What follows belongs to an exercise in optimizing a design on an open flow for small area, a short achievable clock period and few clock cycles per item; a production flow would make more cautious choices.
Function was checked by simulation only, so behaviour that the tests miss may differ from the original.
Not every run is shown, and edits may drop behaviour that the tests do not exercise.

==> constraint.sdc <==
create_clock -name core_clock -period 10.0 [get_ports {clk}]
set_input_delay 2.0000 -clock core_clock [delete_from_list [all_inputs] [get_ports {clk}]]
set_output_delay 2.0000 -clock core_clock [all_outputs]
set_load 0.01 [all_outputs]
==> design.v <==
module input_buffer #(parameter DATA_WIDTH = 8, parameter SIZE = 64)(
    input logic clk,
    input logic rst,
    input logic write_en,
    input logic [DATA_WIDTH-1:0] data_in,
    output logic [DATA_WIDTH-1:0] data_out,
    input logic [$clog2(SIZE)-1:0] read_addr,
    input logic [$clog2(SIZE)-1:0] write_addr
);
    logic [DATA_WIDTH-1:0] buffer [0:SIZE-1];
    always_ff @(posedge clk or posedge rst) begin
        if (rst)
            for (int i = 0; i < SIZE; i++) buffer[i] <= 0;
        else if (write_en)
            buffer[write_addr] <= data_in;
    end
    assign data_out = buffer[read_addr];
endmodule
module weight_buffer #(parameter DATA_WIDTH = 8, parameter SIZE = 9)(
    input logic clk,
    input logic rst,
    input logic write_en,
    input logic [DATA_WIDTH-1:0] data_in,
    input logic [$clog2(SIZE)-1:0] write_addr,
    output logic [SIZE*DATA_WIDTH-1:0] weights
);
    logic [DATA_WIDTH-1:0] buffer [0:SIZE-1];
    always_ff @(posedge clk or posedge rst) begin
        if (rst)
            for (int i = 0; i < SIZE; i++) buffer[i] <= 0;
        else if (write_en)
            buffer[write_addr] <= data_in;
    end
    for (genvar g = 0; g < SIZE; g++) begin : g_out
        assign weights[g*DATA_WIDTH +: DATA_WIDTH] = buffer[g];
    end
endmodule
module conv2d_core #(parameter DATA_WIDTH = 8)(
    input logic clk,
    input logic rst,
    input logic [9*DATA_WIDTH-1:0] input_window,
    input logic [9*DATA_WIDTH-1:0] weights,
    output logic signed [2*DATA_WIDTH-1:0] conv_out
);
    logic signed [2*DATA_WIDTH-1:0] acc, acc_next;
    always_comb begin
        acc_next = 0;
        for (int i = 0; i < 9; i++) begin
            acc_next += $signed(input_window[i*DATA_WIDTH +: DATA_WIDTH]) * $signed(weights[i*DATA_WIDTH +: DATA_WIDTH]);
        end
    end
    always_ff @(posedge clk or posedge rst) begin
        if (rst)
            acc <= 0;
        else
            acc <= acc_next;
    end
    assign conv_out = acc;
endmodule
module relu #(parameter DATA_WIDTH = 16)(
    input logic signed [DATA_WIDTH-1:0] in,
    output logic signed [DATA_WIDTH-1:0] out
);
    assign out = (in > 0) ? in : 0;
endmodule
module max_pool #(parameter DATA_WIDTH = 8)(
    input logic [DATA_WIDTH-1:0] in0, in1, in2, in3,
    output logic [DATA_WIDTH-1:0] out
);
    assign out = (in0 > in1) ? (in0 > in2 ? (in0 > in3 ? in0 : in3) : (in2 > in3 ? in2 : in3)) :
                              (in1 > in2 ? (in1 > in3 ? in1 : in3) : (in2 > in3 ? in2 : in3));
endmodule
module cnn_accel (
    input  logic        clk,
    input  logic        rst,
    input  logic        wr_en,
    input  logic        wr_sel,      
    input  logic [5:0]  wr_addr,
    input  logic [7:0]  wr_data,
    input  logic        start,
    output logic        ready,
    output logic        out_valid,
    output logic [15:0] out_data
);
    typedef enum logic [1:0] {S_IDLE, S_READ, S_CONV, S_POOL} state_t;
    state_t state;
    logic [3:0] k;           
    logic [1:0] s;           
    logic [1:0] py, px;      
    logic [7:0]  pix;
    logic [5:0]  rd_addr;
    logic [71:0] weights;
    logic [7:0]  win [0:8];
    logic [71:0] win_flat;
    logic signed [15:0] conv_out, relu_out;
    logic [15:0] pool_r [0:3];
    logic [15:0] pool_out;
    logic        out_valid_r;
    assign ready = (state == S_IDLE);
    input_buffer #(.DATA_WIDTH(8), .SIZE(64)) u_ibuf (
        .clk(clk), .rst(rst),
        .write_en(wr_en & ~wr_sel & ready),
        .data_in(wr_data),
        .data_out(pix),
        .read_addr(rd_addr),
        .write_addr(wr_addr)
    );
    weight_buffer #(.DATA_WIDTH(8), .SIZE(9)) u_wbuf (
        .clk(clk), .rst(rst),
        .write_en(wr_en & wr_sel & ready),
        .data_in(wr_data),
        .write_addr(wr_addr[3:0]),
        .weights(weights)
    );
    conv2d_core #(.DATA_WIDTH(8)) u_conv (
        .clk(clk), .rst(rst),
        .input_window(win_flat),
        .weights(weights),
        .conv_out(conv_out)
    );
    for (genvar g = 0; g < 9; g++) begin : g_win
        assign win_flat[g*8 +: 8] = win[g];
    end
    relu #(.DATA_WIDTH(16)) u_relu (.in(conv_out), .out(relu_out));
    max_pool #(.DATA_WIDTH(16)) u_pool (
        .in0(pool_r[0]), .in1(pool_r[1]), .in2(pool_r[2]), .in3(pool_r[3]),
        .out(pool_out)
    );
    logic [1:0] ky, kx;
    always_comb begin
        case (k)
            4'd0: begin ky = 2'd0; kx = 2'd0; end
            4'd1: begin ky = 2'd0; kx = 2'd1; end
            4'd2: begin ky = 2'd0; kx = 2'd2; end
            4'd3: begin ky = 2'd1; kx = 2'd0; end
            4'd4: begin ky = 2'd1; kx = 2'd1; end
            4'd5: begin ky = 2'd1; kx = 2'd2; end
            4'd6: begin ky = 2'd2; kx = 2'd0; end
            4'd7: begin ky = 2'd2; kx = 2'd1; end
            default: begin ky = 2'd2; kx = 2'd2; end
        endcase
    end
    logic [2:0] row, col;
    assign row = {py, 1'b0} + {2'b00, s[1]} + {1'b0, ky};
    assign col = {px, 1'b0} + {2'b00, s[0]} + {1'b0, kx};
    assign rd_addr = {row, col};
    always_ff @(posedge clk or posedge rst) begin
        if (rst) begin
            state       <= S_IDLE;
            k           <= 4'd0;
            s           <= 2'd0;
            py          <= 2'd0;
            px          <= 2'd0;
            out_valid_r <= 1'b0;
            for (int i = 0; i < 9; i++) win[i] <= 8'd0;
            for (int i = 0; i < 4; i++) pool_r[i] <= 16'd0;
        end else begin
            out_valid_r <= 1'b0;
            case (state)
                S_IDLE: begin
                    if (start) begin
                        state <= S_READ;
                        k  <= 4'd0;
                        s  <= 2'd0;
                        py <= 2'd0;
                        px <= 2'd0;
                    end
                end
                S_READ: begin
                    win[k] <= pix;
                    if (k == 4'd8) state <= S_CONV;
                    else k <= k + 4'd1;
                end
                S_CONV: begin
                    state <= S_POOL;
                end
                S_POOL: begin
                    pool_r[s] <= relu_out;
                    k <= 4'd0;
                    if (s == 2'd3) begin
                        out_valid_r <= 1'b1;
                        s <= 2'd0;
                        if (px == 2'd2) begin
                            px <= 2'd0;
                            if (py == 2'd2) begin
                                py <= 2'd0;
                                state <= S_IDLE;
                            end else begin
                                py <= py + 2'd1;
                                state <= S_READ;
                            end
                        end else begin
                            px <= px + 2'd1;
                            state <= S_READ;
                        end
                    end else begin
                        s <= s + 2'd1;
                        state <= S_READ;
                    end
                end
                default: state <= S_IDLE;
            endcase
        end
    end
    assign out_valid = out_valid_r;
    assign out_data  = pool_out;
endmodule
==> run.sh <==
#!/bin/bash
# synth_recipe.tcl (not shown) runs the flow's synth.tcl, then flattens the netlist and writes it again
# the make line also repeats each setting of config.mk as NAME=value (left out here)
make -C /OpenROAD-flow-scripts/flow DESIGN_CONFIG=/design/flow/config.mk WORK_HOME=/design/flow/orfs CLKGATE_MAP_FILE= SYNTH_SCRIPT=/design/flow/synth_recipe.tcl finish
==> config.mk <==
export PLATFORM = sky130hd
export DESIGN_NAME = cnn_accel
export DESIGN_NICKNAME = cnn_accel
export VERILOG_FILES = /design/flow/design.v
export SDC_FILE = /design/flow/constraint.sdc
export NUM_CORES = 4
export LEC_CHECK = 0
export CAP_MARGIN = 20
export CORE_MARGIN = 2
export CORE_UTILIZATION = 40
export SLEW_MARGIN = 20
Fig. 1: run 1, congestion heat map
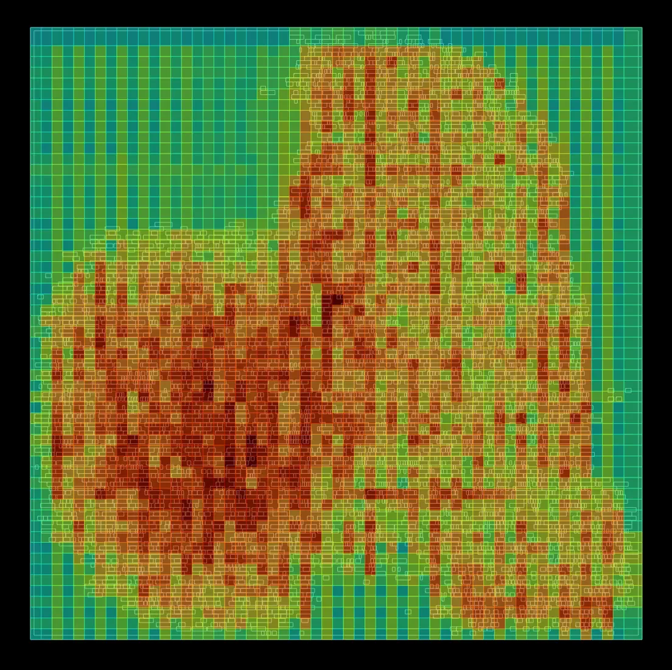
Total Routing Usage GR: 25.6%
global routing usage on met2: 41.6%
final design utilization: 44.0%
global routing met3 resource utilization: 4.53%

Fig. 2: run 1, a small window of the routed layout
Region (73, 73) to (123, 123) um. Cells in gray, sequential cells in the stronger gray; small squares are vias.
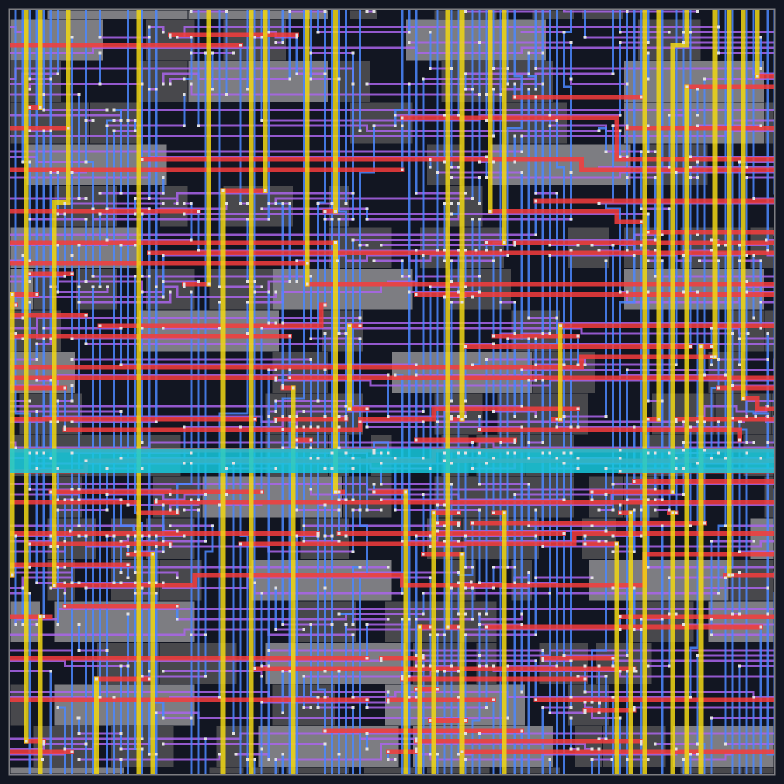
metal 5: marked cyan. metal 4: marked yellow. metal 2: marked blue. metal 3: marked red. metal 1: marked purple.
Sequential cells in the window: 22. 114 logic cells have their middle in the window. Most frequent: mux2_2 (24), dfrtp_1 (22), nand3_1 (9). Netlist names of flops here include u_ibuf.buffer (22).

Fig. 3: run 1, the routed nets
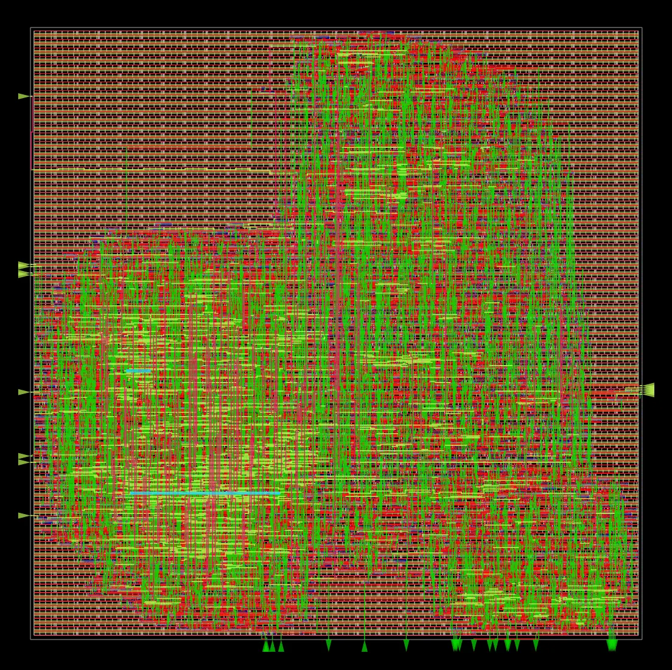
highest routing layer actually used: met5
DRT Wirelength: 192000 um

Fig. 4: run 1, power grid
Pins as bars on the die edge. Tap cells in gray.
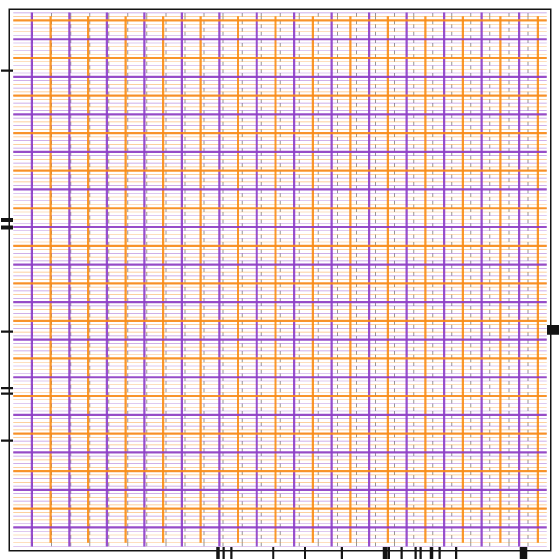
VDD: marked orange. VSS: marked purple.
1944 tap cells. The core has 142 rows. 37 signal pins sit on the boundary. 28 straps on met4. 143 met1 rails follow the rows.

==> results_tabular.tex, run 1 <==
\begin{tabular}{lr}
\hline
Metric & Value \\
\hline
\multicolumn{2}{l}{\textbf{Run status}} \\
\quad Run status & timing/DRC/antenna clean \\
\multicolumn{2}{l}{\textbf{Timing}} \\
\quad Slew HR & 15.4\% \\
\quad Worst Skew & 0.0887 ns \\
\quad Hold Violations, Final & 0 \\
\quad Fmax & around 110 MHz \\
\quad Setup repair after global routing missed its margin & no \\
\quad Setup-violating endpoint count in the final report & 0 \\
\multicolumn{2}{l}{\textbf{Cells and area}} \\
\quad Most common cell after layout, fill and taps aside & inv\_1 \\
\quad Layout cell share with drive strength beyond 1 & between 10\% and 20\% \\
\quad Area taken by flip-flops and latches & $\sim$19000 um\^{}2 \\
\quad Antenna diode count & 1 \\
\quad Number of cells in the finished layout apart from fillers & 7535 \\
\quad Portion of the layout cell area used by clock cells & roughly 4.6\% \\
\quad Commonest non-fill, non-tap cells in the layout & inv\_1 (859), dfrtp\_1 (749), fa\_1 (689), mux2\_2 (608), nand2\_1 (486) \\
\quad Clock buffers & roughly 130 \\
\quad Filler instances & 14000 \\
\quad Multi-input comb cells & 3692 \\
\quad Area added between synthesis and finish & 9.46\% \\
\multicolumn{2}{l}{\textbf{Floorplan}} \\
\quad DIE AREA & around 150000 um\^{}2 \\
\quad Number of well-tap cells placed & between 1500 and 2000 \\
\quad Core Region & about 150000 um\^{}2 \\
\quad Die Wd & $\sim$390 um \\
\quad Standard-cell row count & approximately 140 \\
\multicolumn{2}{l}{\textbf{Logic synthesis}} \\
\quad Share of the yosys chip area belonging to registers & a little under a third \\
\quad Adder-cell area share of the yosys netlist & 29.2\% \\
\quad Multiplexer area fraction after synthesis & between 10\% and 20\% \\
\quad Leading cell type by number of instances after synthesis & inv\_1 \\
\quad Largest area contributor in the netlist & dfrtp\_1 \\
\quad Cell count after synthesis & about 5600 \\
\quad Area of the mapped netlist & approximately 60000 um\^{}2 \\
\quad Synth Area in Compound Gates & 8.35\% \\
\quad Number of nets produced by synthesis & approximately 6600 \\
\quad Avg Cell Area, Syn & roughly 11 um\^{}2 \\
\quad Synth unique cells & between 80 and 90 \\
\multicolumn{2}{l}{\textbf{Route}} \\
\quad Antenna Violating Nets Remaining & 0 \\
\quad Routed vias/inst & 5.63 \\
\quad DRC & 0 \\
\quad Number of violations reported at the end of detailed-routing iteration 0 & between 3000 and 4000 \\
\multicolumn{2}{l}{\textbf{Global route}} \\
\quad Wire length of the first global-routing pass & slightly below 300000 um \\
\quad Maximum number of pins on one net before global-route repair & approximately 170 \\
\quad Via count of the first global-routing pass & 44100 \\
\multicolumn{2}{l}{\textbf{CTS}} \\
\quad TritonCTS clock tree & built \\
\quad Count of hold buffers inserted by post-cts repair & 0 \\
\quad Total setup buffers inserted after CTS & 0 \\
\multicolumn{2}{l}{\textbf{Hold path}} \\
\quad Hold/Removal Path Class & reg2reg \\
\multicolumn{2}{l}{\textbf{Setup path}} \\
\quad Required @ worst endpoint & 10.50 ns \\
\quad Worst Path Max Fanout & 9 \\
\quad Critical Path Start Type & register \\
\quad Data arrival at the endpoint of the critical path & 9.54 ns \\
\multicolumn{2}{l}{\textbf{Placed design}} \\
\quad Final HPWL from detailed placement & 143000 um \\
\quad Final weighted congestion of routability-driven global placement & 0.946 \\
\hline
\end{tabular}
Testbench counts for the RTL of run 1, summed over its fixed seeds: cycles 45,120, frames 96.
## run 1: routing by layer
metal  vias to the layer above  routed length (um)  global-route usage [%]
li1                      18300                   -                       -
met1                     22000               77900                    33.5
met2                      1686               91000                    41.6
met3                       417               13500                    4.53
met4                         4                9710                    11.1
met5                         -                 107                   0.415
## run 1: through the flow
| stage | area (um^2) | hold WS (ns) | TNS (ns) |
|---|---|---|---|
| after global routing | 65600 | 0.504 | 0 |
| after global placement | 62500 | 0.462 | 0 |
| after floorplan | 59900 | 0.450 | -1698.26 |
| final | 65600 | 0.480 | 0 |
| after detailed placement | 62500 | 0.470 | 0 |
| after CTS | 65600 | 0.483 | 0 |
## run 1: cells by family after synthesis
logic type	after synthesis
and+or+nand+nor	1255
buffers and inverters	1120
adders and majority gates	984
DFF	749
AOI/OAI and AO/OA	714
muxes	646
xor gates and xnor gates	93
## run 1: flip-flops by register name, indices dropped and copies added, names as in the netlist
register / flops
k: 4
out_valid_r: 1
pool_r: 64
px: 2
py: 2
s: 2
state: 2
u_conv.acc: 16
u_ibuf.buffer: 512
u_wbuf.buffer: 72
win: 72
## run 1: critical path, delay by kind of cell (launching register included)
family,cells,cell delay (ns)
adders and majority gates,11,5.24
AOI/OAI and AO/OA,3,1.74
and+or+nand+nor,2,0.63
buffers and inverters,8,0.57
DFF,1,0.51
xor gates and xnor gates,1,0.12
## run 1: worst paths after layout
path | end | slack (ns) | cells after the start | startpoint
max | u_conv.acc[15]$_DFF_PP0_ | 0.96 | 25 | u_wbuf.buffer[7][0]$_DFFE_PP0P_
min | pool_r[3][9]$_DFFE_PP0P_ | 0.48 | 2 | pool_r[3][9]$_DFFE_PP0P_
max reg2reg | u_conv.acc[15]$_DFF_PP0_ | 0.96 | 25 | u_wbuf.buffer[7][0]$_DFFE_PP0P_
min reg2reg | pool_r[3][9]$_DFFE_PP0P_ | 0.48 | 2 | pool_r[3][9]$_DFFE_PP0P_
max in group asynchronous | u_ibuf.buffer[5][7]$_DFFE_PP0P_ | 6.47 | 4 | rst
min in group asynchronous | u_ibuf.buffer[30][7]$_DFFE_PP0P_ | 1.88 | 3 | rst
--- run 2 (changed files replaced; the others as in run 1) ---
==> design.v <==
module input_buffer (
    input  logic        clk,
    input  logic        rst,
    input  logic        write_en,
    input  logic [5:0]  write_addr,
    input  logic [7:0]  data_in,
    input  logic [2:0]  rd_row,
    input  logic [2:0]  rd_col,
    output logic [23:0] data_out
);
    logic [7:0] buffer [0:63];
    always_ff @(posedge clk or posedge rst) begin
        if (rst)
            for (int i = 0; i < 64; i++) buffer[i] <= 8'd0;
        else if (write_en)
            buffer[write_addr] <= data_in;
    end
    logic [7:0] colv [0:7];
    always_comb
        for (int y = 0; y < 8; y++) colv[y] = buffer[{y[2:0], rd_col}];
    assign data_out[7:0]   = colv[rd_row];
    assign data_out[15:8]  = colv[rd_row + 3'd1];
    assign data_out[23:16] = colv[rd_row + 3'd2];
endmodule
module weight_buffer (
    input  logic        clk,
    input  logic        rst,
    input  logic        write_en,
    input  logic [3:0]  write_addr,
    input  logic [7:0]  data_in,
    input  logic        load,
    output logic [71:0] weights
);
    logic [7:0] buffer [0:8];
    logic [7:0] active [0:8];
    always_ff @(posedge clk or posedge rst) begin
        if (rst)
            for (int i = 0; i < 9; i++) buffer[i] <= 8'd0;
        else if (write_en)
            buffer[write_addr] <= data_in;
    end
    always_ff @(posedge clk)
        if (load) for (int i = 0; i < 9; i++) active[i] <= buffer[i];
    for (genvar g = 0; g < 9; g++) begin : g_out
        assign weights[g*8 +: 8] = active[g];
    end
endmodule
module conv2d_core (
    input  logic        clk,
    input  logic [23:0] column,
    input  logic [71:0] weights,
    output logic [15:0] conv_out
);
    logic signed [7:0]  p [0:2];
    logic signed [7:0]  w [0:8];
    logic signed [15:0] m [0:8];    
    for (genvar g = 0; g < 3; g++) begin : g_p
        assign p[g] = column[g*8 +: 8];
    end
    for (genvar g = 0; g < 9; g++) begin : g_m
        assign w[g] = weights[g*8 +: 8];
        assign m[g] = p[g/3] * w[g];
    end
    logic [15:0] acc1, acc2;
    always_ff @(posedge clk) begin
        acc1     <= m[0] + m[3] + m[6];
        acc2     <= acc1 + m[1] + m[4] + m[7];
        conv_out <= acc2 + m[2] + m[5] + m[8];
    end
endmodule
module relu (
    input  logic [15:0] in,
    output logic [14:0] out
);
    assign out = in[15] ? 15'd0 : in[14:0];
endmodule
module max_pool (
    input  logic [14:0] a,
    input  logic [14:0] b,
    output logic [14:0] out
);
    assign out = (a > b) ? a : b;
endmodule
module cnn_accel (
    input  logic        clk,
    input  logic        rst,
    input  logic        wr_en,
    input  logic        wr_sel,      
    input  logic [5:0]  wr_addr,
    input  logic [7:0]  wr_data,
    input  logic        start,
    output logic        ready,
    output logic        out_valid,
    output logic [15:0] out_data
);
    logic       a_v, a_st, a_sel, b_v, b_st, b_sel;
    logic [5:0] a_addr, b_addr;
    logic [7:0] a_data, b_data;
    logic       ready_q;
    logic       busy;            
    logic [2:0] r, j;            
    logic       h_v, h_st, h_sel, h_blk, apply;
    logic [5:0] h_addr;
    logic [7:0] h_data;
    assign h_v    = b_v | a_v;
    assign h_st   = b_v ? b_st   : a_st;
    assign h_sel  = b_v ? b_sel  : a_sel;
    assign h_addr = b_v ? b_addr : a_addr;
    assign h_data = b_v ? b_data : a_data;
    assign h_blk  = busy & (h_st | (~h_sel & (h_addr[5:3] >= r)));
    assign apply  = h_v & ~h_blk;
    always_ff @(posedge clk or posedge rst) begin
        if (rst) begin
            a_v <= 1'b0; a_st <= 1'b0;
            b_v <= 1'b0; b_st <= 1'b0;
            ready_q <= 1'b1;
        end else begin
            if (b_v) begin
                if (apply) begin
                    b_v <= a_v; b_st <= a_st;
                    a_v <= 1'b0;
                end
                ready_q <= apply & ~a_v;
            end else begin
                if (a_v & h_blk) begin
                    b_v <= 1'b1; b_st <= a_st;
                end
                a_v <= wr_en | start; a_st <= start;
                ready_q <= ~(a_v & h_blk);
            end
        end
    end
    always_ff @(posedge clk) begin
        if (b_v) begin
            if (apply) begin
                b_sel <= a_sel; b_addr <= a_addr; b_data <= a_data;
            end
        end else begin
            if (a_v & h_blk) begin
                b_sel <= a_sel; b_addr <= a_addr; b_data <= a_data;
            end
            a_sel <= wr_sel; a_addr <= wr_addr; a_data <= wr_data;
        end
    end
    assign ready = ready_q;
    logic do_start;
    assign do_start = apply & h_st;
    logic [23:0] column;
    logic [71:0] weights;
    input_buffer u_ibuf (
        .clk(clk), .rst(rst),
        .write_en(apply & ~h_st & ~h_sel),
        .write_addr(h_addr),
        .data_in(h_data),
        .rd_row(r), .rd_col(j),
        .data_out(column)
    );
    weight_buffer u_wbuf (
        .clk(clk), .rst(rst),
        .write_en(apply & ~h_st & h_sel),
        .write_addr(h_addr[3:0]),
        .data_in(h_data),
        .load(do_start),
        .weights(weights)
    );
    always_ff @(posedge clk or posedge rst) begin
        if (rst) begin
            busy <= 1'b0; r <= 3'd0; j <= 3'd0;
        end else if (do_start) begin
            busy <= 1'b1; r <= 3'd0; j <= 3'd0;
        end else if (busy) begin
            j <= j + 3'd1;
            if (j == 3'd7) begin
                r <= r + 3'd1;
                if (r == 3'd5) busy <= 1'b0;
            end
        end
    end
    logic [23:0] col_q;
    logic        v1, v2, v3;
    logic [2:0]  j1, j2;
    logic        ro1, ro2, ro3;       
    always_ff @(posedge clk) col_q <= column;
    always_ff @(posedge clk or posedge rst) begin
        if (rst) begin
            v1 <= 1'b0; v2 <= 1'b0;
        end else begin
            v1 <= busy;
            v2 <= v1;
        end
    end
    always_ff @(posedge clk) begin
        j1 <= j;  ro1 <= r[0];
        j2 <= j1; ro2 <= ro1;
    end
    logic [15:0] conv_out;
    conv2d_core u_conv (
        .clk(clk), .column(col_q), .weights(weights), .conv_out(conv_out)
    );
    logic [14:0] rl, pm, pair_max, pair;
    relu u_relu (.in(conv_out), .out(rl));
    max_pool u_pair (.a(pm), .b(rl), .out(pair_max));
    logic c_ok;
    assign c_ok = v2 & (j2[2] | j2[1]);
    always_ff @(posedge clk) begin
        if (c_ok & ~j2[0]) pm <= rl;
        if (c_ok & j2[0])  pair <= pair_max;
        if (v3) begin
            rb2 <= pair; rb1 <= rb2; rb0 <= rb1;
        end
        ro3 <= ro2;
    end
    logic [14:0] rb0, rb1, rb2, win_max;
    max_pool u_pool (.a(rb0), .b(pair), .out(win_max));
    logic        ov;
    logic [14:0] od;
    always_ff @(posedge clk or posedge rst) begin
        if (rst) begin
            v3 <= 1'b0; ov <= 1'b0;
        end else begin
            v3 <= c_ok & j2[0];
            ov <= v3 & ro3;
        end
    end
    always_ff @(posedge clk) if (v3 & ro3) od <= win_max;
    assign out_valid = ov;
    assign out_data  = {1'b0, od};
endmodule
Fig. 5: run 2, gate-type map
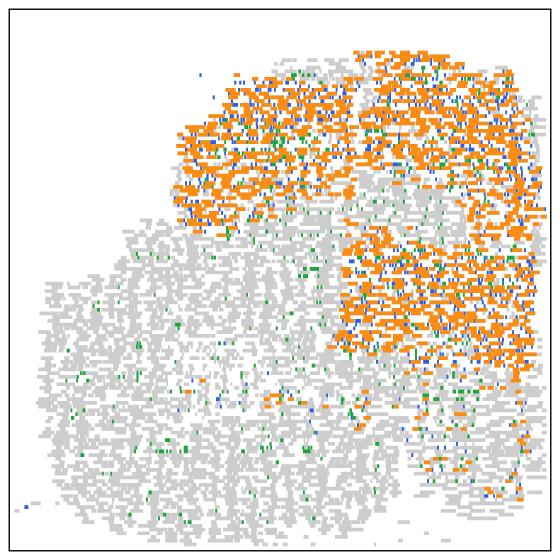
inv cells: marked blue, cells 870, most used inv_1. nand cells: marked green, cells 557, most used nand2_1. fa/ha/maj cells: marked orange, cells 957, most used fa_1.

Fig. 6: run 2, metal 3
Bar = 100 um.
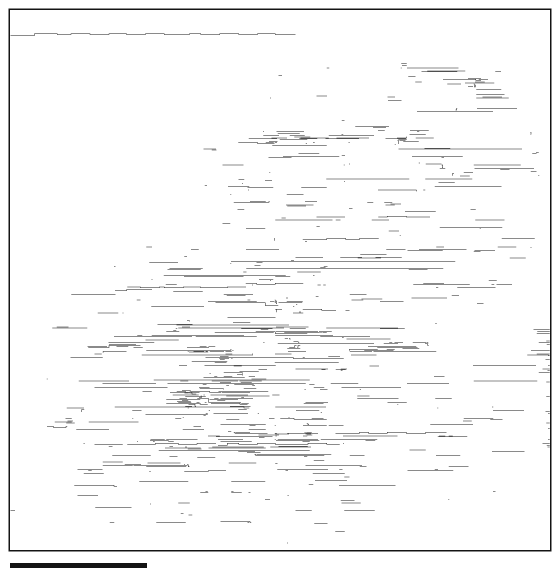
The wires run mostly horizontal. The layer holds 5.9% of the routed length. The longest straight run is 164 um.

==> run 2 against run 1 <==
Hold slack lost 0.15 ns. Die area grew 1.7%. Via count shrank 6.9%. Global-route usage shrank 4.3 points. Clock skew shrank 0.052 ns. Sequential share of layout area grew 4.9 points. Flip-flop and latch count grew 124.
==> results_tabular.tex, run 2 <==
\begin{tabular}{lr}
\hline
Metric & Value \\
\hline
\multicolumn{2}{l}{\textbf{Logic synthesis}} \\
\quad Leading cell type by number of instances after synthesis & inv\_1 \\
\quad Share of the yosys chip area belonging to registers & between 30\% and 40\% \\
\quad Area of the mapped netlist & $\sim$61000 um\^{}2 \\
\quad Number of nets produced by synthesis & 6305 \\
\quad Avg Cell Area, Syn & 11.4 um\^{}2 \\
\multicolumn{2}{l}{\textbf{Setup path}} \\
\quad Critical Path Start Type & register \\
\quad Worst R2R Start & col\_q[7]\$\_DFF\_P\_ \\
\quad FF-to-FF path depth & 19 \\
\quad Required @ worst endpoint & between 10 and 15 ns \\
\multicolumn{2}{l}{\textbf{Route}} \\
\quad Number of violations reported at the end of detailed-routing iteration 0 & $\sim$3400 \\
\quad DRT Wirelength & between 150000 and 200000 um \\
\quad Routed vias/inst & between 5 and 6 \\
\multicolumn{2}{l}{\textbf{CTS}} \\
\quad TritonCTS clock tree & built \\
\quad Total setup buffers inserted after CTS & 0 \\
\quad Count of hold buffers inserted by post-cts repair & 0 \\
\multicolumn{2}{l}{\textbf{Hold path}} \\
\quad Worst hold stages & 0 \\
\quad Worst hold path endpoint & j2[0]\$\_DFF\_P\_ \\
\multicolumn{2}{l}{\textbf{Cells and area}} \\
\quad Largest register by flop count & u\_ibuf.buffer \\
\quad Commonest non-fill, non-tap cells in the layout & inv\_1 (867), fa\_1 (663), mux2\_2 (600), dfrtp\_1 (597), nand2\_1 (441) \\
\quad Area of all placed cells without fillers & around 67000 um\^{}2 \\
\quad Most common cell after layout, fill and taps aside & inv\_1 \\
\quad Biggest registers after layout & u\_ibuf.buffer (512), u\_wbuf.active (72), u\_wbuf.buffer (72) \\
\multicolumn{2}{l}{\textbf{Run status}} \\
\quad Run status & timing/DRC/antenna clean \\
\multicolumn{2}{l}{\textbf{Placed design}} \\
\quad Final HPWL from detailed placement & approximately 120000 um \\
\quad Standard cell area after detailed placement & between 60000 and 70000 um\^{}2 \\
\hline
\end{tabular}
Testbench counts for the RTL of run 2, summed over its fixed seeds: cycles 7,520, frames 96.
==> run 2: metrics by stage <==
step	setup slack, ns	util (%)
floorplan	-0.182	-
global placement	3.28	42.0
detailed placement	3.16	42.0
CTS	3.13	44.1
global route	2.77	44.1
finish	3.15	44.1
==> run 2: layout make-up <==
| cell class | instances | area, um^2 |
|---|---|---|
| clock inverter | 44 | 528 |
| tap | 2030 | 2540 |
| timing repair buffer | 115 | 1010 |
| antenna | 2 | 5.00 |
| multi-input combinational | 3350 | 34400 |
| sequential | 873 | 22400 |
| fill | 14100 | 84700 |
| inverter | 870 | 3270 |
| clock buffer | 132 | 2730 |
==> run 2: logic make-up after synthesis <==
group | after synthesis | share of synthesized area [%]
DFF | 873 | 36.8
and+or+nand+nor | 1135 | 8.98
muxes | 632 | 11.6
buffers and inverters | 1107 | 6.88
AOI/OAI and AO/OA | 512 | 6.29
other | 1 | 0.00615
xor gates and xnor gates | 113 | 1.62
adders and majority gates | 957 | 27.8
==> run 2: worst max-delay path by stage <==
| stage | startpoint | end | slack (ns) | depth (start not counted) |
|---|---|---|---|---|
| after global routing | col_q[7]$_DFF_P_ | u_conv.conv_out[15]$_DFF_P_ | 2.77 | 19 |
| final | col_q[7]$_DFF_P_ | u_conv.conv_out[15]$_DFF_P_ | 3.15 | 19 |
| after detailed placement | col_q[7]$_DFF_P_ | u_conv.conv_out[15]$_DFF_P_ | 3.16 | 19 |
| after global placement | col_q[7]$_DFF_P_ | u_conv.conv_out[15]$_DFF_P_ | 3.28 | 19 |
| after floorplan | rst | a_st$_DFFE_PP0N_ | -0.18 | 1 |
| after CTS | col_q[7]$_DFF_P_ | u_conv.conv_out[15]$_DFF_P_ | 3.13 | 19 |
==> run 2: critical path, cell delays in order (launching register included) <==
cell and delay [ns]:
dfxtp_1 0.31, buf_4 0.33, and2_1 0.48, inv_1 0.17, fa_1 0.48, fa_1 0.51
inv_1 0.06, fa_1 0.55, fa_1 0.43, fa_1 0.46, fa_1 0.51, inv_1 0.06
fa_1 0.47, inv_1 0.04, ha_1 0.22, o41ai_1 0.55, o21ai_0 0.24, o41ai_1 0.49
o21ai_0 0.21, xnor2_1 0.15
## Run 3: large edit since run 2, in outline
design.v: 228 -> 1499 lines; modules unchanged: 2
  input_buffer: edited, 24 -> 38 lines
  weight_buffer: edited, 23 -> 49 lines
  conv2d_core: edited, 23 -> 1249 lines
  cnn_accel: edited, 145 -> 150 lines
==> module cnn_accel as of run 3 <==
module cnn_accel (
    input  logic        clk,
    input  logic        rst,
    input  logic        wr_en,
    input  logic        wr_sel,      
    input  logic [5:0]  wr_addr,
    input  logic [7:0]  wr_data,
    input  logic        start,
    output logic        ready,
    output logic        out_valid,
    output logic [15:0] out_data
);
    logic       a_v, a_st, a_sel, b_v, b_st, b_sel;
    logic [5:0] a_addr, b_addr;
    logic [7:0] a_data, b_data;
    logic       ready_q;
    logic       busy;            
    logic       v1;              
    logic [2:0] r, j;            
    logic       h_v, h_st, h_sel, h_blk, apply;
    logic [5:0] h_addr;
    logic [7:0] h_data;
    assign h_v    = b_v | a_v;
    assign h_st   = b_v ? b_st   : a_st;
    assign h_sel  = b_v ? b_sel  : a_sel;
    assign h_addr = b_v ? b_addr : a_addr;
    assign h_data = b_v ? b_data : a_data;
    assign h_blk  = h_st ? (busy | v1) : (busy & ~h_sel & (h_addr[5:3] >= r));
    assign apply  = h_v & ~h_blk;
    always_ff @(posedge clk or posedge rst) begin
        if (rst) begin
            a_v <= 1'b0; a_st <= 1'b0;
            b_v <= 1'b0; b_st <= 1'b0;
            ready_q <= 1'b1;
        end else begin
            if (b_v) begin
                if (apply) begin
                    b_v <= a_v; b_st <= a_st;
                    a_v <= 1'b0;
                end
                ready_q <= apply & ~a_v;
            end else begin
                if (a_v & h_blk) begin
                    b_v <= 1'b1; b_st <= a_st;
                end
                a_v <= wr_en | start; a_st <= start;
                ready_q <= ~(a_v & h_blk);
            end
        end
    end
    always_ff @(posedge clk) begin
        if (b_v) begin
            if (apply) begin
                b_sel <= a_sel; b_addr <= a_addr; b_data <= a_data;
            end
        end else begin
            if (a_v & h_blk) begin
                b_sel <= a_sel; b_addr <= a_addr; b_data <= a_data;
            end
            a_sel <= wr_sel; a_addr <= wr_addr; a_data <= wr_data;
        end
    end
    assign ready = ready_q;
    logic do_start;
    assign do_start = apply & h_st;
    logic [23:0] column;
    logic [35:0] dg_one, dg_two, dg_neg;
    logic [15:0] kc;
    input_buffer u_ibuf (
        .clk(clk), .rst(rst),
        .write_en(apply & ~h_st & ~h_sel),
        .write_addr(h_addr),
        .data_in(h_data),
        .rd_row(r), .rd_col(j),
        .data_out(column)
    );
    weight_buffer u_wbuf (
        .clk(clk), .rst(rst),
        .write_en(apply & ~h_st & h_sel),
        .write_addr(h_addr[3:0]),
        .data_in(h_data),
        .load(do_start),
        .dg_one(dg_one), .dg_two(dg_two), .dg_neg(dg_neg), .k(kc)
    );
    always_ff @(posedge clk or posedge rst) begin
        if (rst) begin
            busy <= 1'b0; r <= 3'd0; j <= 3'd0;
        end else if (do_start) begin
            busy <= 1'b1; r <= 3'd0; j <= 3'd0;
        end else if (busy) begin
            j <= j + 3'd1;
            if (j == 3'd7) begin
                r <= r + 3'd1;
                if (r == 3'd5) busy <= 1'b0;
            end
        end
    end
    logic [23:0] col_q;
    always_ff @(posedge clk) col_q <= column;
    logic [4:0] cv;      
    logic [4:0] codd;    
    logic [4:0] rodd;    
    always_ff @(posedge clk or posedge rst) begin
        if (rst) begin
            v1 <= 1'b0;
            cv <= 5'd0;
        end else begin
            v1 <= busy;
            cv <= {cv[3:0], busy & ~(j[2] & j[1])};
        end
    end
    always_ff @(posedge clk) begin
        codd <= {codd[3:0], j[0]};
        rodd <= {rodd[3:0], r[0]};
    end
    logic [15:0] conv_s, conv_c, conv_sum;
    conv2d_core u_conv (
        .clk(clk), .column(col_q),
        .dg_one(dg_one), .dg_two(dg_two), .dg_neg(dg_neg), .k(kc),
        .conv_s(conv_s), .conv_c(conv_c)
    );
    assign conv_sum = conv_s + conv_c;
    logic [14:0] rl, pm, pair_max, pair;
    relu u_relu (.in(conv_sum), .out(rl));
    max_pool u_pair (.a(pm), .b(rl), .out(pair_max));
    logic        v3, ro3;
    logic [14:0] rb0, rb1, rb2, win_max;
    always_ff @(posedge clk) begin
        if (cv[4] & ~codd[4]) pm <= rl;
        if (cv[4] & codd[4])  pair <= pair_max;
        if (v3) begin
            rb2 <= pair; rb1 <= rb2; rb0 <= rb1;
        end
        ro3 <= rodd[4];
    end
    max_pool u_pool (.a(rb0), .b(pair), .out(win_max));
    logic        ov;
    logic [14:0] od;
    always_ff @(posedge clk or posedge rst) begin
        if (rst) begin
            v3 <= 1'b0; ov <= 1'b0;
        end else begin
            v3 <= cv[4] & codd[4];
            ov <= v3 & ro3;
        end
    end
    always_ff @(posedge clk) if (v3 & ro3) od <= win_max;
    assign out_valid = ov;
    assign out_data  = {1'b0, od};
endmodule
==> module input_buffer as of run 3 <==
module input_buffer (
    input  logic        clk,
    input  logic        rst,
    input  logic        write_en,
    input  logic [5:0]  write_addr,
    input  logic [7:0]  data_in,
    input  logic [2:0]  rd_row,
    input  logic [2:0]  rd_col,
    output logic [23:0] data_out
);
    logic [7:0] buffer [0:63];
    logic [7:0] rv;
    logic [2:0] wy, wx;
    assign wy = write_addr[5:3];
    assign wx = write_addr[2:0];
    always_ff @(posedge clk or posedge rst) begin
        if (rst) rv <= 8'd0;
        else if (write_en) rv[wy] <= 1'b1;
    end
    logic [7:0] dcol [0:7];
    always_comb
        for (int x = 0; x < 8; x++) dcol[x] = (wx == 3'(x)) ? data_in : 8'd0;
    always_ff @(posedge clk) begin
        for (int y = 0; y < 8; y++)
            for (int x = 0; x < 8; x++)
                if (write_en & (wy == 3'(y)) & ((wx == 3'(x)) | ~rv[y]))
                    buffer[y*8+x] <= dcol[x];
    end
    logic [7:0] colv [0:7];
    always_comb
        for (int y = 0; y < 8; y++) colv[y] = buffer[{y[2:0], rd_col}];
    logic [2:0] r1, r2;
    assign r1 = rd_row + 3'd1;
    assign r2 = rd_row + 3'd2;
    assign data_out[7:0]   = rv[rd_row] ? colv[rd_row] : 8'd0;
    assign data_out[15:8]  = rv[r1]     ? colv[r1]     : 8'd0;
    assign data_out[23:16] = rv[r2]     ? colv[r2]     : 8'd0;
endmodule
==> module weight_buffer as of run 3 <==
module weight_buffer (
    input  logic        clk,
    input  logic        rst,
    input  logic        write_en,
    input  logic [3:0]  write_addr,
    input  logic [7:0]  data_in,
    input  logic        load,
    output logic [35:0] dg_one,
    output logic [35:0] dg_two,
    output logic [35:0] dg_neg,
    output logic [15:0] k
);
    logic [7:0] buffer [0:8];
    logic       wv;
    always_ff @(posedge clk or posedge rst) begin
        if (rst) wv <= 1'b0;
        else if (write_en) wv <= 1'b1;
    end
    always_ff @(posedge clk) begin
        for (int i = 0; i < 9; i++)
            if (write_en & ((write_addr == 4'(i)) | ~wv))
                buffer[i] <= (write_addr == 4'(i)) ? data_in : 8'd0;
    end
    logic [35:0] one_n, two_n, neg_n;
    always_comb begin
        for (int i = 0; i < 9; i++) begin
            logic [8:0] w;
            w = {wv ? buffer[i] : 8'd0, 1'b0};      
            for (int d = 0; d < 4; d++) begin
                one_n[i*4+d] = w[2*d+1] ^ w[2*d];
                two_n[i*4+d] = (w[2*d+2] & ~w[2*d+1] & ~w[2*d]) |
                               (~w[2*d+2] & w[2*d+1] & w[2*d]);
                neg_n[i*4+d] = w[2*d+2] & ~(w[2*d+1] & w[2*d]);
            end
        end
    end
    always_ff @(posedge clk) begin
        if (load) begin
            dg_one <= one_n; dg_two <= two_n; dg_neg <= neg_n;
        end
    end
    logic [15:0] k_n;
    always_comb begin
        k_n = 16'd1536;
        for (int i = 0; i < 9; i++)
            k_n = k_n + {9'd0, dg_neg[i*4+3], 1'b0, dg_neg[i*4+2], 1'b0, dg_neg[i*4+1], 1'b0, dg_neg[i*4]};
    end
    always_ff @(posedge clk) k <= k_n;
endmodule
Fig. 7: run 3, power grid
Pins as bars on the die edge. Tap cells in gray.
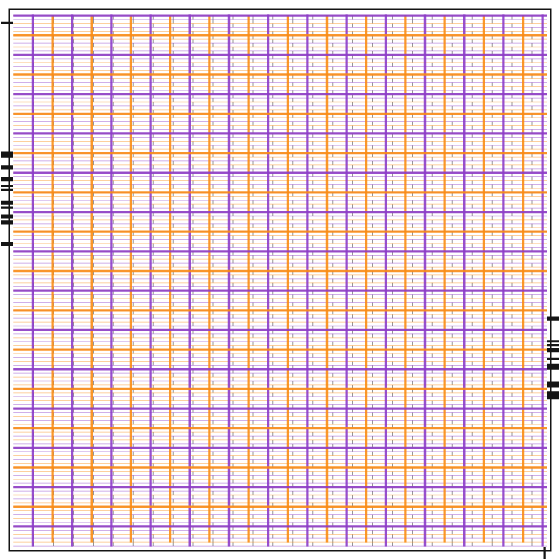
VDD: marked orange. VSS: marked purple.
37 signal pins sit on the boundary. The core has 135 rows. 1781 tap cells.

Fig. 8: run 3, the routed nets
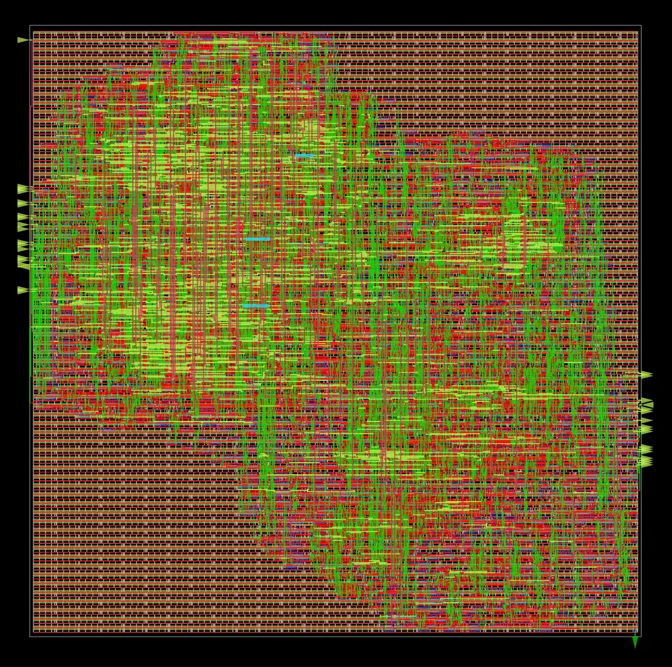
met1 routed wirelength after detailed routing: 67700 um
DRT Wirelength: 168000 um
total length of routed met2 wires: 74900 um
post-detailed-route wirelength per cell: 27.2 um

==> run 3 against run 2 <==
Still clean. Synthesized cell count down 18%. Via count is 11% lower. Final cell count down 17%. Critical path depth is 8 lower. Utilization up 0.66 points. Area after synthesis shrank 10%. Register-to-register slack gained 1.6 ns. Count of clock-buffer cells in the layout increased by 12. Sequential share of layout area grew 14 points. Critical path type unchanged. Largest cell class is now flip-flops and latches. Highest routed layer is now met5.
==> results_tabular.tex, run 3 <==
\begin{tabular}{lr}
\hline
Metric & Value \\
\hline
\multicolumn{2}{l}{\textbf{Global route}} \\
\quad Total Routing Usage GR & 23.6\% \\
\quad Via count of the first global-routing pass & roughly 34000 \\
\quad Maximum number of pins on one net before global-route repair & 108 \\
\quad Total global routing overflow & 0 \\
\multicolumn{2}{l}{\textbf{Setup path}} \\
\quad Data arrival at the endpoint of the critical path & 5.87 ns \\
\quad Required @ worst endpoint & 10.62 ns \\
\quad Crit-path leading delay family & buffers and inverters \\
\quad Most frequent cell on the critical path & buf\_4 \\
\quad CP max stage delay & roughly 0.80 ns \\
\quad Worst Path Max Fanout & 68 \\
\quad Worst R2R Start & j[2]\$\_DFFE\_PP0P\_ \\
\quad Max stage delay cell, worst path & inv\_1 \\
\quad Number of buffer and inverter instances along the worst setup path & 3 \\
\quad Critical path, cell by cell & inv\_1, ha\_2, buf\_4, or4\_4, or2\_4, buf\_4, a41oi\_1, a22o\_1, nor3\_1, a31oi\_1, o221a\_1 \\
\multicolumn{2}{l}{\textbf{Logic synthesis}} \\
\quad Share of the yosys chip area belonging to registers & a little over half \\
\quad Avg Cell Area, Syn & 12.6 um\^{}2 \\
\quad Number of nets produced by synthesis & between 4000 and 5000 \\
\quad Synth unique cells & 79 \\
\quad Largest area contributor in the netlist & edfxtp\_1 \\
\quad Leading cell type by number of instances after synthesis & edfxtp\_1 \\
\quad Area of the mapped netlist & between 50000 and 60000 um\^{}2 \\
\multicolumn{2}{l}{\textbf{CTS}} \\
\quad Clock H-tree levels & 3 \\
\quad Total clock sinks & just over 1000 \\
\quad Count of hold buffers inserted by post-cts repair & 0 \\
\quad Total setup buffers inserted after CTS & 0 \\
\quad Number of gates resized after CTS & 0 \\
\quad TritonCTS clock tree & built \\
\multicolumn{2}{l}{\textbf{Cells and area}} \\
\quad Largest register by flop count & u\_ibuf.buffer \\
\quad Layout cell share with drive strength beyond 1 & around a tenth \\
\quad Area of all placed cells without fillers & slightly above 60000 um\^{}2 \\
\quad Most common cell after layout, fill and taps aside & edfxtp\_1 \\
\quad Area added between synthesis and finish & 11.0\% \\
\quad Biggest registers after layout & u\_ibuf.buffer (512), u\_wbuf.buffer (72) \\
\quad Largest register FFs & approximately 500 \\
\multicolumn{2}{l}{\textbf{Hold path}} \\
\quad Startpoint of the lowest-slack hold path & codd[2]\$\_DFF\_P\_ \\
\quad Hold/Removal Path Class & reg2reg \\
\multicolumn{2}{l}{\textbf{Timing}} \\
\quad Setup-violating endpoint count in the final report & 0 \\
\quad Worst Skew & 0.0965 ns \\
\quad Setup repair after global routing missed its margin & no \\
\quad Hold Violations, Final & 0 \\
\quad Worst hold-check slack & slightly above 0.3 ns \\
\quad Fmax & 190 MHz \\
\quad Accumulated negative setup slack & 0 ns \\
\multicolumn{2}{l}{\textbf{Route}} \\
\quad Antenna Violating Nets Remaining & 0 \\
\quad DRC & 0 \\
\quad Number of violations reported at the end of detailed-routing iteration 0 & 4995 \\
\quad Routed vias/inst & between 5 and 6 \\
\multicolumn{2}{l}{\textbf{Floorplan}} \\
\quad Initial cell density of the core & 40.3\% \\
\quad Die Wd & 374 um \\
\quad DIE AREA & 140000 um\^{}2 \\
\quad Standard-cell row count & 135 \\
\quad Core Region & 136000 um\^{}2 \\
\multicolumn{2}{l}{\textbf{Placed design}} \\
\quad Final weighted congestion of routability-driven global placement & approximately 0.93 \\
\quad Standard cell area after detailed placement & about 57000 um\^{}2 \\
\multicolumn{2}{l}{\textbf{Run status}} \\
\quad Run status & timing/DRC/antenna clean \\
\hline
\end{tabular}
Testbench counts for the RTL of run 3, summed over its fixed seeds: cycles 7,528, frames 96.
-- run 3: changes by cell type after synthesis, moves of 191 or more --
cell | before | now
fa_1 | 663 | 339
inv_1 | 868 | 436
and2_1 | 291 | 100
a22oi_1 | 11 | 288
edfxtp_1 | 192 | 812
mux2_2 | 600 | 99
nand2_1 | 441 | 231
dfrtp_1 | 599 | 28
-- run 3: logic make-up (layout without fill, tap and decap cells) --
family / count (synthesis) / after routing / share of synthesized area (%)
flops: 1032 / 1032 / 52.9
buf+inv: 753 / 778 / 5.36
fa+ha+maj: 503 / 503 / 16.2
simple gates: 724 / 724 / 5.99
compound gates: 842 / 842 / 11.1
xor+xnor: 368 / 368 / 5.89
other cells: 1 / 4 / 0.00686
mux: 124 / 124 / 2.58
-- run 3: per-stage QoR --
stage                     setup slack (ns)  cells  util [%]
after global placement                4.86   5948      42.0
after CTS                             4.86   6151      44.8
after global routing                  4.49   6153      44.8
after detailed placement              4.87   5948      42.0
after floorplan                      0.506   4347         -
final                                 4.75   6156      44.8
-- run 3: cell type report --
cell class / count / area [um^2]
Inverter: 437 / 1640
Multi-Input combinational cell: 2562 / 23000
Clock buffer: 144 / 2980
Antenna cell: 3 / 7.51
Clock inverter: 59 / 813
Sequential cell: 1032 / 28900
Tap cell: 1781 / 2230
Fill cell: 12200 / 74900
Timing Repair Buffer: 138 / 1120
-- run 3: per-layer routing --
layer  part of all wire (%)  global-route usage, %  wire [um]
met5                  0.021                      0         35
met4                    5.4                   11.5       9060
met3                    9.5                   4.33      16000
met2                     45                   36.2      74900
met1                     40                   32.4      67700
-- run 3: final timing paths --
check	to	slack [ns]	cells after the start
worst max-delay path	col_q[15]$_SDFF_PN0_	4.75	11
worst min-delay path	codd[3]$_DFF_P_	0.30	0
worst max register to register	col_q[15]$_SDFF_PN0_	4.75	11
worst min register to register	codd[3]$_DFF_P_	0.30	0
max in group asynchronous	u_wbuf.wv$_DFFE_PP0P_	7.40	2
min in group asynchronous	ov$_DFF_PP0_	1.82	2
--- run 4 (diff from run 3) ---
--- a/design.v
+++ b/design.v
@@ -1,43 +1,34 @@
 module input_buffer (
     input  logic        clk,
-    input  logic        rst,
+    input  logic [2:0]  ph,
+    input  logic        flip,
+    input  logic        flush,
     input  logic        write_en,
     input  logic [5:0]  write_addr,
     input  logic [7:0]  data_in,
-    input  logic [2:0]  rd_row,
-    input  logic [2:0]  rd_col,
-    output logic [23:0] data_out
+    output logic [63:0] taps           
 );
-    logic [7:0] buffer [0:63];
-    logic [7:0] rv;
-    logic [2:0] wy, wx;
+    logic [7:0] ring [0:7][0:7];
+    logic [2:0] wy, tq;
     assign wy = write_addr[5:3];
-    assign wx = write_addr[2:0];
-    always_ff @(posedge clk or posedge rst) begin
-        if (rst) rv <= 8'd0;
-        else if (write_en) rv[wy] <= 1'b1;
-    end
-    logic [7:0] dcol [0:7];
-    always_comb
-        for (int x = 0; x < 8; x++) dcol[x] = (wx == 3'(x)) ? data_in : 8'd0;
+    assign tq = write_addr[2:0] - ph - {2'd0, flip} - 3'd1;
+    logic [7:0] dport;
+    assign dport = flush ? 8'd0 : data_in;
     always_ff @(posedge clk) begin
         for (int y = 0; y < 8; y++)
-            for (int x = 0; x < 8; x++)
-                if (write_en & (wy == 3'(y)) & ((wx == 3'(x)) | ~rv[y]))
-                    buffer[y*8+x] <= dcol[x];
+            for (int q = 0; q < 8; q++) begin
+                if (q[0] && (flush || (write_en && wy == 3'(y) && tq[2:1] == 2'(q >> 1))))
+                    ring[y][q] <= dport;
+                else
+                    ring[y][q] <= ring[y][(q + 1) % 8];
+            end
+    end
+    for (genvar y = 0; y < 8; y++) begin : g_tap
+        assign taps[8*y +: 8] = ring[y][0];
     end
-    logic [7:0] colv [0:7];
-    always_comb
-        for (int y = 0; y < 8; y++) colv[y] = buffer[{y[2:0], rd_col}];
-    logic [2:0] r1, r2;
-    assign r1 = rd_row + 3'd1;
-    assign r2 = rd_row + 3'd2;
-    assign data_out[7:0]   = rv[rd_row] ? colv[rd_row] : 8'd0;
-    assign data_out[15:8]  = rv[r1]     ? colv[r1]     : 8'd0;
-    assign data_out[23:16] = rv[r2]     ? colv[r2]     : 8'd0;
 endmodule
 module weight_buffer (
     input  logic        clk,
-    input  logic        rst,
+    input  logic        flush,
     input  logic        write_en,
     input  logic [3:0]  write_addr,
@@ -50,13 +41,8 @@
 );
     logic [7:0] buffer [0:8];
-    logic       wv;
-    always_ff @(posedge clk or posedge rst) begin
-        if (rst) wv <= 1'b0;
-        else if (write_en) wv <= 1'b1;
-    end
     always_ff @(posedge clk) begin
         for (int i = 0; i < 9; i++)
-            if (write_en & ((write_addr == 4'(i)) | ~wv))
-                buffer[i] <= (write_addr == 4'(i)) ? data_in : 8'd0;
+            if (flush | (write_en & (write_addr == 4'(i))))
+                buffer[i] <= flush ? 8'd0 : data_in;
     end
     logic [35:0] one_n, two_n, neg_n;
@@ -64,5 +50,5 @@
         for (int i = 0; i < 9; i++) begin
             logic [8:0] w;
-            w = {wv ? buffer[i] : 8'd0, 1'b0};      
+            w = {buffer[i], 1'b0};               
             for (int d = 0; d < 4; d++) begin
                 one_n[i*4+d] = w[2*d+1] ^ w[2*d];
@@ -1360,12 +1346,18 @@
     output logic [15:0] out_data
 );
+    logic [1:0] fl;              
+    logic       flush;
+    logic [2:0] ph;              
+    logic       virgin;          
+    logic       armed;           
+    logic       busy;            
+    logic [2:0] r;               
+    logic       v1;              
+    assign flush = (fl != 2'd0);
     logic       a_v, a_st, a_sel, b_v, b_st, b_sel;
     logic [5:0] a_addr, b_addr;
     logic [7:0] a_data, b_data;
     logic       ready_q;
-    logic       busy;            
-    logic       v1;              
-    logic [2:0] r, j;            
-    logic       h_v, h_st, h_sel, h_blk, apply;
+    logic       h_v, h_st, h_sel, h_blk, apply, flip;
     logic [5:0] h_addr;
     logic [7:0] h_data;
@@ -1375,12 +1367,22 @@
     assign h_addr = b_v ? b_addr : a_addr;
     assign h_data = b_v ? b_data : a_data;
-    assign h_blk  = h_st ? (busy | v1) : (busy & ~h_sel & (h_addr[5:3] >= r));
-    assign apply  = h_v & ~h_blk;
+    logic misal, pix_blk;
+    assign misal   = h_addr[0] ^ ph[0];
+    assign flip    = virgin & ~armed & ~busy & misal;
+    assign pix_blk = armed | (busy & (h_addr > {r, ph})) | (misal & ~flip);
+    assign h_blk   = h_st ? (armed | busy | v1) : (~h_sel & pix_blk);
+    assign apply   = h_v & ~h_blk & ~flush;
+    logic pix_we, wgt_we, do_start;
+    assign pix_we   = apply & ~h_st & ~h_sel;
+    assign wgt_we   = apply & ~h_st & h_sel;
+    assign do_start = apply & h_st;
     always_ff @(posedge clk or posedge rst) begin
         if (rst) begin
             a_v <= 1'b0; a_st <= 1'b0;
             b_v <= 1'b0; b_st <= 1'b0;
-            ready_q <= 1'b1;
+            ready_q <= 1'b0;
+            fl <= 2'd2;
         end else begin
+            if (flush) fl <= fl - 2'd1;
             if (b_v) begin
                 if (apply) begin
@@ -1390,9 +1392,9 @@
                 ready_q <= apply & ~a_v;
             end else begin
-                if (a_v & h_blk) begin
+                if (a_v & ~apply) begin
                     b_v <= 1'b1; b_st <= a_st;
                 end
                 a_v <= wr_en | start; a_st <= start;
-                ready_q <= ~(a_v & h_blk);
+                ready_q <= ~(a_v & ~apply) & (fl[1] == 1'b0);
             end
         end
@@ -1404,5 +1406,5 @@
             end
         end else begin
-            if (a_v & h_blk) begin
+            if (a_v & ~apply) begin
                 b_sel <= a_sel; b_addr <= a_addr; b_data <= a_data;
             end
@@ -1411,22 +1413,15 @@
     end
     assign ready = ready_q;
-    logic do_start;
-    assign do_start = apply & h_st;
-    logic [23:0] column;
+    logic [63:0] taps;
     logic [35:0] dg_one, dg_two, dg_neg;
     logic [15:0] kc;
     input_buffer u_ibuf (
-        .clk(clk), .rst(rst),
-        .write_en(apply & ~h_st & ~h_sel),
-        .write_addr(h_addr),
-        .data_in(h_data),
-        .rd_row(r), .rd_col(j),
-        .data_out(column)
+        .clk(clk), .ph(ph), .flip(flip), .flush(flush),
+        .write_en(pix_we), .write_addr(h_addr), .data_in(h_data),
+        .taps(taps)
     );
     weight_buffer u_wbuf (
-        .clk(clk), .rst(rst),
-        .write_en(apply & ~h_st & h_sel),
-        .write_addr(h_addr[3:0]),
-        .data_in(h_data),
+        .clk(clk), .flush(flush),
+        .write_en(wgt_we), .write_addr(h_addr[3:0]), .data_in(h_data),
         .load(do_start),
         .dg_one(dg_one), .dg_two(dg_two), .dg_neg(dg_neg), .k(kc)
@@ -1434,10 +1429,13 @@
     always_ff @(posedge clk or posedge rst) begin
         if (rst) begin
-            busy <= 1'b0; r <= 3'd0; j <= 3'd0;
-        end else if (do_start) begin
-            busy <= 1'b1; r <= 3'd0; j <= 3'd0;
-        end else if (busy) begin
-            j <= j + 3'd1;
-            if (j == 3'd7) begin
+            ph <= 3'd0; virgin <= 1'b1;
+            armed <= 1'b0; busy <= 1'b0; r <= 3'd0;
+        end else begin
+            ph <= ph + 3'd1 + {2'd0, flip & pix_we};
+            if (pix_we) virgin <= 1'b0;
+            if (do_start) armed <= 1'b1;
+            else if (armed & (ph == 3'd7)) begin
+                armed <= 1'b0; busy <= 1'b1; r <= 3'd0;
+            end else if (busy & (ph == 3'd7)) begin
                 r <= r + 3'd1;
                 if (r == 3'd5) busy <= 1'b0;
@@ -1445,6 +1443,10 @@
         end
     end
+    logic [7:0] tap [0:7];
+    for (genvar y = 0; y < 8; y++) begin : g_tap
+        assign tap[y] = taps[8*y +: 8];
+    end
     logic [23:0] col_q;
-    always_ff @(posedge clk) col_q <= column;
+    always_ff @(posedge clk) col_q <= {tap[r + 3'd2], tap[r + 3'd1], tap[r]};
     logic [4:0] cv;      
     logic [4:0] codd;    
@@ -1456,9 +1458,9 @@
         end else begin
             v1 <= busy;
-            cv <= {cv[3:0], busy & ~(j[2] & j[1])};
+            cv <= {cv[3:0], busy & ~(ph[2] & ph[1])};
         end
     end
     always_ff @(posedge clk) begin
-        codd <= {codd[3:0], j[0]};
+        codd <= {codd[3:0], ph[0]};
         rodd <= {rodd[3:0], r[0]};
     end
@@ -1470,20 +1472,18 @@
     );
     assign conv_sum = conv_s + conv_c;
-    logic [14:0] rl, pm, pair_max, pair;
+    logic [14:0] rl, pm, pair_max;
     relu u_relu (.in(conv_sum), .out(rl));
     max_pool u_pair (.a(pm), .b(rl), .out(pair_max));
-    logic        v3, ro3;
+    logic v3, ro3, ov;
+    always_ff @(posedge clk)
+        if (cv[4]) pm <= codd[4] ? pair_max : rl;
     logic [14:0] rb0, rb1, rb2, win_max;
+    max_pool u_pool (.a(rb0), .b(pm), .out(win_max));
     always_ff @(posedge clk) begin
-        if (cv[4] & ~codd[4]) pm <= rl;
-        if (cv[4] & codd[4])  pair <= pair_max;
         if (v3) begin
-            rb2 <= pair; rb1 <= rb2; rb0 <= rb1;
+            rb2 <= ro3 ? win_max : pm; rb1 <= rb2; rb0 <= rb1;
         end
         ro3 <= rodd[4];
     end
-    max_pool u_pool (.a(rb0), .b(pair), .out(win_max));
-    logic        ov;
-    logic [14:0] od;
     always_ff @(posedge clk or posedge rst) begin
         if (rst) begin
@@ -1494,6 +1494,5 @@
         end
     end
-    always_ff @(posedge clk) if (v3 & ro3) od <= win_max;
     assign out_valid = ov;
-    assign out_data  = {1'b0, od};
+    assign out_data  = {1'b0, rb2};
 endmodule
Fig. 9: run 4, power grid
Pins as bars on the die edge. Tap cells in gray.
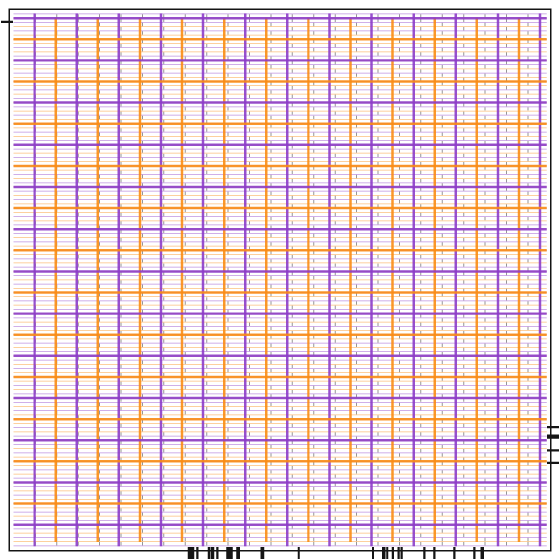
VSS: marked purple. VDD: marked orange.
25 straps on met5. 127 met1 rails follow the rows. The core has 126 rows. 25 straps on met4.

Fig. 10: run 4, metal 3
Bar = 100 um.
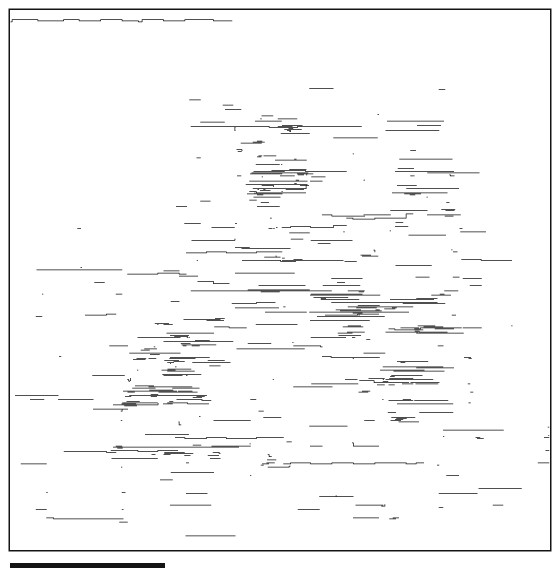
global routing met3 resource utilization: 2.96%
DRT Wirelength: 111000 um
vias: 28100

==> run 4 against run 3 <==
Non-clock buffer count decreased by 53. Die area decreased by 13%. Clock skew decreased by 0.042 ns. Design area decreased by 14%. Flip-flop and latch count decreased by 35. Register-to-register slack improved by 0.89 ns. Critical path depth increased by 3. Hold slack got worse by 0.018 ns. Maximum frequency increased by 20%. Sequential share of layout area decreased by 4.2 points.
==> results_tabular.tex, run 4 <==
\begin{tabular}{lr}
\hline
Metric & Value \\
\hline
\multicolumn{2}{l}{\textbf{Setup path}} \\
\quad Number of buffer and inverter instances along the worst setup path & 1 \\
\quad Worst Path Max Fanout & 13 \\
\quad Depth of the critical timing path with buffers and inverters included & 14 \\
\quad Termination of the worst setup path & pm[12]\$\_DFFE\_PP\_ \\
\quad Required @ worst endpoint & just over 10 ns \\
\quad Reg2Reg Setup Slack & roughly 5.6 ns \\
\quad Reg-to-reg critical path endpoint & pm[12]\$\_DFFE\_PP\_ \\
\quad Critical path, cell by cell & ha\_1, fa\_1, a21oi\_1, o2111a\_1, o21ai\_0, a2111oi\_0, o21a\_1, o21ai\_0, ha\_1, and4\_1, nand3\_1, o31a\_1, a21boi\_1, buf\_4 \\
\quad Max stage delay cell, worst path & a2111oi\_0 \\
\quad Worst R2R Start & u\_conv.conv\_s[0]\$\_DFF\_P\_ \\
\quad Critical Path Start Type & register \\
\quad Data arrival at the endpoint of the critical path & $\sim$4.7 ns \\
\quad Critical path startpoint & u\_conv.conv\_s[0]\$\_DFF\_P\_ \\
\quad Crit-path leading delay family & compound AO/OA/AOI/OAI gates \\
\quad FF-to-FF path depth & 14 \\
\multicolumn{2}{l}{\textbf{Placed design}} \\
\quad Final HPWL from detailed placement & between 70000 and 80000 um \\
\quad Worst Setup Slack post-DPL & 5.67 ns \\
\quad Standard cell area after detailed placement & between 40000 and 50000 um\^{}2 \\
\quad Final weighted congestion of routability-driven global placement & between 0.8 and 0.9 \\
\multicolumn{2}{l}{\textbf{Cells and area}} \\
\quad Commonest non-fill, non-tap cells in the layout & dfxtp\_1 (703), inv\_1 (416), nand2\_1 (366), fa\_1 (340), edfxtp\_1 (270) \\
\quad Biggest registers after layout & u\_ibuf.ring (512), u\_wbuf.buffer (72) \\
\quad Most common cell after layout, fill and taps aside & dfxtp\_1 \\
\quad Layout cell share with drive strength beyond 1 & 7.68\% \\
\quad Filler instances & around 11000 \\
\quad Largest register FFs & slightly above 500 \\
\quad Area taken by flip-flops and latches & 22800 um\^{}2 \\
\quad Area of all placed cells without fillers & between 50000 and 60000 um\^{}2 \\
\quad Final design utilization & around 45\% \\
\multicolumn{2}{l}{\textbf{Timing}} \\
\quad Worst hold-check slack & 0.284 ns \\
\quad Hold Violations, Final & 0 \\
\quad Fin worst setup slack & between 5 and 6 ns \\
\quad Slew HR & between 20\% and 30\% \\
\quad Setup-violating endpoint count in the final report & 0 \\
\quad Accumulated negative setup slack & 0 ns \\
\quad Fmax & approximately 230 MHz \\
\multicolumn{2}{l}{\textbf{Floorplan}} \\
\quad Die Wd & around 350 um \\
\quad Standard-cell row count & 126 \\
\quad Initial cell density of the core & around two fifths \\
\quad DIE AREA & roughly 120000 um\^{}2 \\
\multicolumn{2}{l}{\textbf{Global route}} \\
\quad Via count of the first global-routing pass & about 28000 \\
\quad Maximum number of pins on one net before global-route repair & roughly 110 \\
\quad Total global routing overflow & 0 \\
\quad Total Routing Usage GR & a little under a fifth \\
\quad Wire length of the first global-routing pass & roughly 170000 um \\
\multicolumn{2}{l}{\textbf{Logic synthesis}} \\
\quad Share of the yosys chip area belonging to registers & 48.1\% \\
\quad Leading cell type by number of instances after synthesis & dfxtp\_1 \\
\quad Number of nets produced by synthesis & approximately 4500 \\
\quad Avg Cell Area, Syn & between 10 and 15 um\^{}2 \\
\multicolumn{2}{l}{\textbf{CTS}} \\
\quad Total setup buffers inserted after CTS & 0 \\
\quad Total clock sinks & 997 \\
\quad Clock H-tree levels & 3 \\
\quad Number of gates resized after CTS & 0 \\
\multicolumn{2}{l}{\textbf{Route}} \\
\quad Antenna Violating Nets Remaining & 0 \\
\quad Post-detailed-route wirelength per cell & approximately 20 um \\
\multicolumn{2}{l}{\textbf{Run status}} \\
\quad Run status & timing/DRC/antenna clean \\
\multicolumn{2}{l}{\textbf{Hold path}} \\
\quad Hold/Removal Path Class & reg2reg \\
\hline
\end{tabular}
Testbench counts for the RTL of run 4, summed over its fixed seeds: cycles 7,568, frames 96.
## run 4: stage by stage
step	std cells
floorplan	4010
global placement	5365
detailed placement	5367
CTS	5558
global route	5559
finish	5559
## run 4: per-layer routing
metal	vias up	global-route usage (%)	wire length, um
met5	-	0	0
met4	0	4.73	2300
met3	154	2.96	6090
met2	771	30.1	52500
met1	14000	25.7	50400
li1	13100	-	-
## run 4: how the worst min path moves through the flow
stage / start / end / cells after the start
after floorplan: codd[0]$_DFF_P_ / codd[1]$_DFF_P_ / 0
after global placement: u_ibuf.ring[29][1]$_DFF_P_ / u_ibuf.ring[28][1]$_DFF_P_ / 0
after detailed placement: codd[2]$_DFF_P_ / codd[3]$_DFF_P_ / 0
after CTS: u_ibuf.ring[57][7]$_DFF_P_ / u_ibuf.ring[56][7]$_DFF_P_ / 0
after global routing: u_ibuf.ring[57][7]$_DFF_P_ / u_ibuf.ring[56][7]$_DFF_P_ / 0
final: u_ibuf.ring[57][7]$_DFF_P_ / u_ibuf.ring[56][7]$_DFF_P_ / 0
## run 4: final cells by class
type,instances,area share [%]
Clock inverter,52,1.09
Inverter,420,3.01
Tap cell,1536,3.67
Clock buffer,139,5.46
Sequential cell,997,43.5
Timing Repair Buffer,85,1.40
Multi-Input combinational cell,2330,41.9
## run 4: logic make-up (layout without fill, tap and decap cells)
logic type | count (synthesis) | after routing | synth area share (%)
AO/OA/AOI/OAI | 526 | 526 | 7.76
XOR/XNOR | 367 | 367 | 6.79
adder cells (fa/ha/maj) | 501 | 501 | 18.6
buffers and inverters | 683 | 696 | 5.47
flip-flops | 997 | 997 | 48.1
multiplexers | 319 | 319 | 6.92
other | 1 | 1 | 0.00792
AND/OR/NAND/NOR | 616 | 616 | 6.27
==> run 5: too many edits to list; what changed since run 4 <==
design.v: 1498 -> 1548 lines; modules unchanged: 3
  weight_buffer: edited, 44 -> 36 lines
  conv2d_core: edited, 1249 -> 1310 lines
  cnn_accel: edited, 163 -> 160 lines
==> module weight_buffer as of run 5 <==
module weight_buffer (
    input  logic        clk,
    input  logic        flush,
    input  logic        write_en,
    input  logic [3:0]  write_addr,
    input  logic [7:0]  data_in,
    input  logic        load,
    output logic [35:0] dg_one,
    output logic [35:0] dg_two,
    output logic [35:0] dg_neg
);
    logic [7:0] buffer [0:8];
    always_ff @(posedge clk) begin
        for (int i = 0; i < 9; i++)
            if (flush | (write_en & (write_addr == 4'(i))))
                buffer[i] <= flush ? 8'd0 : data_in;
    end
    logic [35:0] one_n, two_n, neg_n;
    always_comb begin
        for (int i = 0; i < 9; i++) begin
            logic [8:0] w;
            w = {buffer[i], 1'b0};               
            for (int d = 0; d < 4; d++) begin
                one_n[i*4+d] = w[2*d+1] ^ w[2*d];
                two_n[i*4+d] = (w[2*d+2] & ~w[2*d+1] & ~w[2*d]) |
                               (~w[2*d+2] & w[2*d+1] & w[2*d]);
                neg_n[i*4+d] = w[2*d+2] & ~(w[2*d+1] & w[2*d]);
            end
        end
    end
    always_ff @(posedge clk) begin
        if (load) begin
            dg_one <= one_n; dg_two <= two_n; dg_neg <= neg_n;
        end
    end
endmodule
==> module cnn_accel as of run 5 <==
module cnn_accel (
    input  logic        clk,
    input  logic        rst,
    input  logic        wr_en,
    input  logic        wr_sel,      
    input  logic [5:0]  wr_addr,
    input  logic [7:0]  wr_data,
    input  logic        start,
    output logic        ready,
    output logic        out_valid,
    output logic [15:0] out_data
);
    logic [1:0] fl;              
    logic       flush;
    logic [2:0] ph;              
    logic       virgin;          
    logic       armed;           
    logic       busy;            
    logic [2:0] r, r1, r2;       
    logic       v1;              
    assign flush = (fl != 2'd0);
    logic       h_v, h_st, h_sel, t_v, t_st, t_sel;
    logic [5:0] h_addr, t_addr;
    logic [7:0] h_data, t_data;
    logic       ready_q;
    logic       in_v;
    assign in_v = wr_en | start;
    logic h_blk, apply, flip;
    logic misal, pix_blk;
    assign misal   = h_addr[0] ^ ph[0];
    assign flip    = virgin & ~armed & ~busy & misal;
    assign pix_blk = armed | (busy & (h_addr > {r, ph})) | (misal & ~flip);
    assign h_blk   = h_st ? (armed | busy | v1) : (~h_sel & pix_blk);
    assign apply   = h_v & ~h_blk;
    logic pix_we, wgt_we, do_start;
    assign pix_we   = apply & ~h_st & ~h_sel;
    assign wgt_we   = apply & ~h_st & h_sel;
    assign do_start = apply & h_st;
    logic h_free;
    assign h_free = ~h_v | apply;
    always_ff @(posedge clk or posedge rst) begin
        if (rst) begin
            h_v <= 1'b0; h_st <= 1'b0;
            t_v <= 1'b0; t_st <= 1'b0;
            ready_q <= 1'b0;
            fl <= 2'd2;
        end else begin
            if (flush) fl <= fl - 2'd1;
            if (h_free) begin
                if (t_v) begin
                    h_st <= t_st; t_v <= 1'b0;
                end else begin
                    h_v <= in_v; h_st <= start;
                end
            end else if (~t_v) begin
                t_v <= in_v; t_st <= start;
            end
            ready_q <= ~(~h_free & (t_v | in_v)) & ~fl[1];
        end
    end
    always_ff @(posedge clk) begin
        if (h_free) begin
            if (t_v) begin
                h_sel <= t_sel; h_addr <= t_addr; h_data <= t_data;
            end else begin
                h_sel <= wr_sel; h_addr <= wr_addr; h_data <= wr_data;
            end
        end else if (~t_v) begin
            t_sel <= wr_sel; t_addr <= wr_addr; t_data <= wr_data;
        end
    end
    assign ready = ready_q;
    logic [63:0] taps;
    logic [35:0] dg_one, dg_two, dg_neg;
    input_buffer u_ibuf (
        .clk(clk), .ph(ph), .flip(flip), .flush(flush),
        .write_en(pix_we), .write_addr(h_addr), .data_in(h_data),
        .taps(taps)
    );
    weight_buffer u_wbuf (
        .clk(clk), .flush(flush),
        .write_en(wgt_we), .write_addr(h_addr[3:0]), .data_in(h_data),
        .load(load_q),
        .dg_one(dg_one), .dg_two(dg_two), .dg_neg(dg_neg)
    );
    logic load_q;
    always_ff @(posedge clk or posedge rst)
        if (rst) load_q <= 1'b0;
        else     load_q <= do_start;
    always_ff @(posedge clk or posedge rst) begin
        if (rst) begin
            ph <= 3'd0; virgin <= 1'b1;
            armed <= 1'b0; busy <= 1'b0; r <= 3'd0; r1 <= 3'd1; r2 <= 3'd2;
        end else begin
            ph <= ph + 3'd1 + {2'd0, flip & pix_we};
            if (pix_we) virgin <= 1'b0;
            if (do_start) armed <= 1'b1;
            else if (armed & (ph == 3'd7)) begin
                armed <= 1'b0; busy <= 1'b1; r <= 3'd0; r1 <= 3'd1; r2 <= 3'd2;
            end else if (busy & (ph == 3'd7)) begin
                r <= r1; r1 <= r2; r2 <= r2 + 3'd1;
                if (r == 3'd5) busy <= 1'b0;
            end
        end
    end
    logic [7:0] tap [0:7];
    for (genvar y = 0; y < 8; y++) begin : g_tap
        assign tap[y] = taps[8*y +: 8];
    end
    logic [23:0] column;
    assign column = {tap[r2], tap[r1], tap[r]};
    logic [5:0] cv;      
    logic [5:0] codd;    
    logic [5:0] rodd;    
    always_ff @(posedge clk or posedge rst) begin
        if (rst) begin
            v1 <= 1'b0;
            cv <= 6'd0;
        end else begin
            v1 <= busy;
            cv <= {cv[4:0], busy & ~(ph[2] & ph[1])};
        end
    end
    always_ff @(posedge clk) begin
        codd <= {codd[4:0], ph[0]};
        rodd <= {rodd[4:0], r[0]};
    end
    logic [15:0] conv_s, conv_c, conv_sum;
    conv2d_core u_conv (
        .clk(clk), .column(column),
        .dg_one(dg_one), .dg_two(dg_two), .dg_neg(dg_neg),
        .conv_s(conv_s), .conv_c(conv_c)
    );
    assign conv_sum = conv_s + conv_c;
    logic [14:0] rl_n, rl, pm, pair_max;
    relu u_relu (.in(conv_sum), .out(rl_n));
    always_ff @(posedge clk) rl <= rl_n;
    max_pool u_pair (.a(pm), .b(rl), .out(pair_max));
    logic v3, ro3, ov;
    always_ff @(posedge clk)
        if (cv[5]) pm <= codd[5] ? pair_max : rl;
    logic [14:0] rb0, rb1, rb2, win_max;
    max_pool u_pool (.a(rb0), .b(pm), .out(win_max));
    always_ff @(posedge clk) begin
        if (v3) begin
            rb2 <= ro3 ? win_max : pm; rb1 <= rb2; rb0 <= rb1;
        end
        ro3 <= rodd[5];
    end
    always_ff @(posedge clk or posedge rst) begin
        if (rst) begin
            v3 <= 1'b0; ov <= 1'b0;
        end else begin
            v3 <= cv[5] & codd[5];
            ov <= v3 & ro3;
        end
    end
    assign out_valid = ov;
    assign out_data  = {1'b0, rb2};
endmodule
Fig. 11: run 5, gate-type map
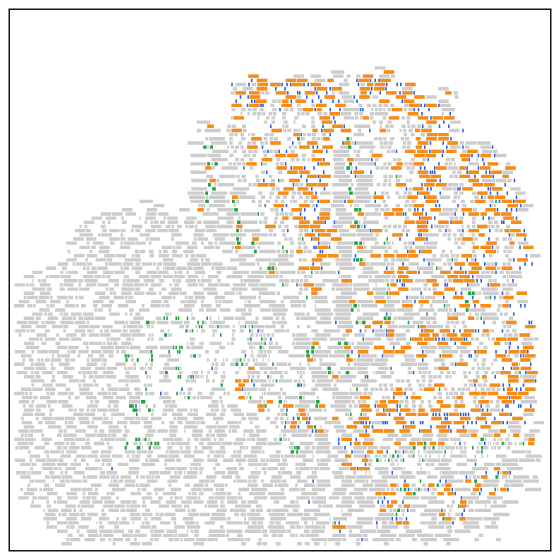
inv cells: marked blue, cells 473, most used inv_1. nand cells: marked green, cells 209, most used nand2_1. fa/ha/maj cells: marked orange, cells 482, most used fa_1.

Fig. 12: run 5, metal 3
Bar = 100 um.
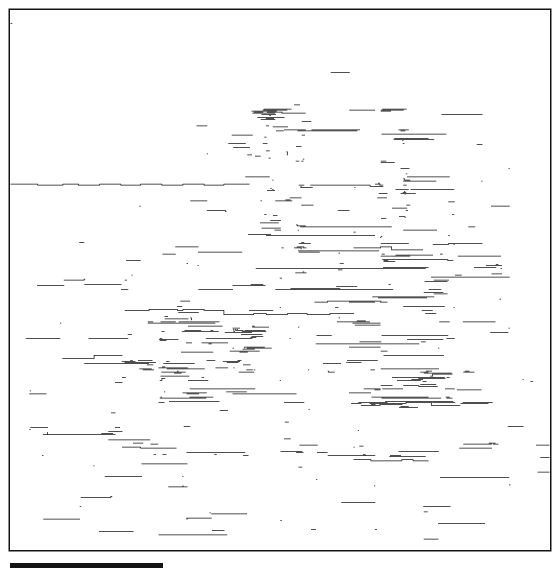
global routing met3 resource utilization: 2.50%
DRT Wirelength: 113000 um
vias: 28400

==> run 5 against run 4 <==
Maximum frequency shrank 3.5%. Worst setup slack lost 0.16 ns. Sequential share of layout area shrank 0.15 points. Via count grew 1.3%. Still clean.
==> results_tabular.tex, run 5 <==
\begin{tabular}{lr}
\hline
Metric & Value \\
\hline
\multicolumn{2}{l}{\textbf{Global route}} \\
\quad Total Routing Usage GR & a little under a fifth \\
\quad Total global routing overflow & 0 \\
\quad Wire length of the first global-routing pass & approximately 180000 um \\
\multicolumn{2}{l}{\textbf{Logic synthesis}} \\
\quad Avg Cell Area, Syn & roughly 12 um\^{}2 \\
\quad Adder-cell area share of the yosys netlist & between 10\% and 20\% \\
\quad Main combinational cell family by area after synthesis & adder cells \\
\quad Synth Area in Compound Gates & 7.14\% \\
\quad Share of the synthesized netlist area taken by xor and xnor gates & under 10\% \\
\quad Largest area contributor in the netlist & dfxtp\_1 \\
\quad Number of nets produced by synthesis & 4579 \\
\quad Cell count after synthesis & 4086 \\
\quad Synth unique cells & between 70 and 80 \\
\multicolumn{2}{l}{\textbf{Setup path}} \\
\quad Critical Path Start Type & register \\
\quad Data arrival at the endpoint of the critical path & around 5.1 ns \\
\quad Worst Path Max Fanout & 24 \\
\quad Most frequent cell on the critical path & fa\_1 \\
\quad CP max stage delay & $\sim$1.1 ns \\
\quad Crit-path leading delay family & adder cells \\
\quad Required @ worst endpoint & approximately 11 ns \\
\multicolumn{2}{l}{\textbf{Cells and area}} \\
\quad Footprint of the multi-input gates & 22500 um\^{}2 \\
\quad Largest register by flop count & u\_ibuf.ring \\
\quad Area added between synthesis and finish & 10.2\% \\
\quad Biggest registers after layout & u\_ibuf.ring (512), u\_wbuf.buffer (72) \\
\quad Largest register FFs & $\sim$510 \\
\quad Layout cell share with drive strength beyond 1 & roughly 6.7\% \\
\quad Most common cell after layout, fill and taps aside & dfxtp\_1 \\
\multicolumn{2}{l}{\textbf{CTS}} \\
\quad Number of gates resized after CTS & 0 \\
\quad Total clock sinks & between 1000 and 1500 \\
\quad Clock H-tree levels & 3 \\
\quad TritonCTS clock tree & built \\
\multicolumn{2}{l}{\textbf{Timing}} \\
\quad Accumulated negative setup slack & 0 ns \\
\quad Setup repair after global routing missed its margin & no \\
\quad Worst hold-check slack & between 0.3 and 0.4 ns \\
\quad Setup-violating endpoint count in the final report & 0 \\
\multicolumn{2}{l}{\textbf{Floorplan}} \\
\quad Standard-cell row count & $\sim$130 \\
\quad DIE AREA & between 100000 and 150000 um\^{}2 \\
\multicolumn{2}{l}{\textbf{Route}} \\
\quad Number of violations reported at the end of detailed-routing iteration 0 & 1996 \\
\quad Antenna Violating Nets Remaining & 0 \\
\multicolumn{2}{l}{\textbf{Run status}} \\
\quad Run status & timing/DRC/antenna clean \\
\multicolumn{2}{l}{\textbf{Placed design}} \\
\quad Final weighted congestion of routability-driven global placement & $\sim$0.9 \\
\hline
\end{tabular}
Testbench counts for the RTL of run 5, summed over its fixed seeds: cycles 7,576, frames 96.
## run 5: logic make-up after synthesis
logic type	after synthesis
simple gates	650
other cells	1
flops	1010
buf+inv	753
mux	321
xor+xnor	373
compound gates	496
fa+ha+maj	482
## run 5: cell type report
cell class	instances	share of cell area (%)
sequential	1010	43.3
multi-input combinational	2323	42.2
clock buffer	157	5.49
tap	1612	3.78
inverter	473	3.33
timing repair buffer	76	1.23
clock inverter	24	0.605
## run 5: stage by stage
step                worst slack (ns)  area, um^2  cells
finish                          5.48       53300   5675
floorplan                       6.22       48400   4086
global placement                5.63       50000   5493
global route                    5.35       53300   5675
detailed placement              5.57       50100   5493
CTS                             5.51       53300   5674
## run 5: path summary, 6_finish.rpt
| path | startpoint | endpoint | slack (ns) | cells past startpoint |
|---|---|---|---|---|
| max in group asynchronous | rst | virgin$_DFFE_PP1N_ | 7.94 | 3 |
| min | u_ibuf.ring[37][1]$_DFF_P_ | u_ibuf.ring[36][1]$_DFF_P_ | 0.32 | 0 |
| min reg2reg | u_ibuf.ring[37][1]$_DFF_P_ | u_ibuf.ring[36][1]$_DFF_P_ | 0.32 | 0 |
| max reg2reg | u_conv.p_00[4]$_DFF_P_ | u_conv.acc1_c[4]$_DFF_P_ | 5.48 | 11 |
| min in group asynchronous | rst | ov$_DFF_PP0_ | 1.71 | 3 |
| max | u_conv.p_00[4]$_DFF_P_ | u_conv.acc1_c[4]$_DFF_P_ | 5.48 | 11 |
## run 5: metal layers
metal,vias up,GRT usage [%],share of wire (%)
li1,13200,-,-
met1,14200,25.6,45
met2,754,30.5,47
met3,193,2.50,4.7
met4,0,6.04,2.6
met5,-,0,0
--- run 6 (diff from run 5) ---
==> flow/run.sh (new file) <==
#!/bin/bash
# The standard layout, with the timing repair aiming at a 3 ns period
# (setup margin 7 ns on the design's 10 ns clock) on the worst paths only.
set -euo pipefail
bash standard.sh SETUP_SLACK_MARGIN=7 TNS_END_PERCENT=0 finish > flow_make.log 2>&1
==> standard.sh (new file) <==
#!/bin/bash
# synth_recipe.tcl (not shown) runs the flow's synth.tcl, then flattens the netlist and writes it again
# the make line also repeats each setting of config.mk as NAME=value (left out here)
make -C /OpenROAD-flow-scripts/flow DESIGN_CONFIG=/design/flow/config.mk WORK_HOME=/design/flow/orfs CLKGATE_MAP_FILE= SYNTH_SCRIPT=/design/flow/synth_recipe.tcl "${@:-finish}"
removed: run.sh
Fig. 13: run 6, the routed nets
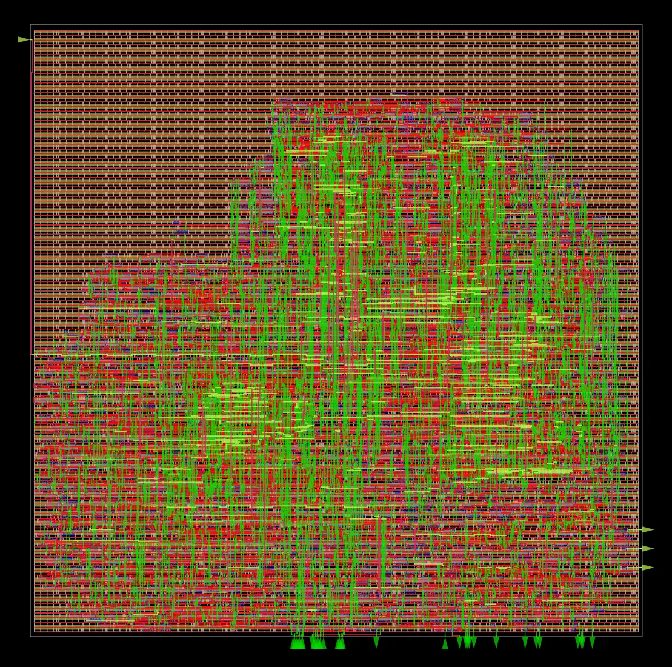
highest routing layer actually used: met4
DRT Wirelength: 120000 um
met1 routed wirelength after detailed routing: 53400 um

Fig. 14: run 6, power grid
Pins as bars on the die edge. Tap cells in gray.
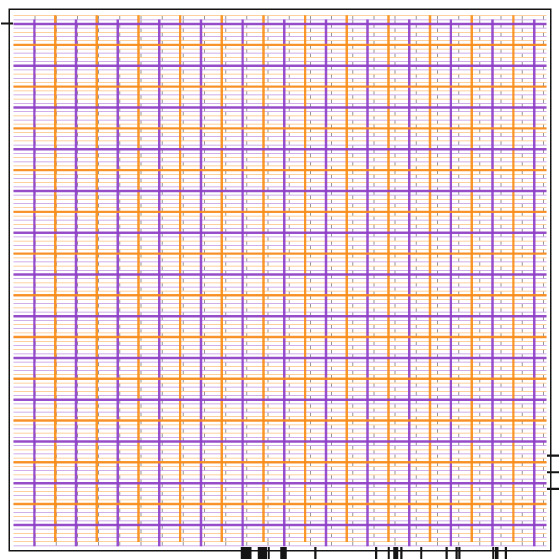
Die Wd: 352 um
vertical die dimension: 352 um
Core Region: 120000 um^2

==> run 6 against run 5 <==
Critical path depth did not move. Wire length increased by 5.5%. Non-clock buffer count rose by 167. Area after synthesis unchanged. Global-route usage grew 0.85 points. Register-to-register slack better by 0.93 ns. Critical path type unchanged.
==> results_tabular.tex, run 6 <==
\begin{tabular}{lr}
\hline
Metric & Value \\
\hline
\multicolumn{2}{l}{\textbf{Run status}} \\
\quad Run status & timing/DRC/antenna clean \\
\multicolumn{2}{l}{\textbf{Global route}} \\
\quad Wire length of the first global-routing pass & about 180000 um \\
\quad Maximum number of pins on one net before global-route repair & 103 \\
\quad Total global routing overflow & 0 \\
\multicolumn{2}{l}{\textbf{CTS}} \\
\quad Clock H-tree levels & 3 \\
\quad Count of hold buffers inserted by post-cts repair & 0 \\
\multicolumn{2}{l}{\textbf{Timing}} \\
\quad Worst hold-check slack & roughly 0.32 ns \\
\quad Slew HR & 28.4\% \\
\quad Setup repair after global routing missed its margin & yes \\
\quad Worst Skew & approximately 0.056 ns \\
\multicolumn{2}{l}{\textbf{Logic synthesis}} \\
\quad Synth unique cells & 75 \\
\quad Avg Cell Area, Syn & 11.8 um\^{}2 \\
\quad Cell count after synthesis & between 4000 and 5000 \\
\multicolumn{2}{l}{\textbf{Cells and area}} \\
\quad Filler instances & $\sim$11000 \\
\quad Biggest registers after layout & u\_ibuf.ring (512), u\_wbuf.buffer (72) \\
\quad Most common cell after layout, fill and taps aside & dfxtp\_1 \\
\quad Area of all placed cells without fillers & around 56000 um\^{}2 \\
\quad Antenna diode count & 0 \\
\quad Largest register FFs & roughly 510 \\
\multicolumn{2}{l}{\textbf{Setup path}} \\
\quad Critical path, cell by cell & nand2\_2, xnor2\_2, fa\_1, inv\_1, fa\_1, inv\_1, fa\_1, inv\_1, fa\_1, inv\_1, fa\_2 \\
\quad Critical path startpoint & u\_wbuf.dg\_one[6]\$\_DFFE\_PP\_ \\
\quad CP max stage delay & approximately 0.56 ns \\
\quad Worst Path Max Fanout & 8 \\
\multicolumn{2}{l}{\textbf{Placed design}} \\
\quad Final weighted congestion of routability-driven global placement & around 0.88 \\
\quad Post-placement cell count & between 5000 and 6000 \\
\multicolumn{2}{l}{\textbf{Hold path}} \\
\quad Hold/Removal Path Class & reg2reg \\
\multicolumn{2}{l}{\textbf{Route}} \\
\quad Antenna Violating Nets Remaining & 0 \\
\hline
\end{tabular}
-- run 6: final timing paths --
path,slack [ns],cells past startpoint,to
max in group asynchronous,7.91,3,load_q$_DFF_PP0_
max,6.41,11,u_conv.acc1_c[4]$_DFF_P_
max reg2reg,6.41,11,u_conv.acc1_c[4]$_DFF_P_
min in group asynchronous,1.71,3,fl[0]$_DFFE_PP0N_
min,0.32,0,u_ibuf.ring[34][2]$_DFF_P_
min reg2reg,0.32,0,u_ibuf.ring[34][2]$_DFF_P_
-- run 6: worst max-delay path: cells and delay by family (launching register included) --
kind | cells | cell delay (ns)
XOR/XNOR | 1 | 0.16
adder cells (fa/ha/maj) | 5 | 2.48
buffers and inverters | 4 | 0.21
AND/OR/NAND/NOR | 1 | 0.12
flip-flops | 1 | 0.56
-- run 6: metal layers --
| metal | global-route usage (%) | vias up | wire length [um] |
|---|---|---|---|
| li1 | - | 13600 | - |
| met1 | 26.6 | 14700 | 53400 |
| met2 | 31.7 | 866 | 56300 |
| met3 | 3.22 | 208 | 6530 |
| met4 | 5.91 | 0 | 3430 |
| met5 | 0 | - | 0 |
-- run 6: timing repair --
item / 4_1_cts / 5_1_grt
hold endpoints to repair: 0 / 0
pin swaps: 25 / 25
cloned: 2 / 0
endpoints found under the setup margin: 431 / 442
setup buffers: 129 / 42
resized for setup: 109 / 25
-- run 6: area by class of cell --
| cell class | instances | area [um^2] | area share (%) |
|---|---|---|---|
| sequential | 1010 | 23100 | 41.4 |
| multi-input combinational | 2323 | 23100 | 41.3 |
| clock buffer | 139 | 2880 | 5.16 |
| timing repair buffer | 243 | 2290 | 4.10 |
| tap | 1612 | 2020 | 3.61 |
| inverter | 473 | 1780 | 3.18 |
| clock inverter | 55 | 688 | 1.23 |
-- run 6: logic make-up after synthesis --
kind of cell    Yosys count  synth area share (%)
mux                     321                  7.07
flops                  1010                  47.7
simple gates            650                  7.90
compound gates          496                  7.14
xor+xnor                373                  6.75
buf+inv                 753                  5.87
fa+ha+maj               482                  17.6
other cells               1               0.00775
-- run 6: per-stage QoR --
stage	worst slack, ns
finish	6.41
global route	6.31
CTS	6.44
detailed placement	5.95
global placement	5.80
floorplan	6.61
==> run 7: too many edits to list; what changed since run 6 <==
design.v: 1548 -> 1548 lines; modules unchanged: 3
  input_buffer: edited, 29 -> 29 lines
  conv2d_core: edited, 1310 -> 1310 lines
  cnn_accel: edited, 160 -> 160 lines
==> module cnn_accel as of run 7 <==
module cnn_accel (
    input  logic        clk,
    input  logic        rst,
    input  logic        wr_en,
    input  logic        wr_sel,      
    input  logic [5:0]  wr_addr,
    input  logic [7:0]  wr_data,
    input  logic        start,
    output logic        ready,
    output logic        out_valid,
    output logic [15:0] out_data
);
    logic [3:0] fl;              
    logic       flush;
    logic [2:0] ph;              
    logic       virgin;          
    logic       armed;           
    logic       busy;            
    logic [2:0] r, r1, r2;       
    logic       v1;              
    assign flush = (fl != 4'd0);
    logic       h_v, h_st, h_sel, t_v, t_st, t_sel;
    logic [5:0] h_addr, t_addr;
    logic [7:0] h_data, t_data;
    logic       ready_q;
    logic       in_v;
    assign in_v = wr_en | start;
    logic h_blk, apply, flip;
    logic misal, pix_blk;
    assign misal   = ~(h_addr[0] ^ ph[0]);
    assign flip    = virgin & ~armed & ~busy & misal;
    assign pix_blk = armed | (busy & (h_addr > {r, ph})) | (misal & ~flip);
    assign h_blk   = h_st ? (armed | busy | v1) : (~h_sel & pix_blk);
    assign apply   = h_v & ~h_blk;
    logic pix_we, wgt_we, do_start;
    assign pix_we   = apply & ~h_st & ~h_sel;
    assign wgt_we   = apply & ~h_st & h_sel;
    assign do_start = apply & h_st;
    logic h_free;
    assign h_free = ~h_v | apply;
    always_ff @(posedge clk or posedge rst) begin
        if (rst) begin
            h_v <= 1'b0; h_st <= 1'b0;
            t_v <= 1'b0; t_st <= 1'b0;
            ready_q <= 1'b0;
            fl <= 4'd8;
        end else begin
            if (flush) fl <= fl - 4'd1;
            if (h_free) begin
                if (t_v) begin
                    h_st <= t_st; t_v <= 1'b0;
                end else begin
                    h_v <= in_v; h_st <= start;
                end
            end else if (~t_v) begin
                t_v <= in_v; t_st <= start;
            end
            ready_q <= ~(~h_free & (t_v | in_v)) & (fl[3:1] == 3'd0);
        end
    end
    always_ff @(posedge clk) begin
        if (h_free) begin
            if (t_v) begin
                h_sel <= t_sel; h_addr <= t_addr; h_data <= t_data;
            end else begin
                h_sel <= wr_sel; h_addr <= wr_addr; h_data <= wr_data;
            end
        end else if (~t_v) begin
            t_sel <= wr_sel; t_addr <= wr_addr; t_data <= wr_data;
        end
    end
    assign ready = ready_q;
    logic [63:0] taps;
    logic [35:0] dg_one, dg_two, dg_neg;
    input_buffer u_ibuf (
        .clk(clk), .ph(ph), .flip(flip), .flush(flush),
        .write_en(pix_we), .write_addr(h_addr), .data_in(h_data),
        .taps(taps)
    );
    weight_buffer u_wbuf (
        .clk(clk), .flush(flush),
        .write_en(wgt_we), .write_addr(h_addr[3:0]), .data_in(h_data),
        .load(load_q),
        .dg_one(dg_one), .dg_two(dg_two), .dg_neg(dg_neg)
    );
    logic load_q;
    always_ff @(posedge clk or posedge rst)
        if (rst) load_q <= 1'b0;
        else     load_q <= do_start;
    always_ff @(posedge clk or posedge rst) begin
        if (rst) begin
            ph <= 3'd0; virgin <= 1'b1;
            armed <= 1'b0; busy <= 1'b0; r <= 3'd0; r1 <= 3'd1; r2 <= 3'd2;
        end else begin
            ph <= ph + 3'd1 + {2'd0, flip & pix_we};
            if (pix_we) virgin <= 1'b0;
            if (do_start) armed <= 1'b1;
            else if (armed & (ph == 3'd7)) begin
                armed <= 1'b0; busy <= 1'b1; r <= 3'd0; r1 <= 3'd1; r2 <= 3'd2;
            end else if (busy & (ph == 3'd7)) begin
                r <= r1; r1 <= r2; r2 <= r2 + 3'd1;
                if (r == 3'd5) busy <= 1'b0;
            end
        end
    end
    logic [7:0] tap [0:7];
    for (genvar y = 0; y < 8; y++) begin : g_tap
        assign tap[y] = taps[8*y +: 8];
    end
    logic [23:0] column;
    assign column = {tap[r2], tap[r1], tap[r]};
    logic [5:0] cv;      
    logic [5:0] codd;    
    logic [5:0] rodd;    
    always_ff @(posedge clk or posedge rst) begin
        if (rst) begin
            v1 <= 1'b0;
            cv <= 6'd0;
        end else begin
            v1 <= busy;
            cv <= {cv[4:0], busy & ~(ph[2] & ph[1])};
        end
    end
    always_ff @(posedge clk) begin
        codd <= {codd[4:0], ph[0]};
        rodd <= {rodd[4:0], r[0]};
    end
    logic [15:0] conv_s, conv_c, conv_sum;
    conv2d_core u_conv (
        .clk(clk), .column(column),
        .dg_one(dg_one), .dg_two(dg_two), .dg_neg(dg_neg),
        .conv_s(conv_s), .conv_c(conv_c)
    );
    assign conv_sum = conv_s + conv_c;
    logic [14:0] rl_n, rl, pm, pair_max;
    relu u_relu (.in(conv_sum), .out(rl_n));
    always_ff @(posedge clk) rl <= rl_n;
    max_pool u_pair (.a(pm), .b(rl), .out(pair_max));
    logic v3, ro3, ov;
    always_ff @(posedge clk)
        if (cv[5]) pm <= codd[5] ? pair_max : rl;
    logic [14:0] rb0, rb1, rb2, win_max;
    max_pool u_pool (.a(rb0), .b(pm), .out(win_max));
    always_ff @(posedge clk) begin
        if (v3) begin
            rb2 <= ro3 ? win_max : pm; rb1 <= rb2; rb0 <= rb1;
        end
        ro3 <= rodd[5];
    end
    always_ff @(posedge clk or posedge rst) begin
        if (rst) begin
            v3 <= 1'b0; ov <= 1'b0;
        end else begin
            v3 <= cv[5] & codd[5];
            ov <= v3 & ro3;
        end
    end
    assign out_valid = ov;
    assign out_data  = {1'b0, rb2};
endmodule
==> module input_buffer as of run 7 <==
module input_buffer (
    input  logic        clk,
    input  logic [2:0]  ph,
    input  logic        flip,
    input  logic        flush,
    input  logic        write_en,
    input  logic [5:0]  write_addr,
    input  logic [7:0]  data_in,
    output logic [63:0] taps           
);
    logic [7:0] ring [0:7][0:7];
    logic [2:0] wy, tq;
    assign wy = write_addr[5:3];
    assign tq = write_addr[2:0] - ph - {2'd0, flip} - 3'd1;
    always_ff @(posedge clk) begin
        for (int y = 0; y < 8; y++)
            for (int q = 0; q < 8; q++) begin
                if (!q[0] && write_en && wy == 3'(y) && tq[2:1] == 2'(q >> 1))
                    ring[y][q] <= data_in;
                else if (q == 7)
                    ring[y][q] <= flush ? 8'd0 : ring[y][0];
                else
                    ring[y][q] <= ring[y][q + 1];
            end
    end
    for (genvar y = 0; y < 8; y++) begin : g_tap
        assign taps[8*y +: 8] = ring[y][0];
    end
endmodule
Fig. 15: run 7, gate-type map
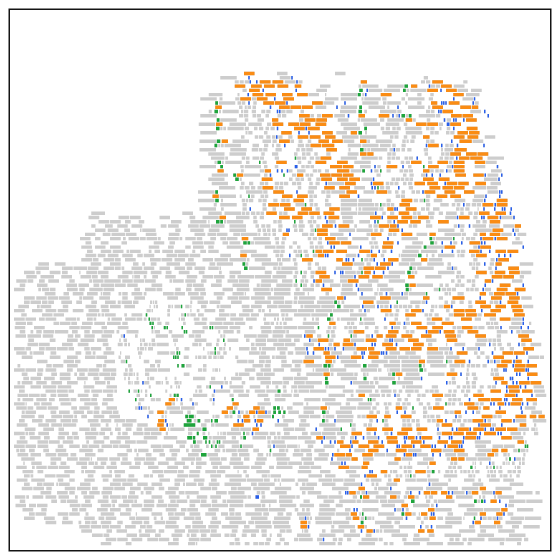
inv cells: marked blue, cells 402, most used inv_1. fa/ha/maj cells: marked orange, cells 480, most used fa_1. nand cells: marked green, cells 172, most used nand2_1.

Fig. 16: run 7, a small window of the routed layout
Region (62, 62) to (112, 112) um. Cells in gray, sequential cells in the stronger gray; small squares are vias.
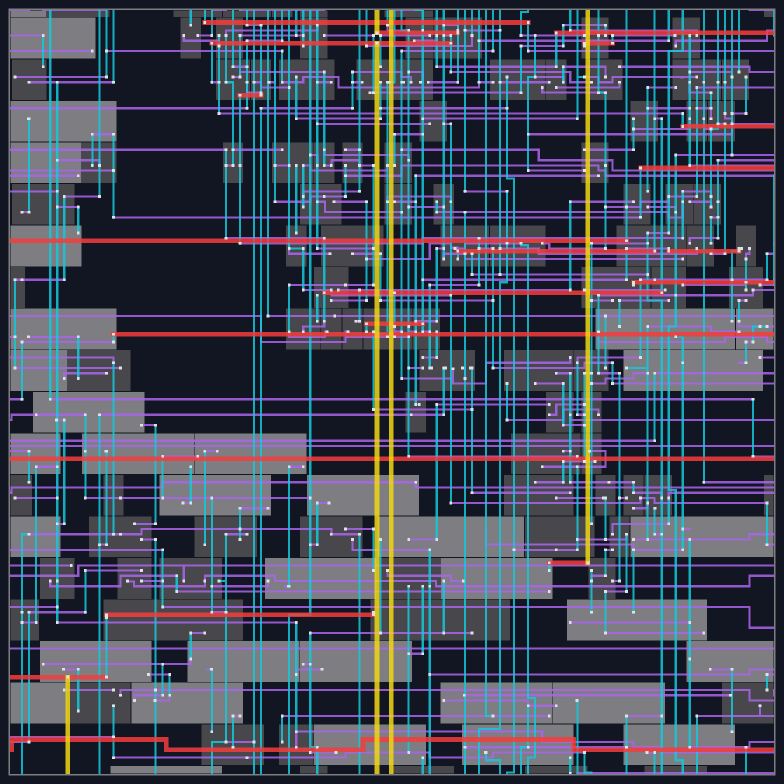
metal 3: marked red. metal 1: marked purple. metal 2: marked cyan. metal 4: marked yellow.
Sequential cells in the window: 29. Most frequent: dfxtp_1 (24), a21oi_1 (10), mux2_2 (10). 112 logic cells have their middle in the window. Netlist names of flops here include u_ibuf.ring (24), r2 (3), r1 (2).

==> run 7 against run 6 <==
Register-to-register slack improved by 0.04 ns. Hold slack worse by 0.024 ns. Non-clock buffer count decreased by 76. Via count fell by 7.4%. Final cell count is 7.9% lower. Flip-flop and latch count rose by 2. Design area is 4.5% lower. Synthesized cell count is 8.4% lower. Critical endpoint is now u_conv.acc2_c[8]$_DFF_P_. Largest cell class unchanged.
==> results_tabular.tex, run 7 <==
\begin{tabular}{lr}
\hline
Metric & Value \\
\hline
\multicolumn{2}{l}{\textbf{Route}} \\
\quad Vias & between 20000 and 30000 \\
\quad Highest routing layer actually used & met4 \\
\quad Post-detailed-route wirelength per cell & approximately 21 um \\
\quad Routed wl met3 & about 6200 um \\
\quad Antenna Violating Nets Remaining & 0 \\
\quad DRC & 0 \\
\quad Total length of routed met2 wires & 52800 um \\
\multicolumn{2}{l}{\textbf{Setup path}} \\
\quad Depth of the critical timing path with buffers and inverters included & 8 \\
\quad Critical Path Start Type & register \\
\quad Crit-path leading delay family & adder cells \\
\quad Worst Path Max Fanout & 4 \\
\quad CP max stage delay & $\sim$0.57 ns \\
\quad Required @ worst endpoint & about 11 ns \\
\quad Most frequent cell on the critical path & fa\_1 \\
\multicolumn{2}{l}{\textbf{Timing}} \\
\quad Fin worst setup slack & 6.45 ns \\
\quad Worst hold-check slack & 0.295 ns \\
\quad Accumulated negative setup slack & 0 ns \\
\quad Fmax & approximately 280 MHz \\
\quad Slew HR & a little over 30\% \\
\multicolumn{2}{l}{\textbf{Logic synthesis}} \\
\quad Largest area contributor in the netlist & dfxtp\_1 \\
\quad Number of nets produced by synthesis & $\sim$4200 \\
\quad Avg Cell Area, Syn & 12.6 um\^{}2 \\
\quad Synth unique cells & 76 \\
\quad Area of the mapped netlist & between 40000 and 50000 um\^{}2 \\
\multicolumn{2}{l}{\textbf{Floorplan}} \\
\quad Vertical die dimension & between 300 and 400 um \\
\multicolumn{2}{l}{\textbf{CTS}} \\
\quad Number of gates resized after CTS & 83 \\
\quad Total clock sinks & 1012 \\
\quad Total setup buffers inserted after CTS & between 90 and 100 \\
\quad TritonCTS clock tree & built \\
\multicolumn{2}{l}{\textbf{Hold path}} \\
\quad Worst hold stages & 0 \\
\multicolumn{2}{l}{\textbf{Global route}} \\
\quad Via count of the first global-routing pass & 27900 \\
\quad Maximum number of pins on one net before global-route repair & 85 \\
\quad Total global routing overflow & 0 \\
\quad Wire length of the first global-routing pass & 174000 um \\
\multicolumn{2}{l}{\textbf{Cells and area}} \\
\quad Area added between synthesis and finish & 13.6\% \\
\quad Layout cell share with drive strength beyond 1 & around a fifth \\
\quad Filler instances & 10600 \\
\quad Biggest registers after layout & u\_ibuf.ring (512), u\_wbuf.buffer (72) \\
\quad Commonest non-fill, non-tap cells in the layout & dfxtp\_1 (693), inv\_1 (390), fa\_1 (331), mux2\_2 (290), edfxtp\_1 (270) \\
\multicolumn{2}{l}{\textbf{Placed design}} \\
\quad Final HPWL from detailed placement & a little under 80000 um \\
\multicolumn{2}{l}{\textbf{Run status}} \\
\quad Run status & timing/DRC/antenna clean \\
\hline
\end{tabular}
Testbench counts for the RTL of run 7, summed over its fixed seeds: cycles 7,584, frames 96.
[run 7: per-layer routing]
metal,track usage [%],vias up
li1,-,12600
met1,25.9,13700
met2,30.8,742
met3,3.15,195
met4,6.65,0
met5,0,-
[run 7: path summary, 6_finish.rpt]
kind,startpoint,to,slack [ns]
max,u_wbuf.dg_one[28]$_DFFE_PP_,u_conv.acc2_c[8]$_DFF_P_,6.45
min,u_ibuf.ring[52][6]$_DFF_P_,u_ibuf.ring[51][6]$_DFF_P_,0.29
max reg2reg,u_wbuf.dg_one[28]$_DFFE_PP_,u_conv.acc2_c[8]$_DFF_P_,6.45
min reg2reg,u_ibuf.ring[52][6]$_DFF_P_,u_ibuf.ring[51][6]$_DFF_P_,0.29
max in group asynchronous,rst,load_q$_DFF_PP0_,7.94
min in group asynchronous,rst,ov$_DFF_PP0_,1.69
[run 7: area by class of cell]
| class | count | area, um^2 | share of cell area, % |
|---|---|---|---|
| antenna | 1 | 2.50 | 0.00469 |
| timing repair buffer | 167 | 1490 | 2.80 |
| multi-input combinational | 2097 | 21900 | 41.0 |
| clock inverter | 47 | 500 | 0.937 |
| clock buffer | 142 | 2900 | 5.42 |
| inverter | 402 | 1520 | 2.84 |
| tap | 1524 | 1910 | 3.57 |
| sequential | 1012 | 23200 | 43.4 |
[run 7: cell families (layout without fill, tap and decap cells)]
kind of cell / count (synthesis) / count (layout) / synth area share [%]
XOR/XNOR: 362 / 362 / 6.75
buffers and inverters: 633 / 758 / 5.09
AO/OA/AOI/OAI: 497 / 497 / 7.35
adder cells (fa/ha/maj): 480 / 480 / 18.3
flip-flops: 1012 / 1012 / 49.2
multiplexers: 324 / 324 / 8.08
AND/OR/NAND/NOR: 433 / 433 / 5.21
other: 1 / 2 / 0.00798
[run 7: metrics by stage]
stage	cells	area, um^2	util (%)
floorplan	3742	47500	-
global placement	5103	48800	42.0
detailed placement	5103	48800	42.0
CTS	5387	53300	45.8
global route	5391	53400	45.9
finish	5392	53400	45.9

==> screenshots <==
Congestion heat map.
shot_01.png
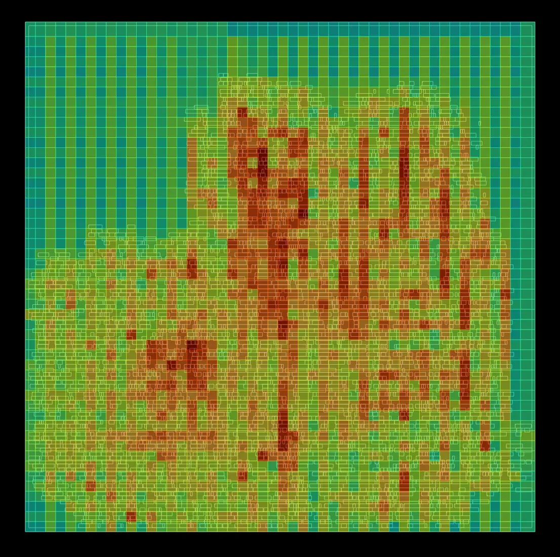
shot_02.png
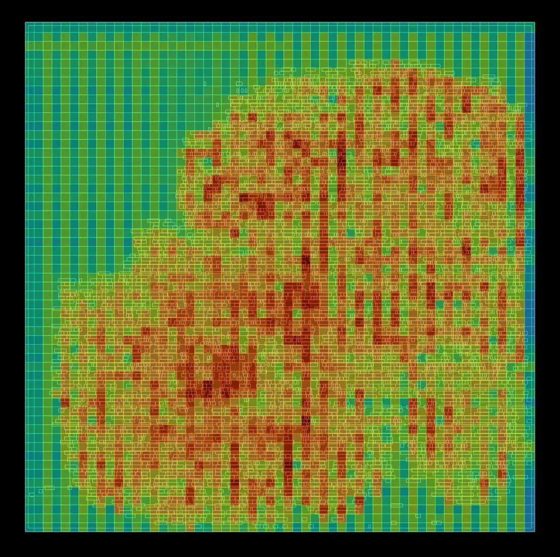
shot_03.png
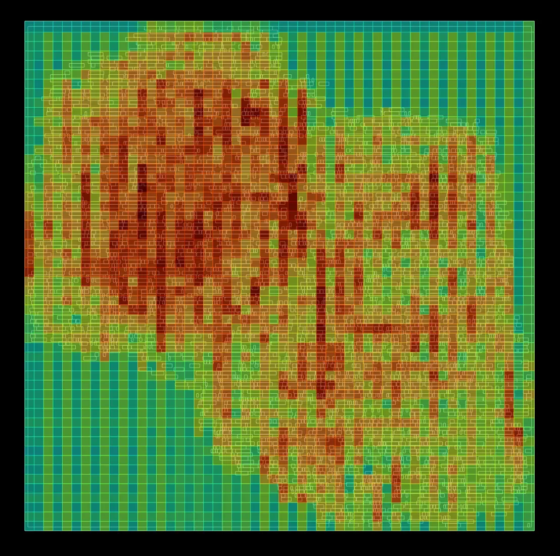
The one with the most wire per cell is shot_03.png.
The one with the lowest track usage is shot_01.png.
run 4 -> shot_01.png
run 2 -> shot_02.png
run 3 -> shot_03.png


## Gallery

Metal 3.
Bar = 100 um.
picture 1
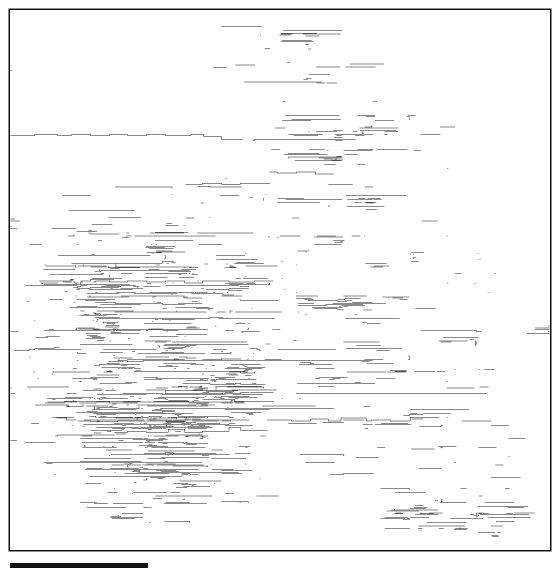
picture 2
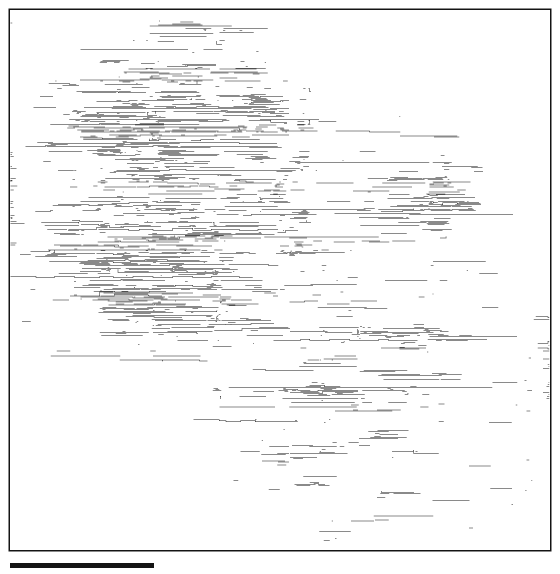
picture 3
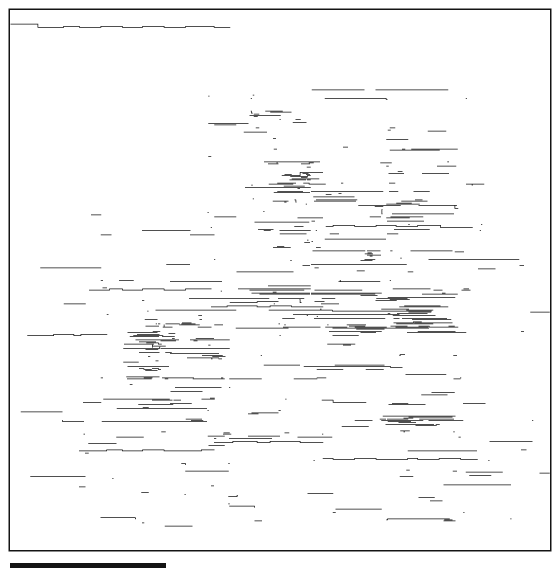
For run 7, see picture 3.
For run 3, see picture 2.
For run 1, see picture 1.

## separate check: timing with driven ports
No port has a modelled driver above. Below, the same layouts with a new extraction and two added sets of constraints.
Step 1, drivers: a clkbuf_16 drives clk and a buf_2 each remaining input, both assumed.
Step 2 times the ports against the registers' clock, not the clock port: input delays grow and output delays shrink by t, the midpoint of the rising clock arrivals with the driver on.
a / b / c = ideal ports / drivers / drivers and shift; a / b = the first two.
run	shift t [ns]	setup slack, ns	worst setup path after step 2	clock arrival spread, ns	worst slew at a driven data input, ns
run 1	0.771	0.960 / 0.960 / 0.960	register to register	0.090 / 0.090	0.12
run 2	0.784	3.146 / 3.146 / 3.146	register to register	0.044 / 0.043	0.05
run 3	0.803	4.748 / 4.748 / 4.748	register to register	0.104 / 0.104	0.09
run 4	0.764	5.637 / 5.637 / 5.637	register to register	0.070 / 0.069	0.05
run 5	0.746	5.479 / 5.479 / 5.479	register to register	0.063 / 0.063	0.05
run 6	0.743	6.408 / 6.408 / 6.408	register to register	0.063 / 0.064	0.05
run 7	0.776	6.450 / 6.450 / 6.450	register to register	0.045 / 0.045	0.04
After both steps setup and hold are still met in every run listed.
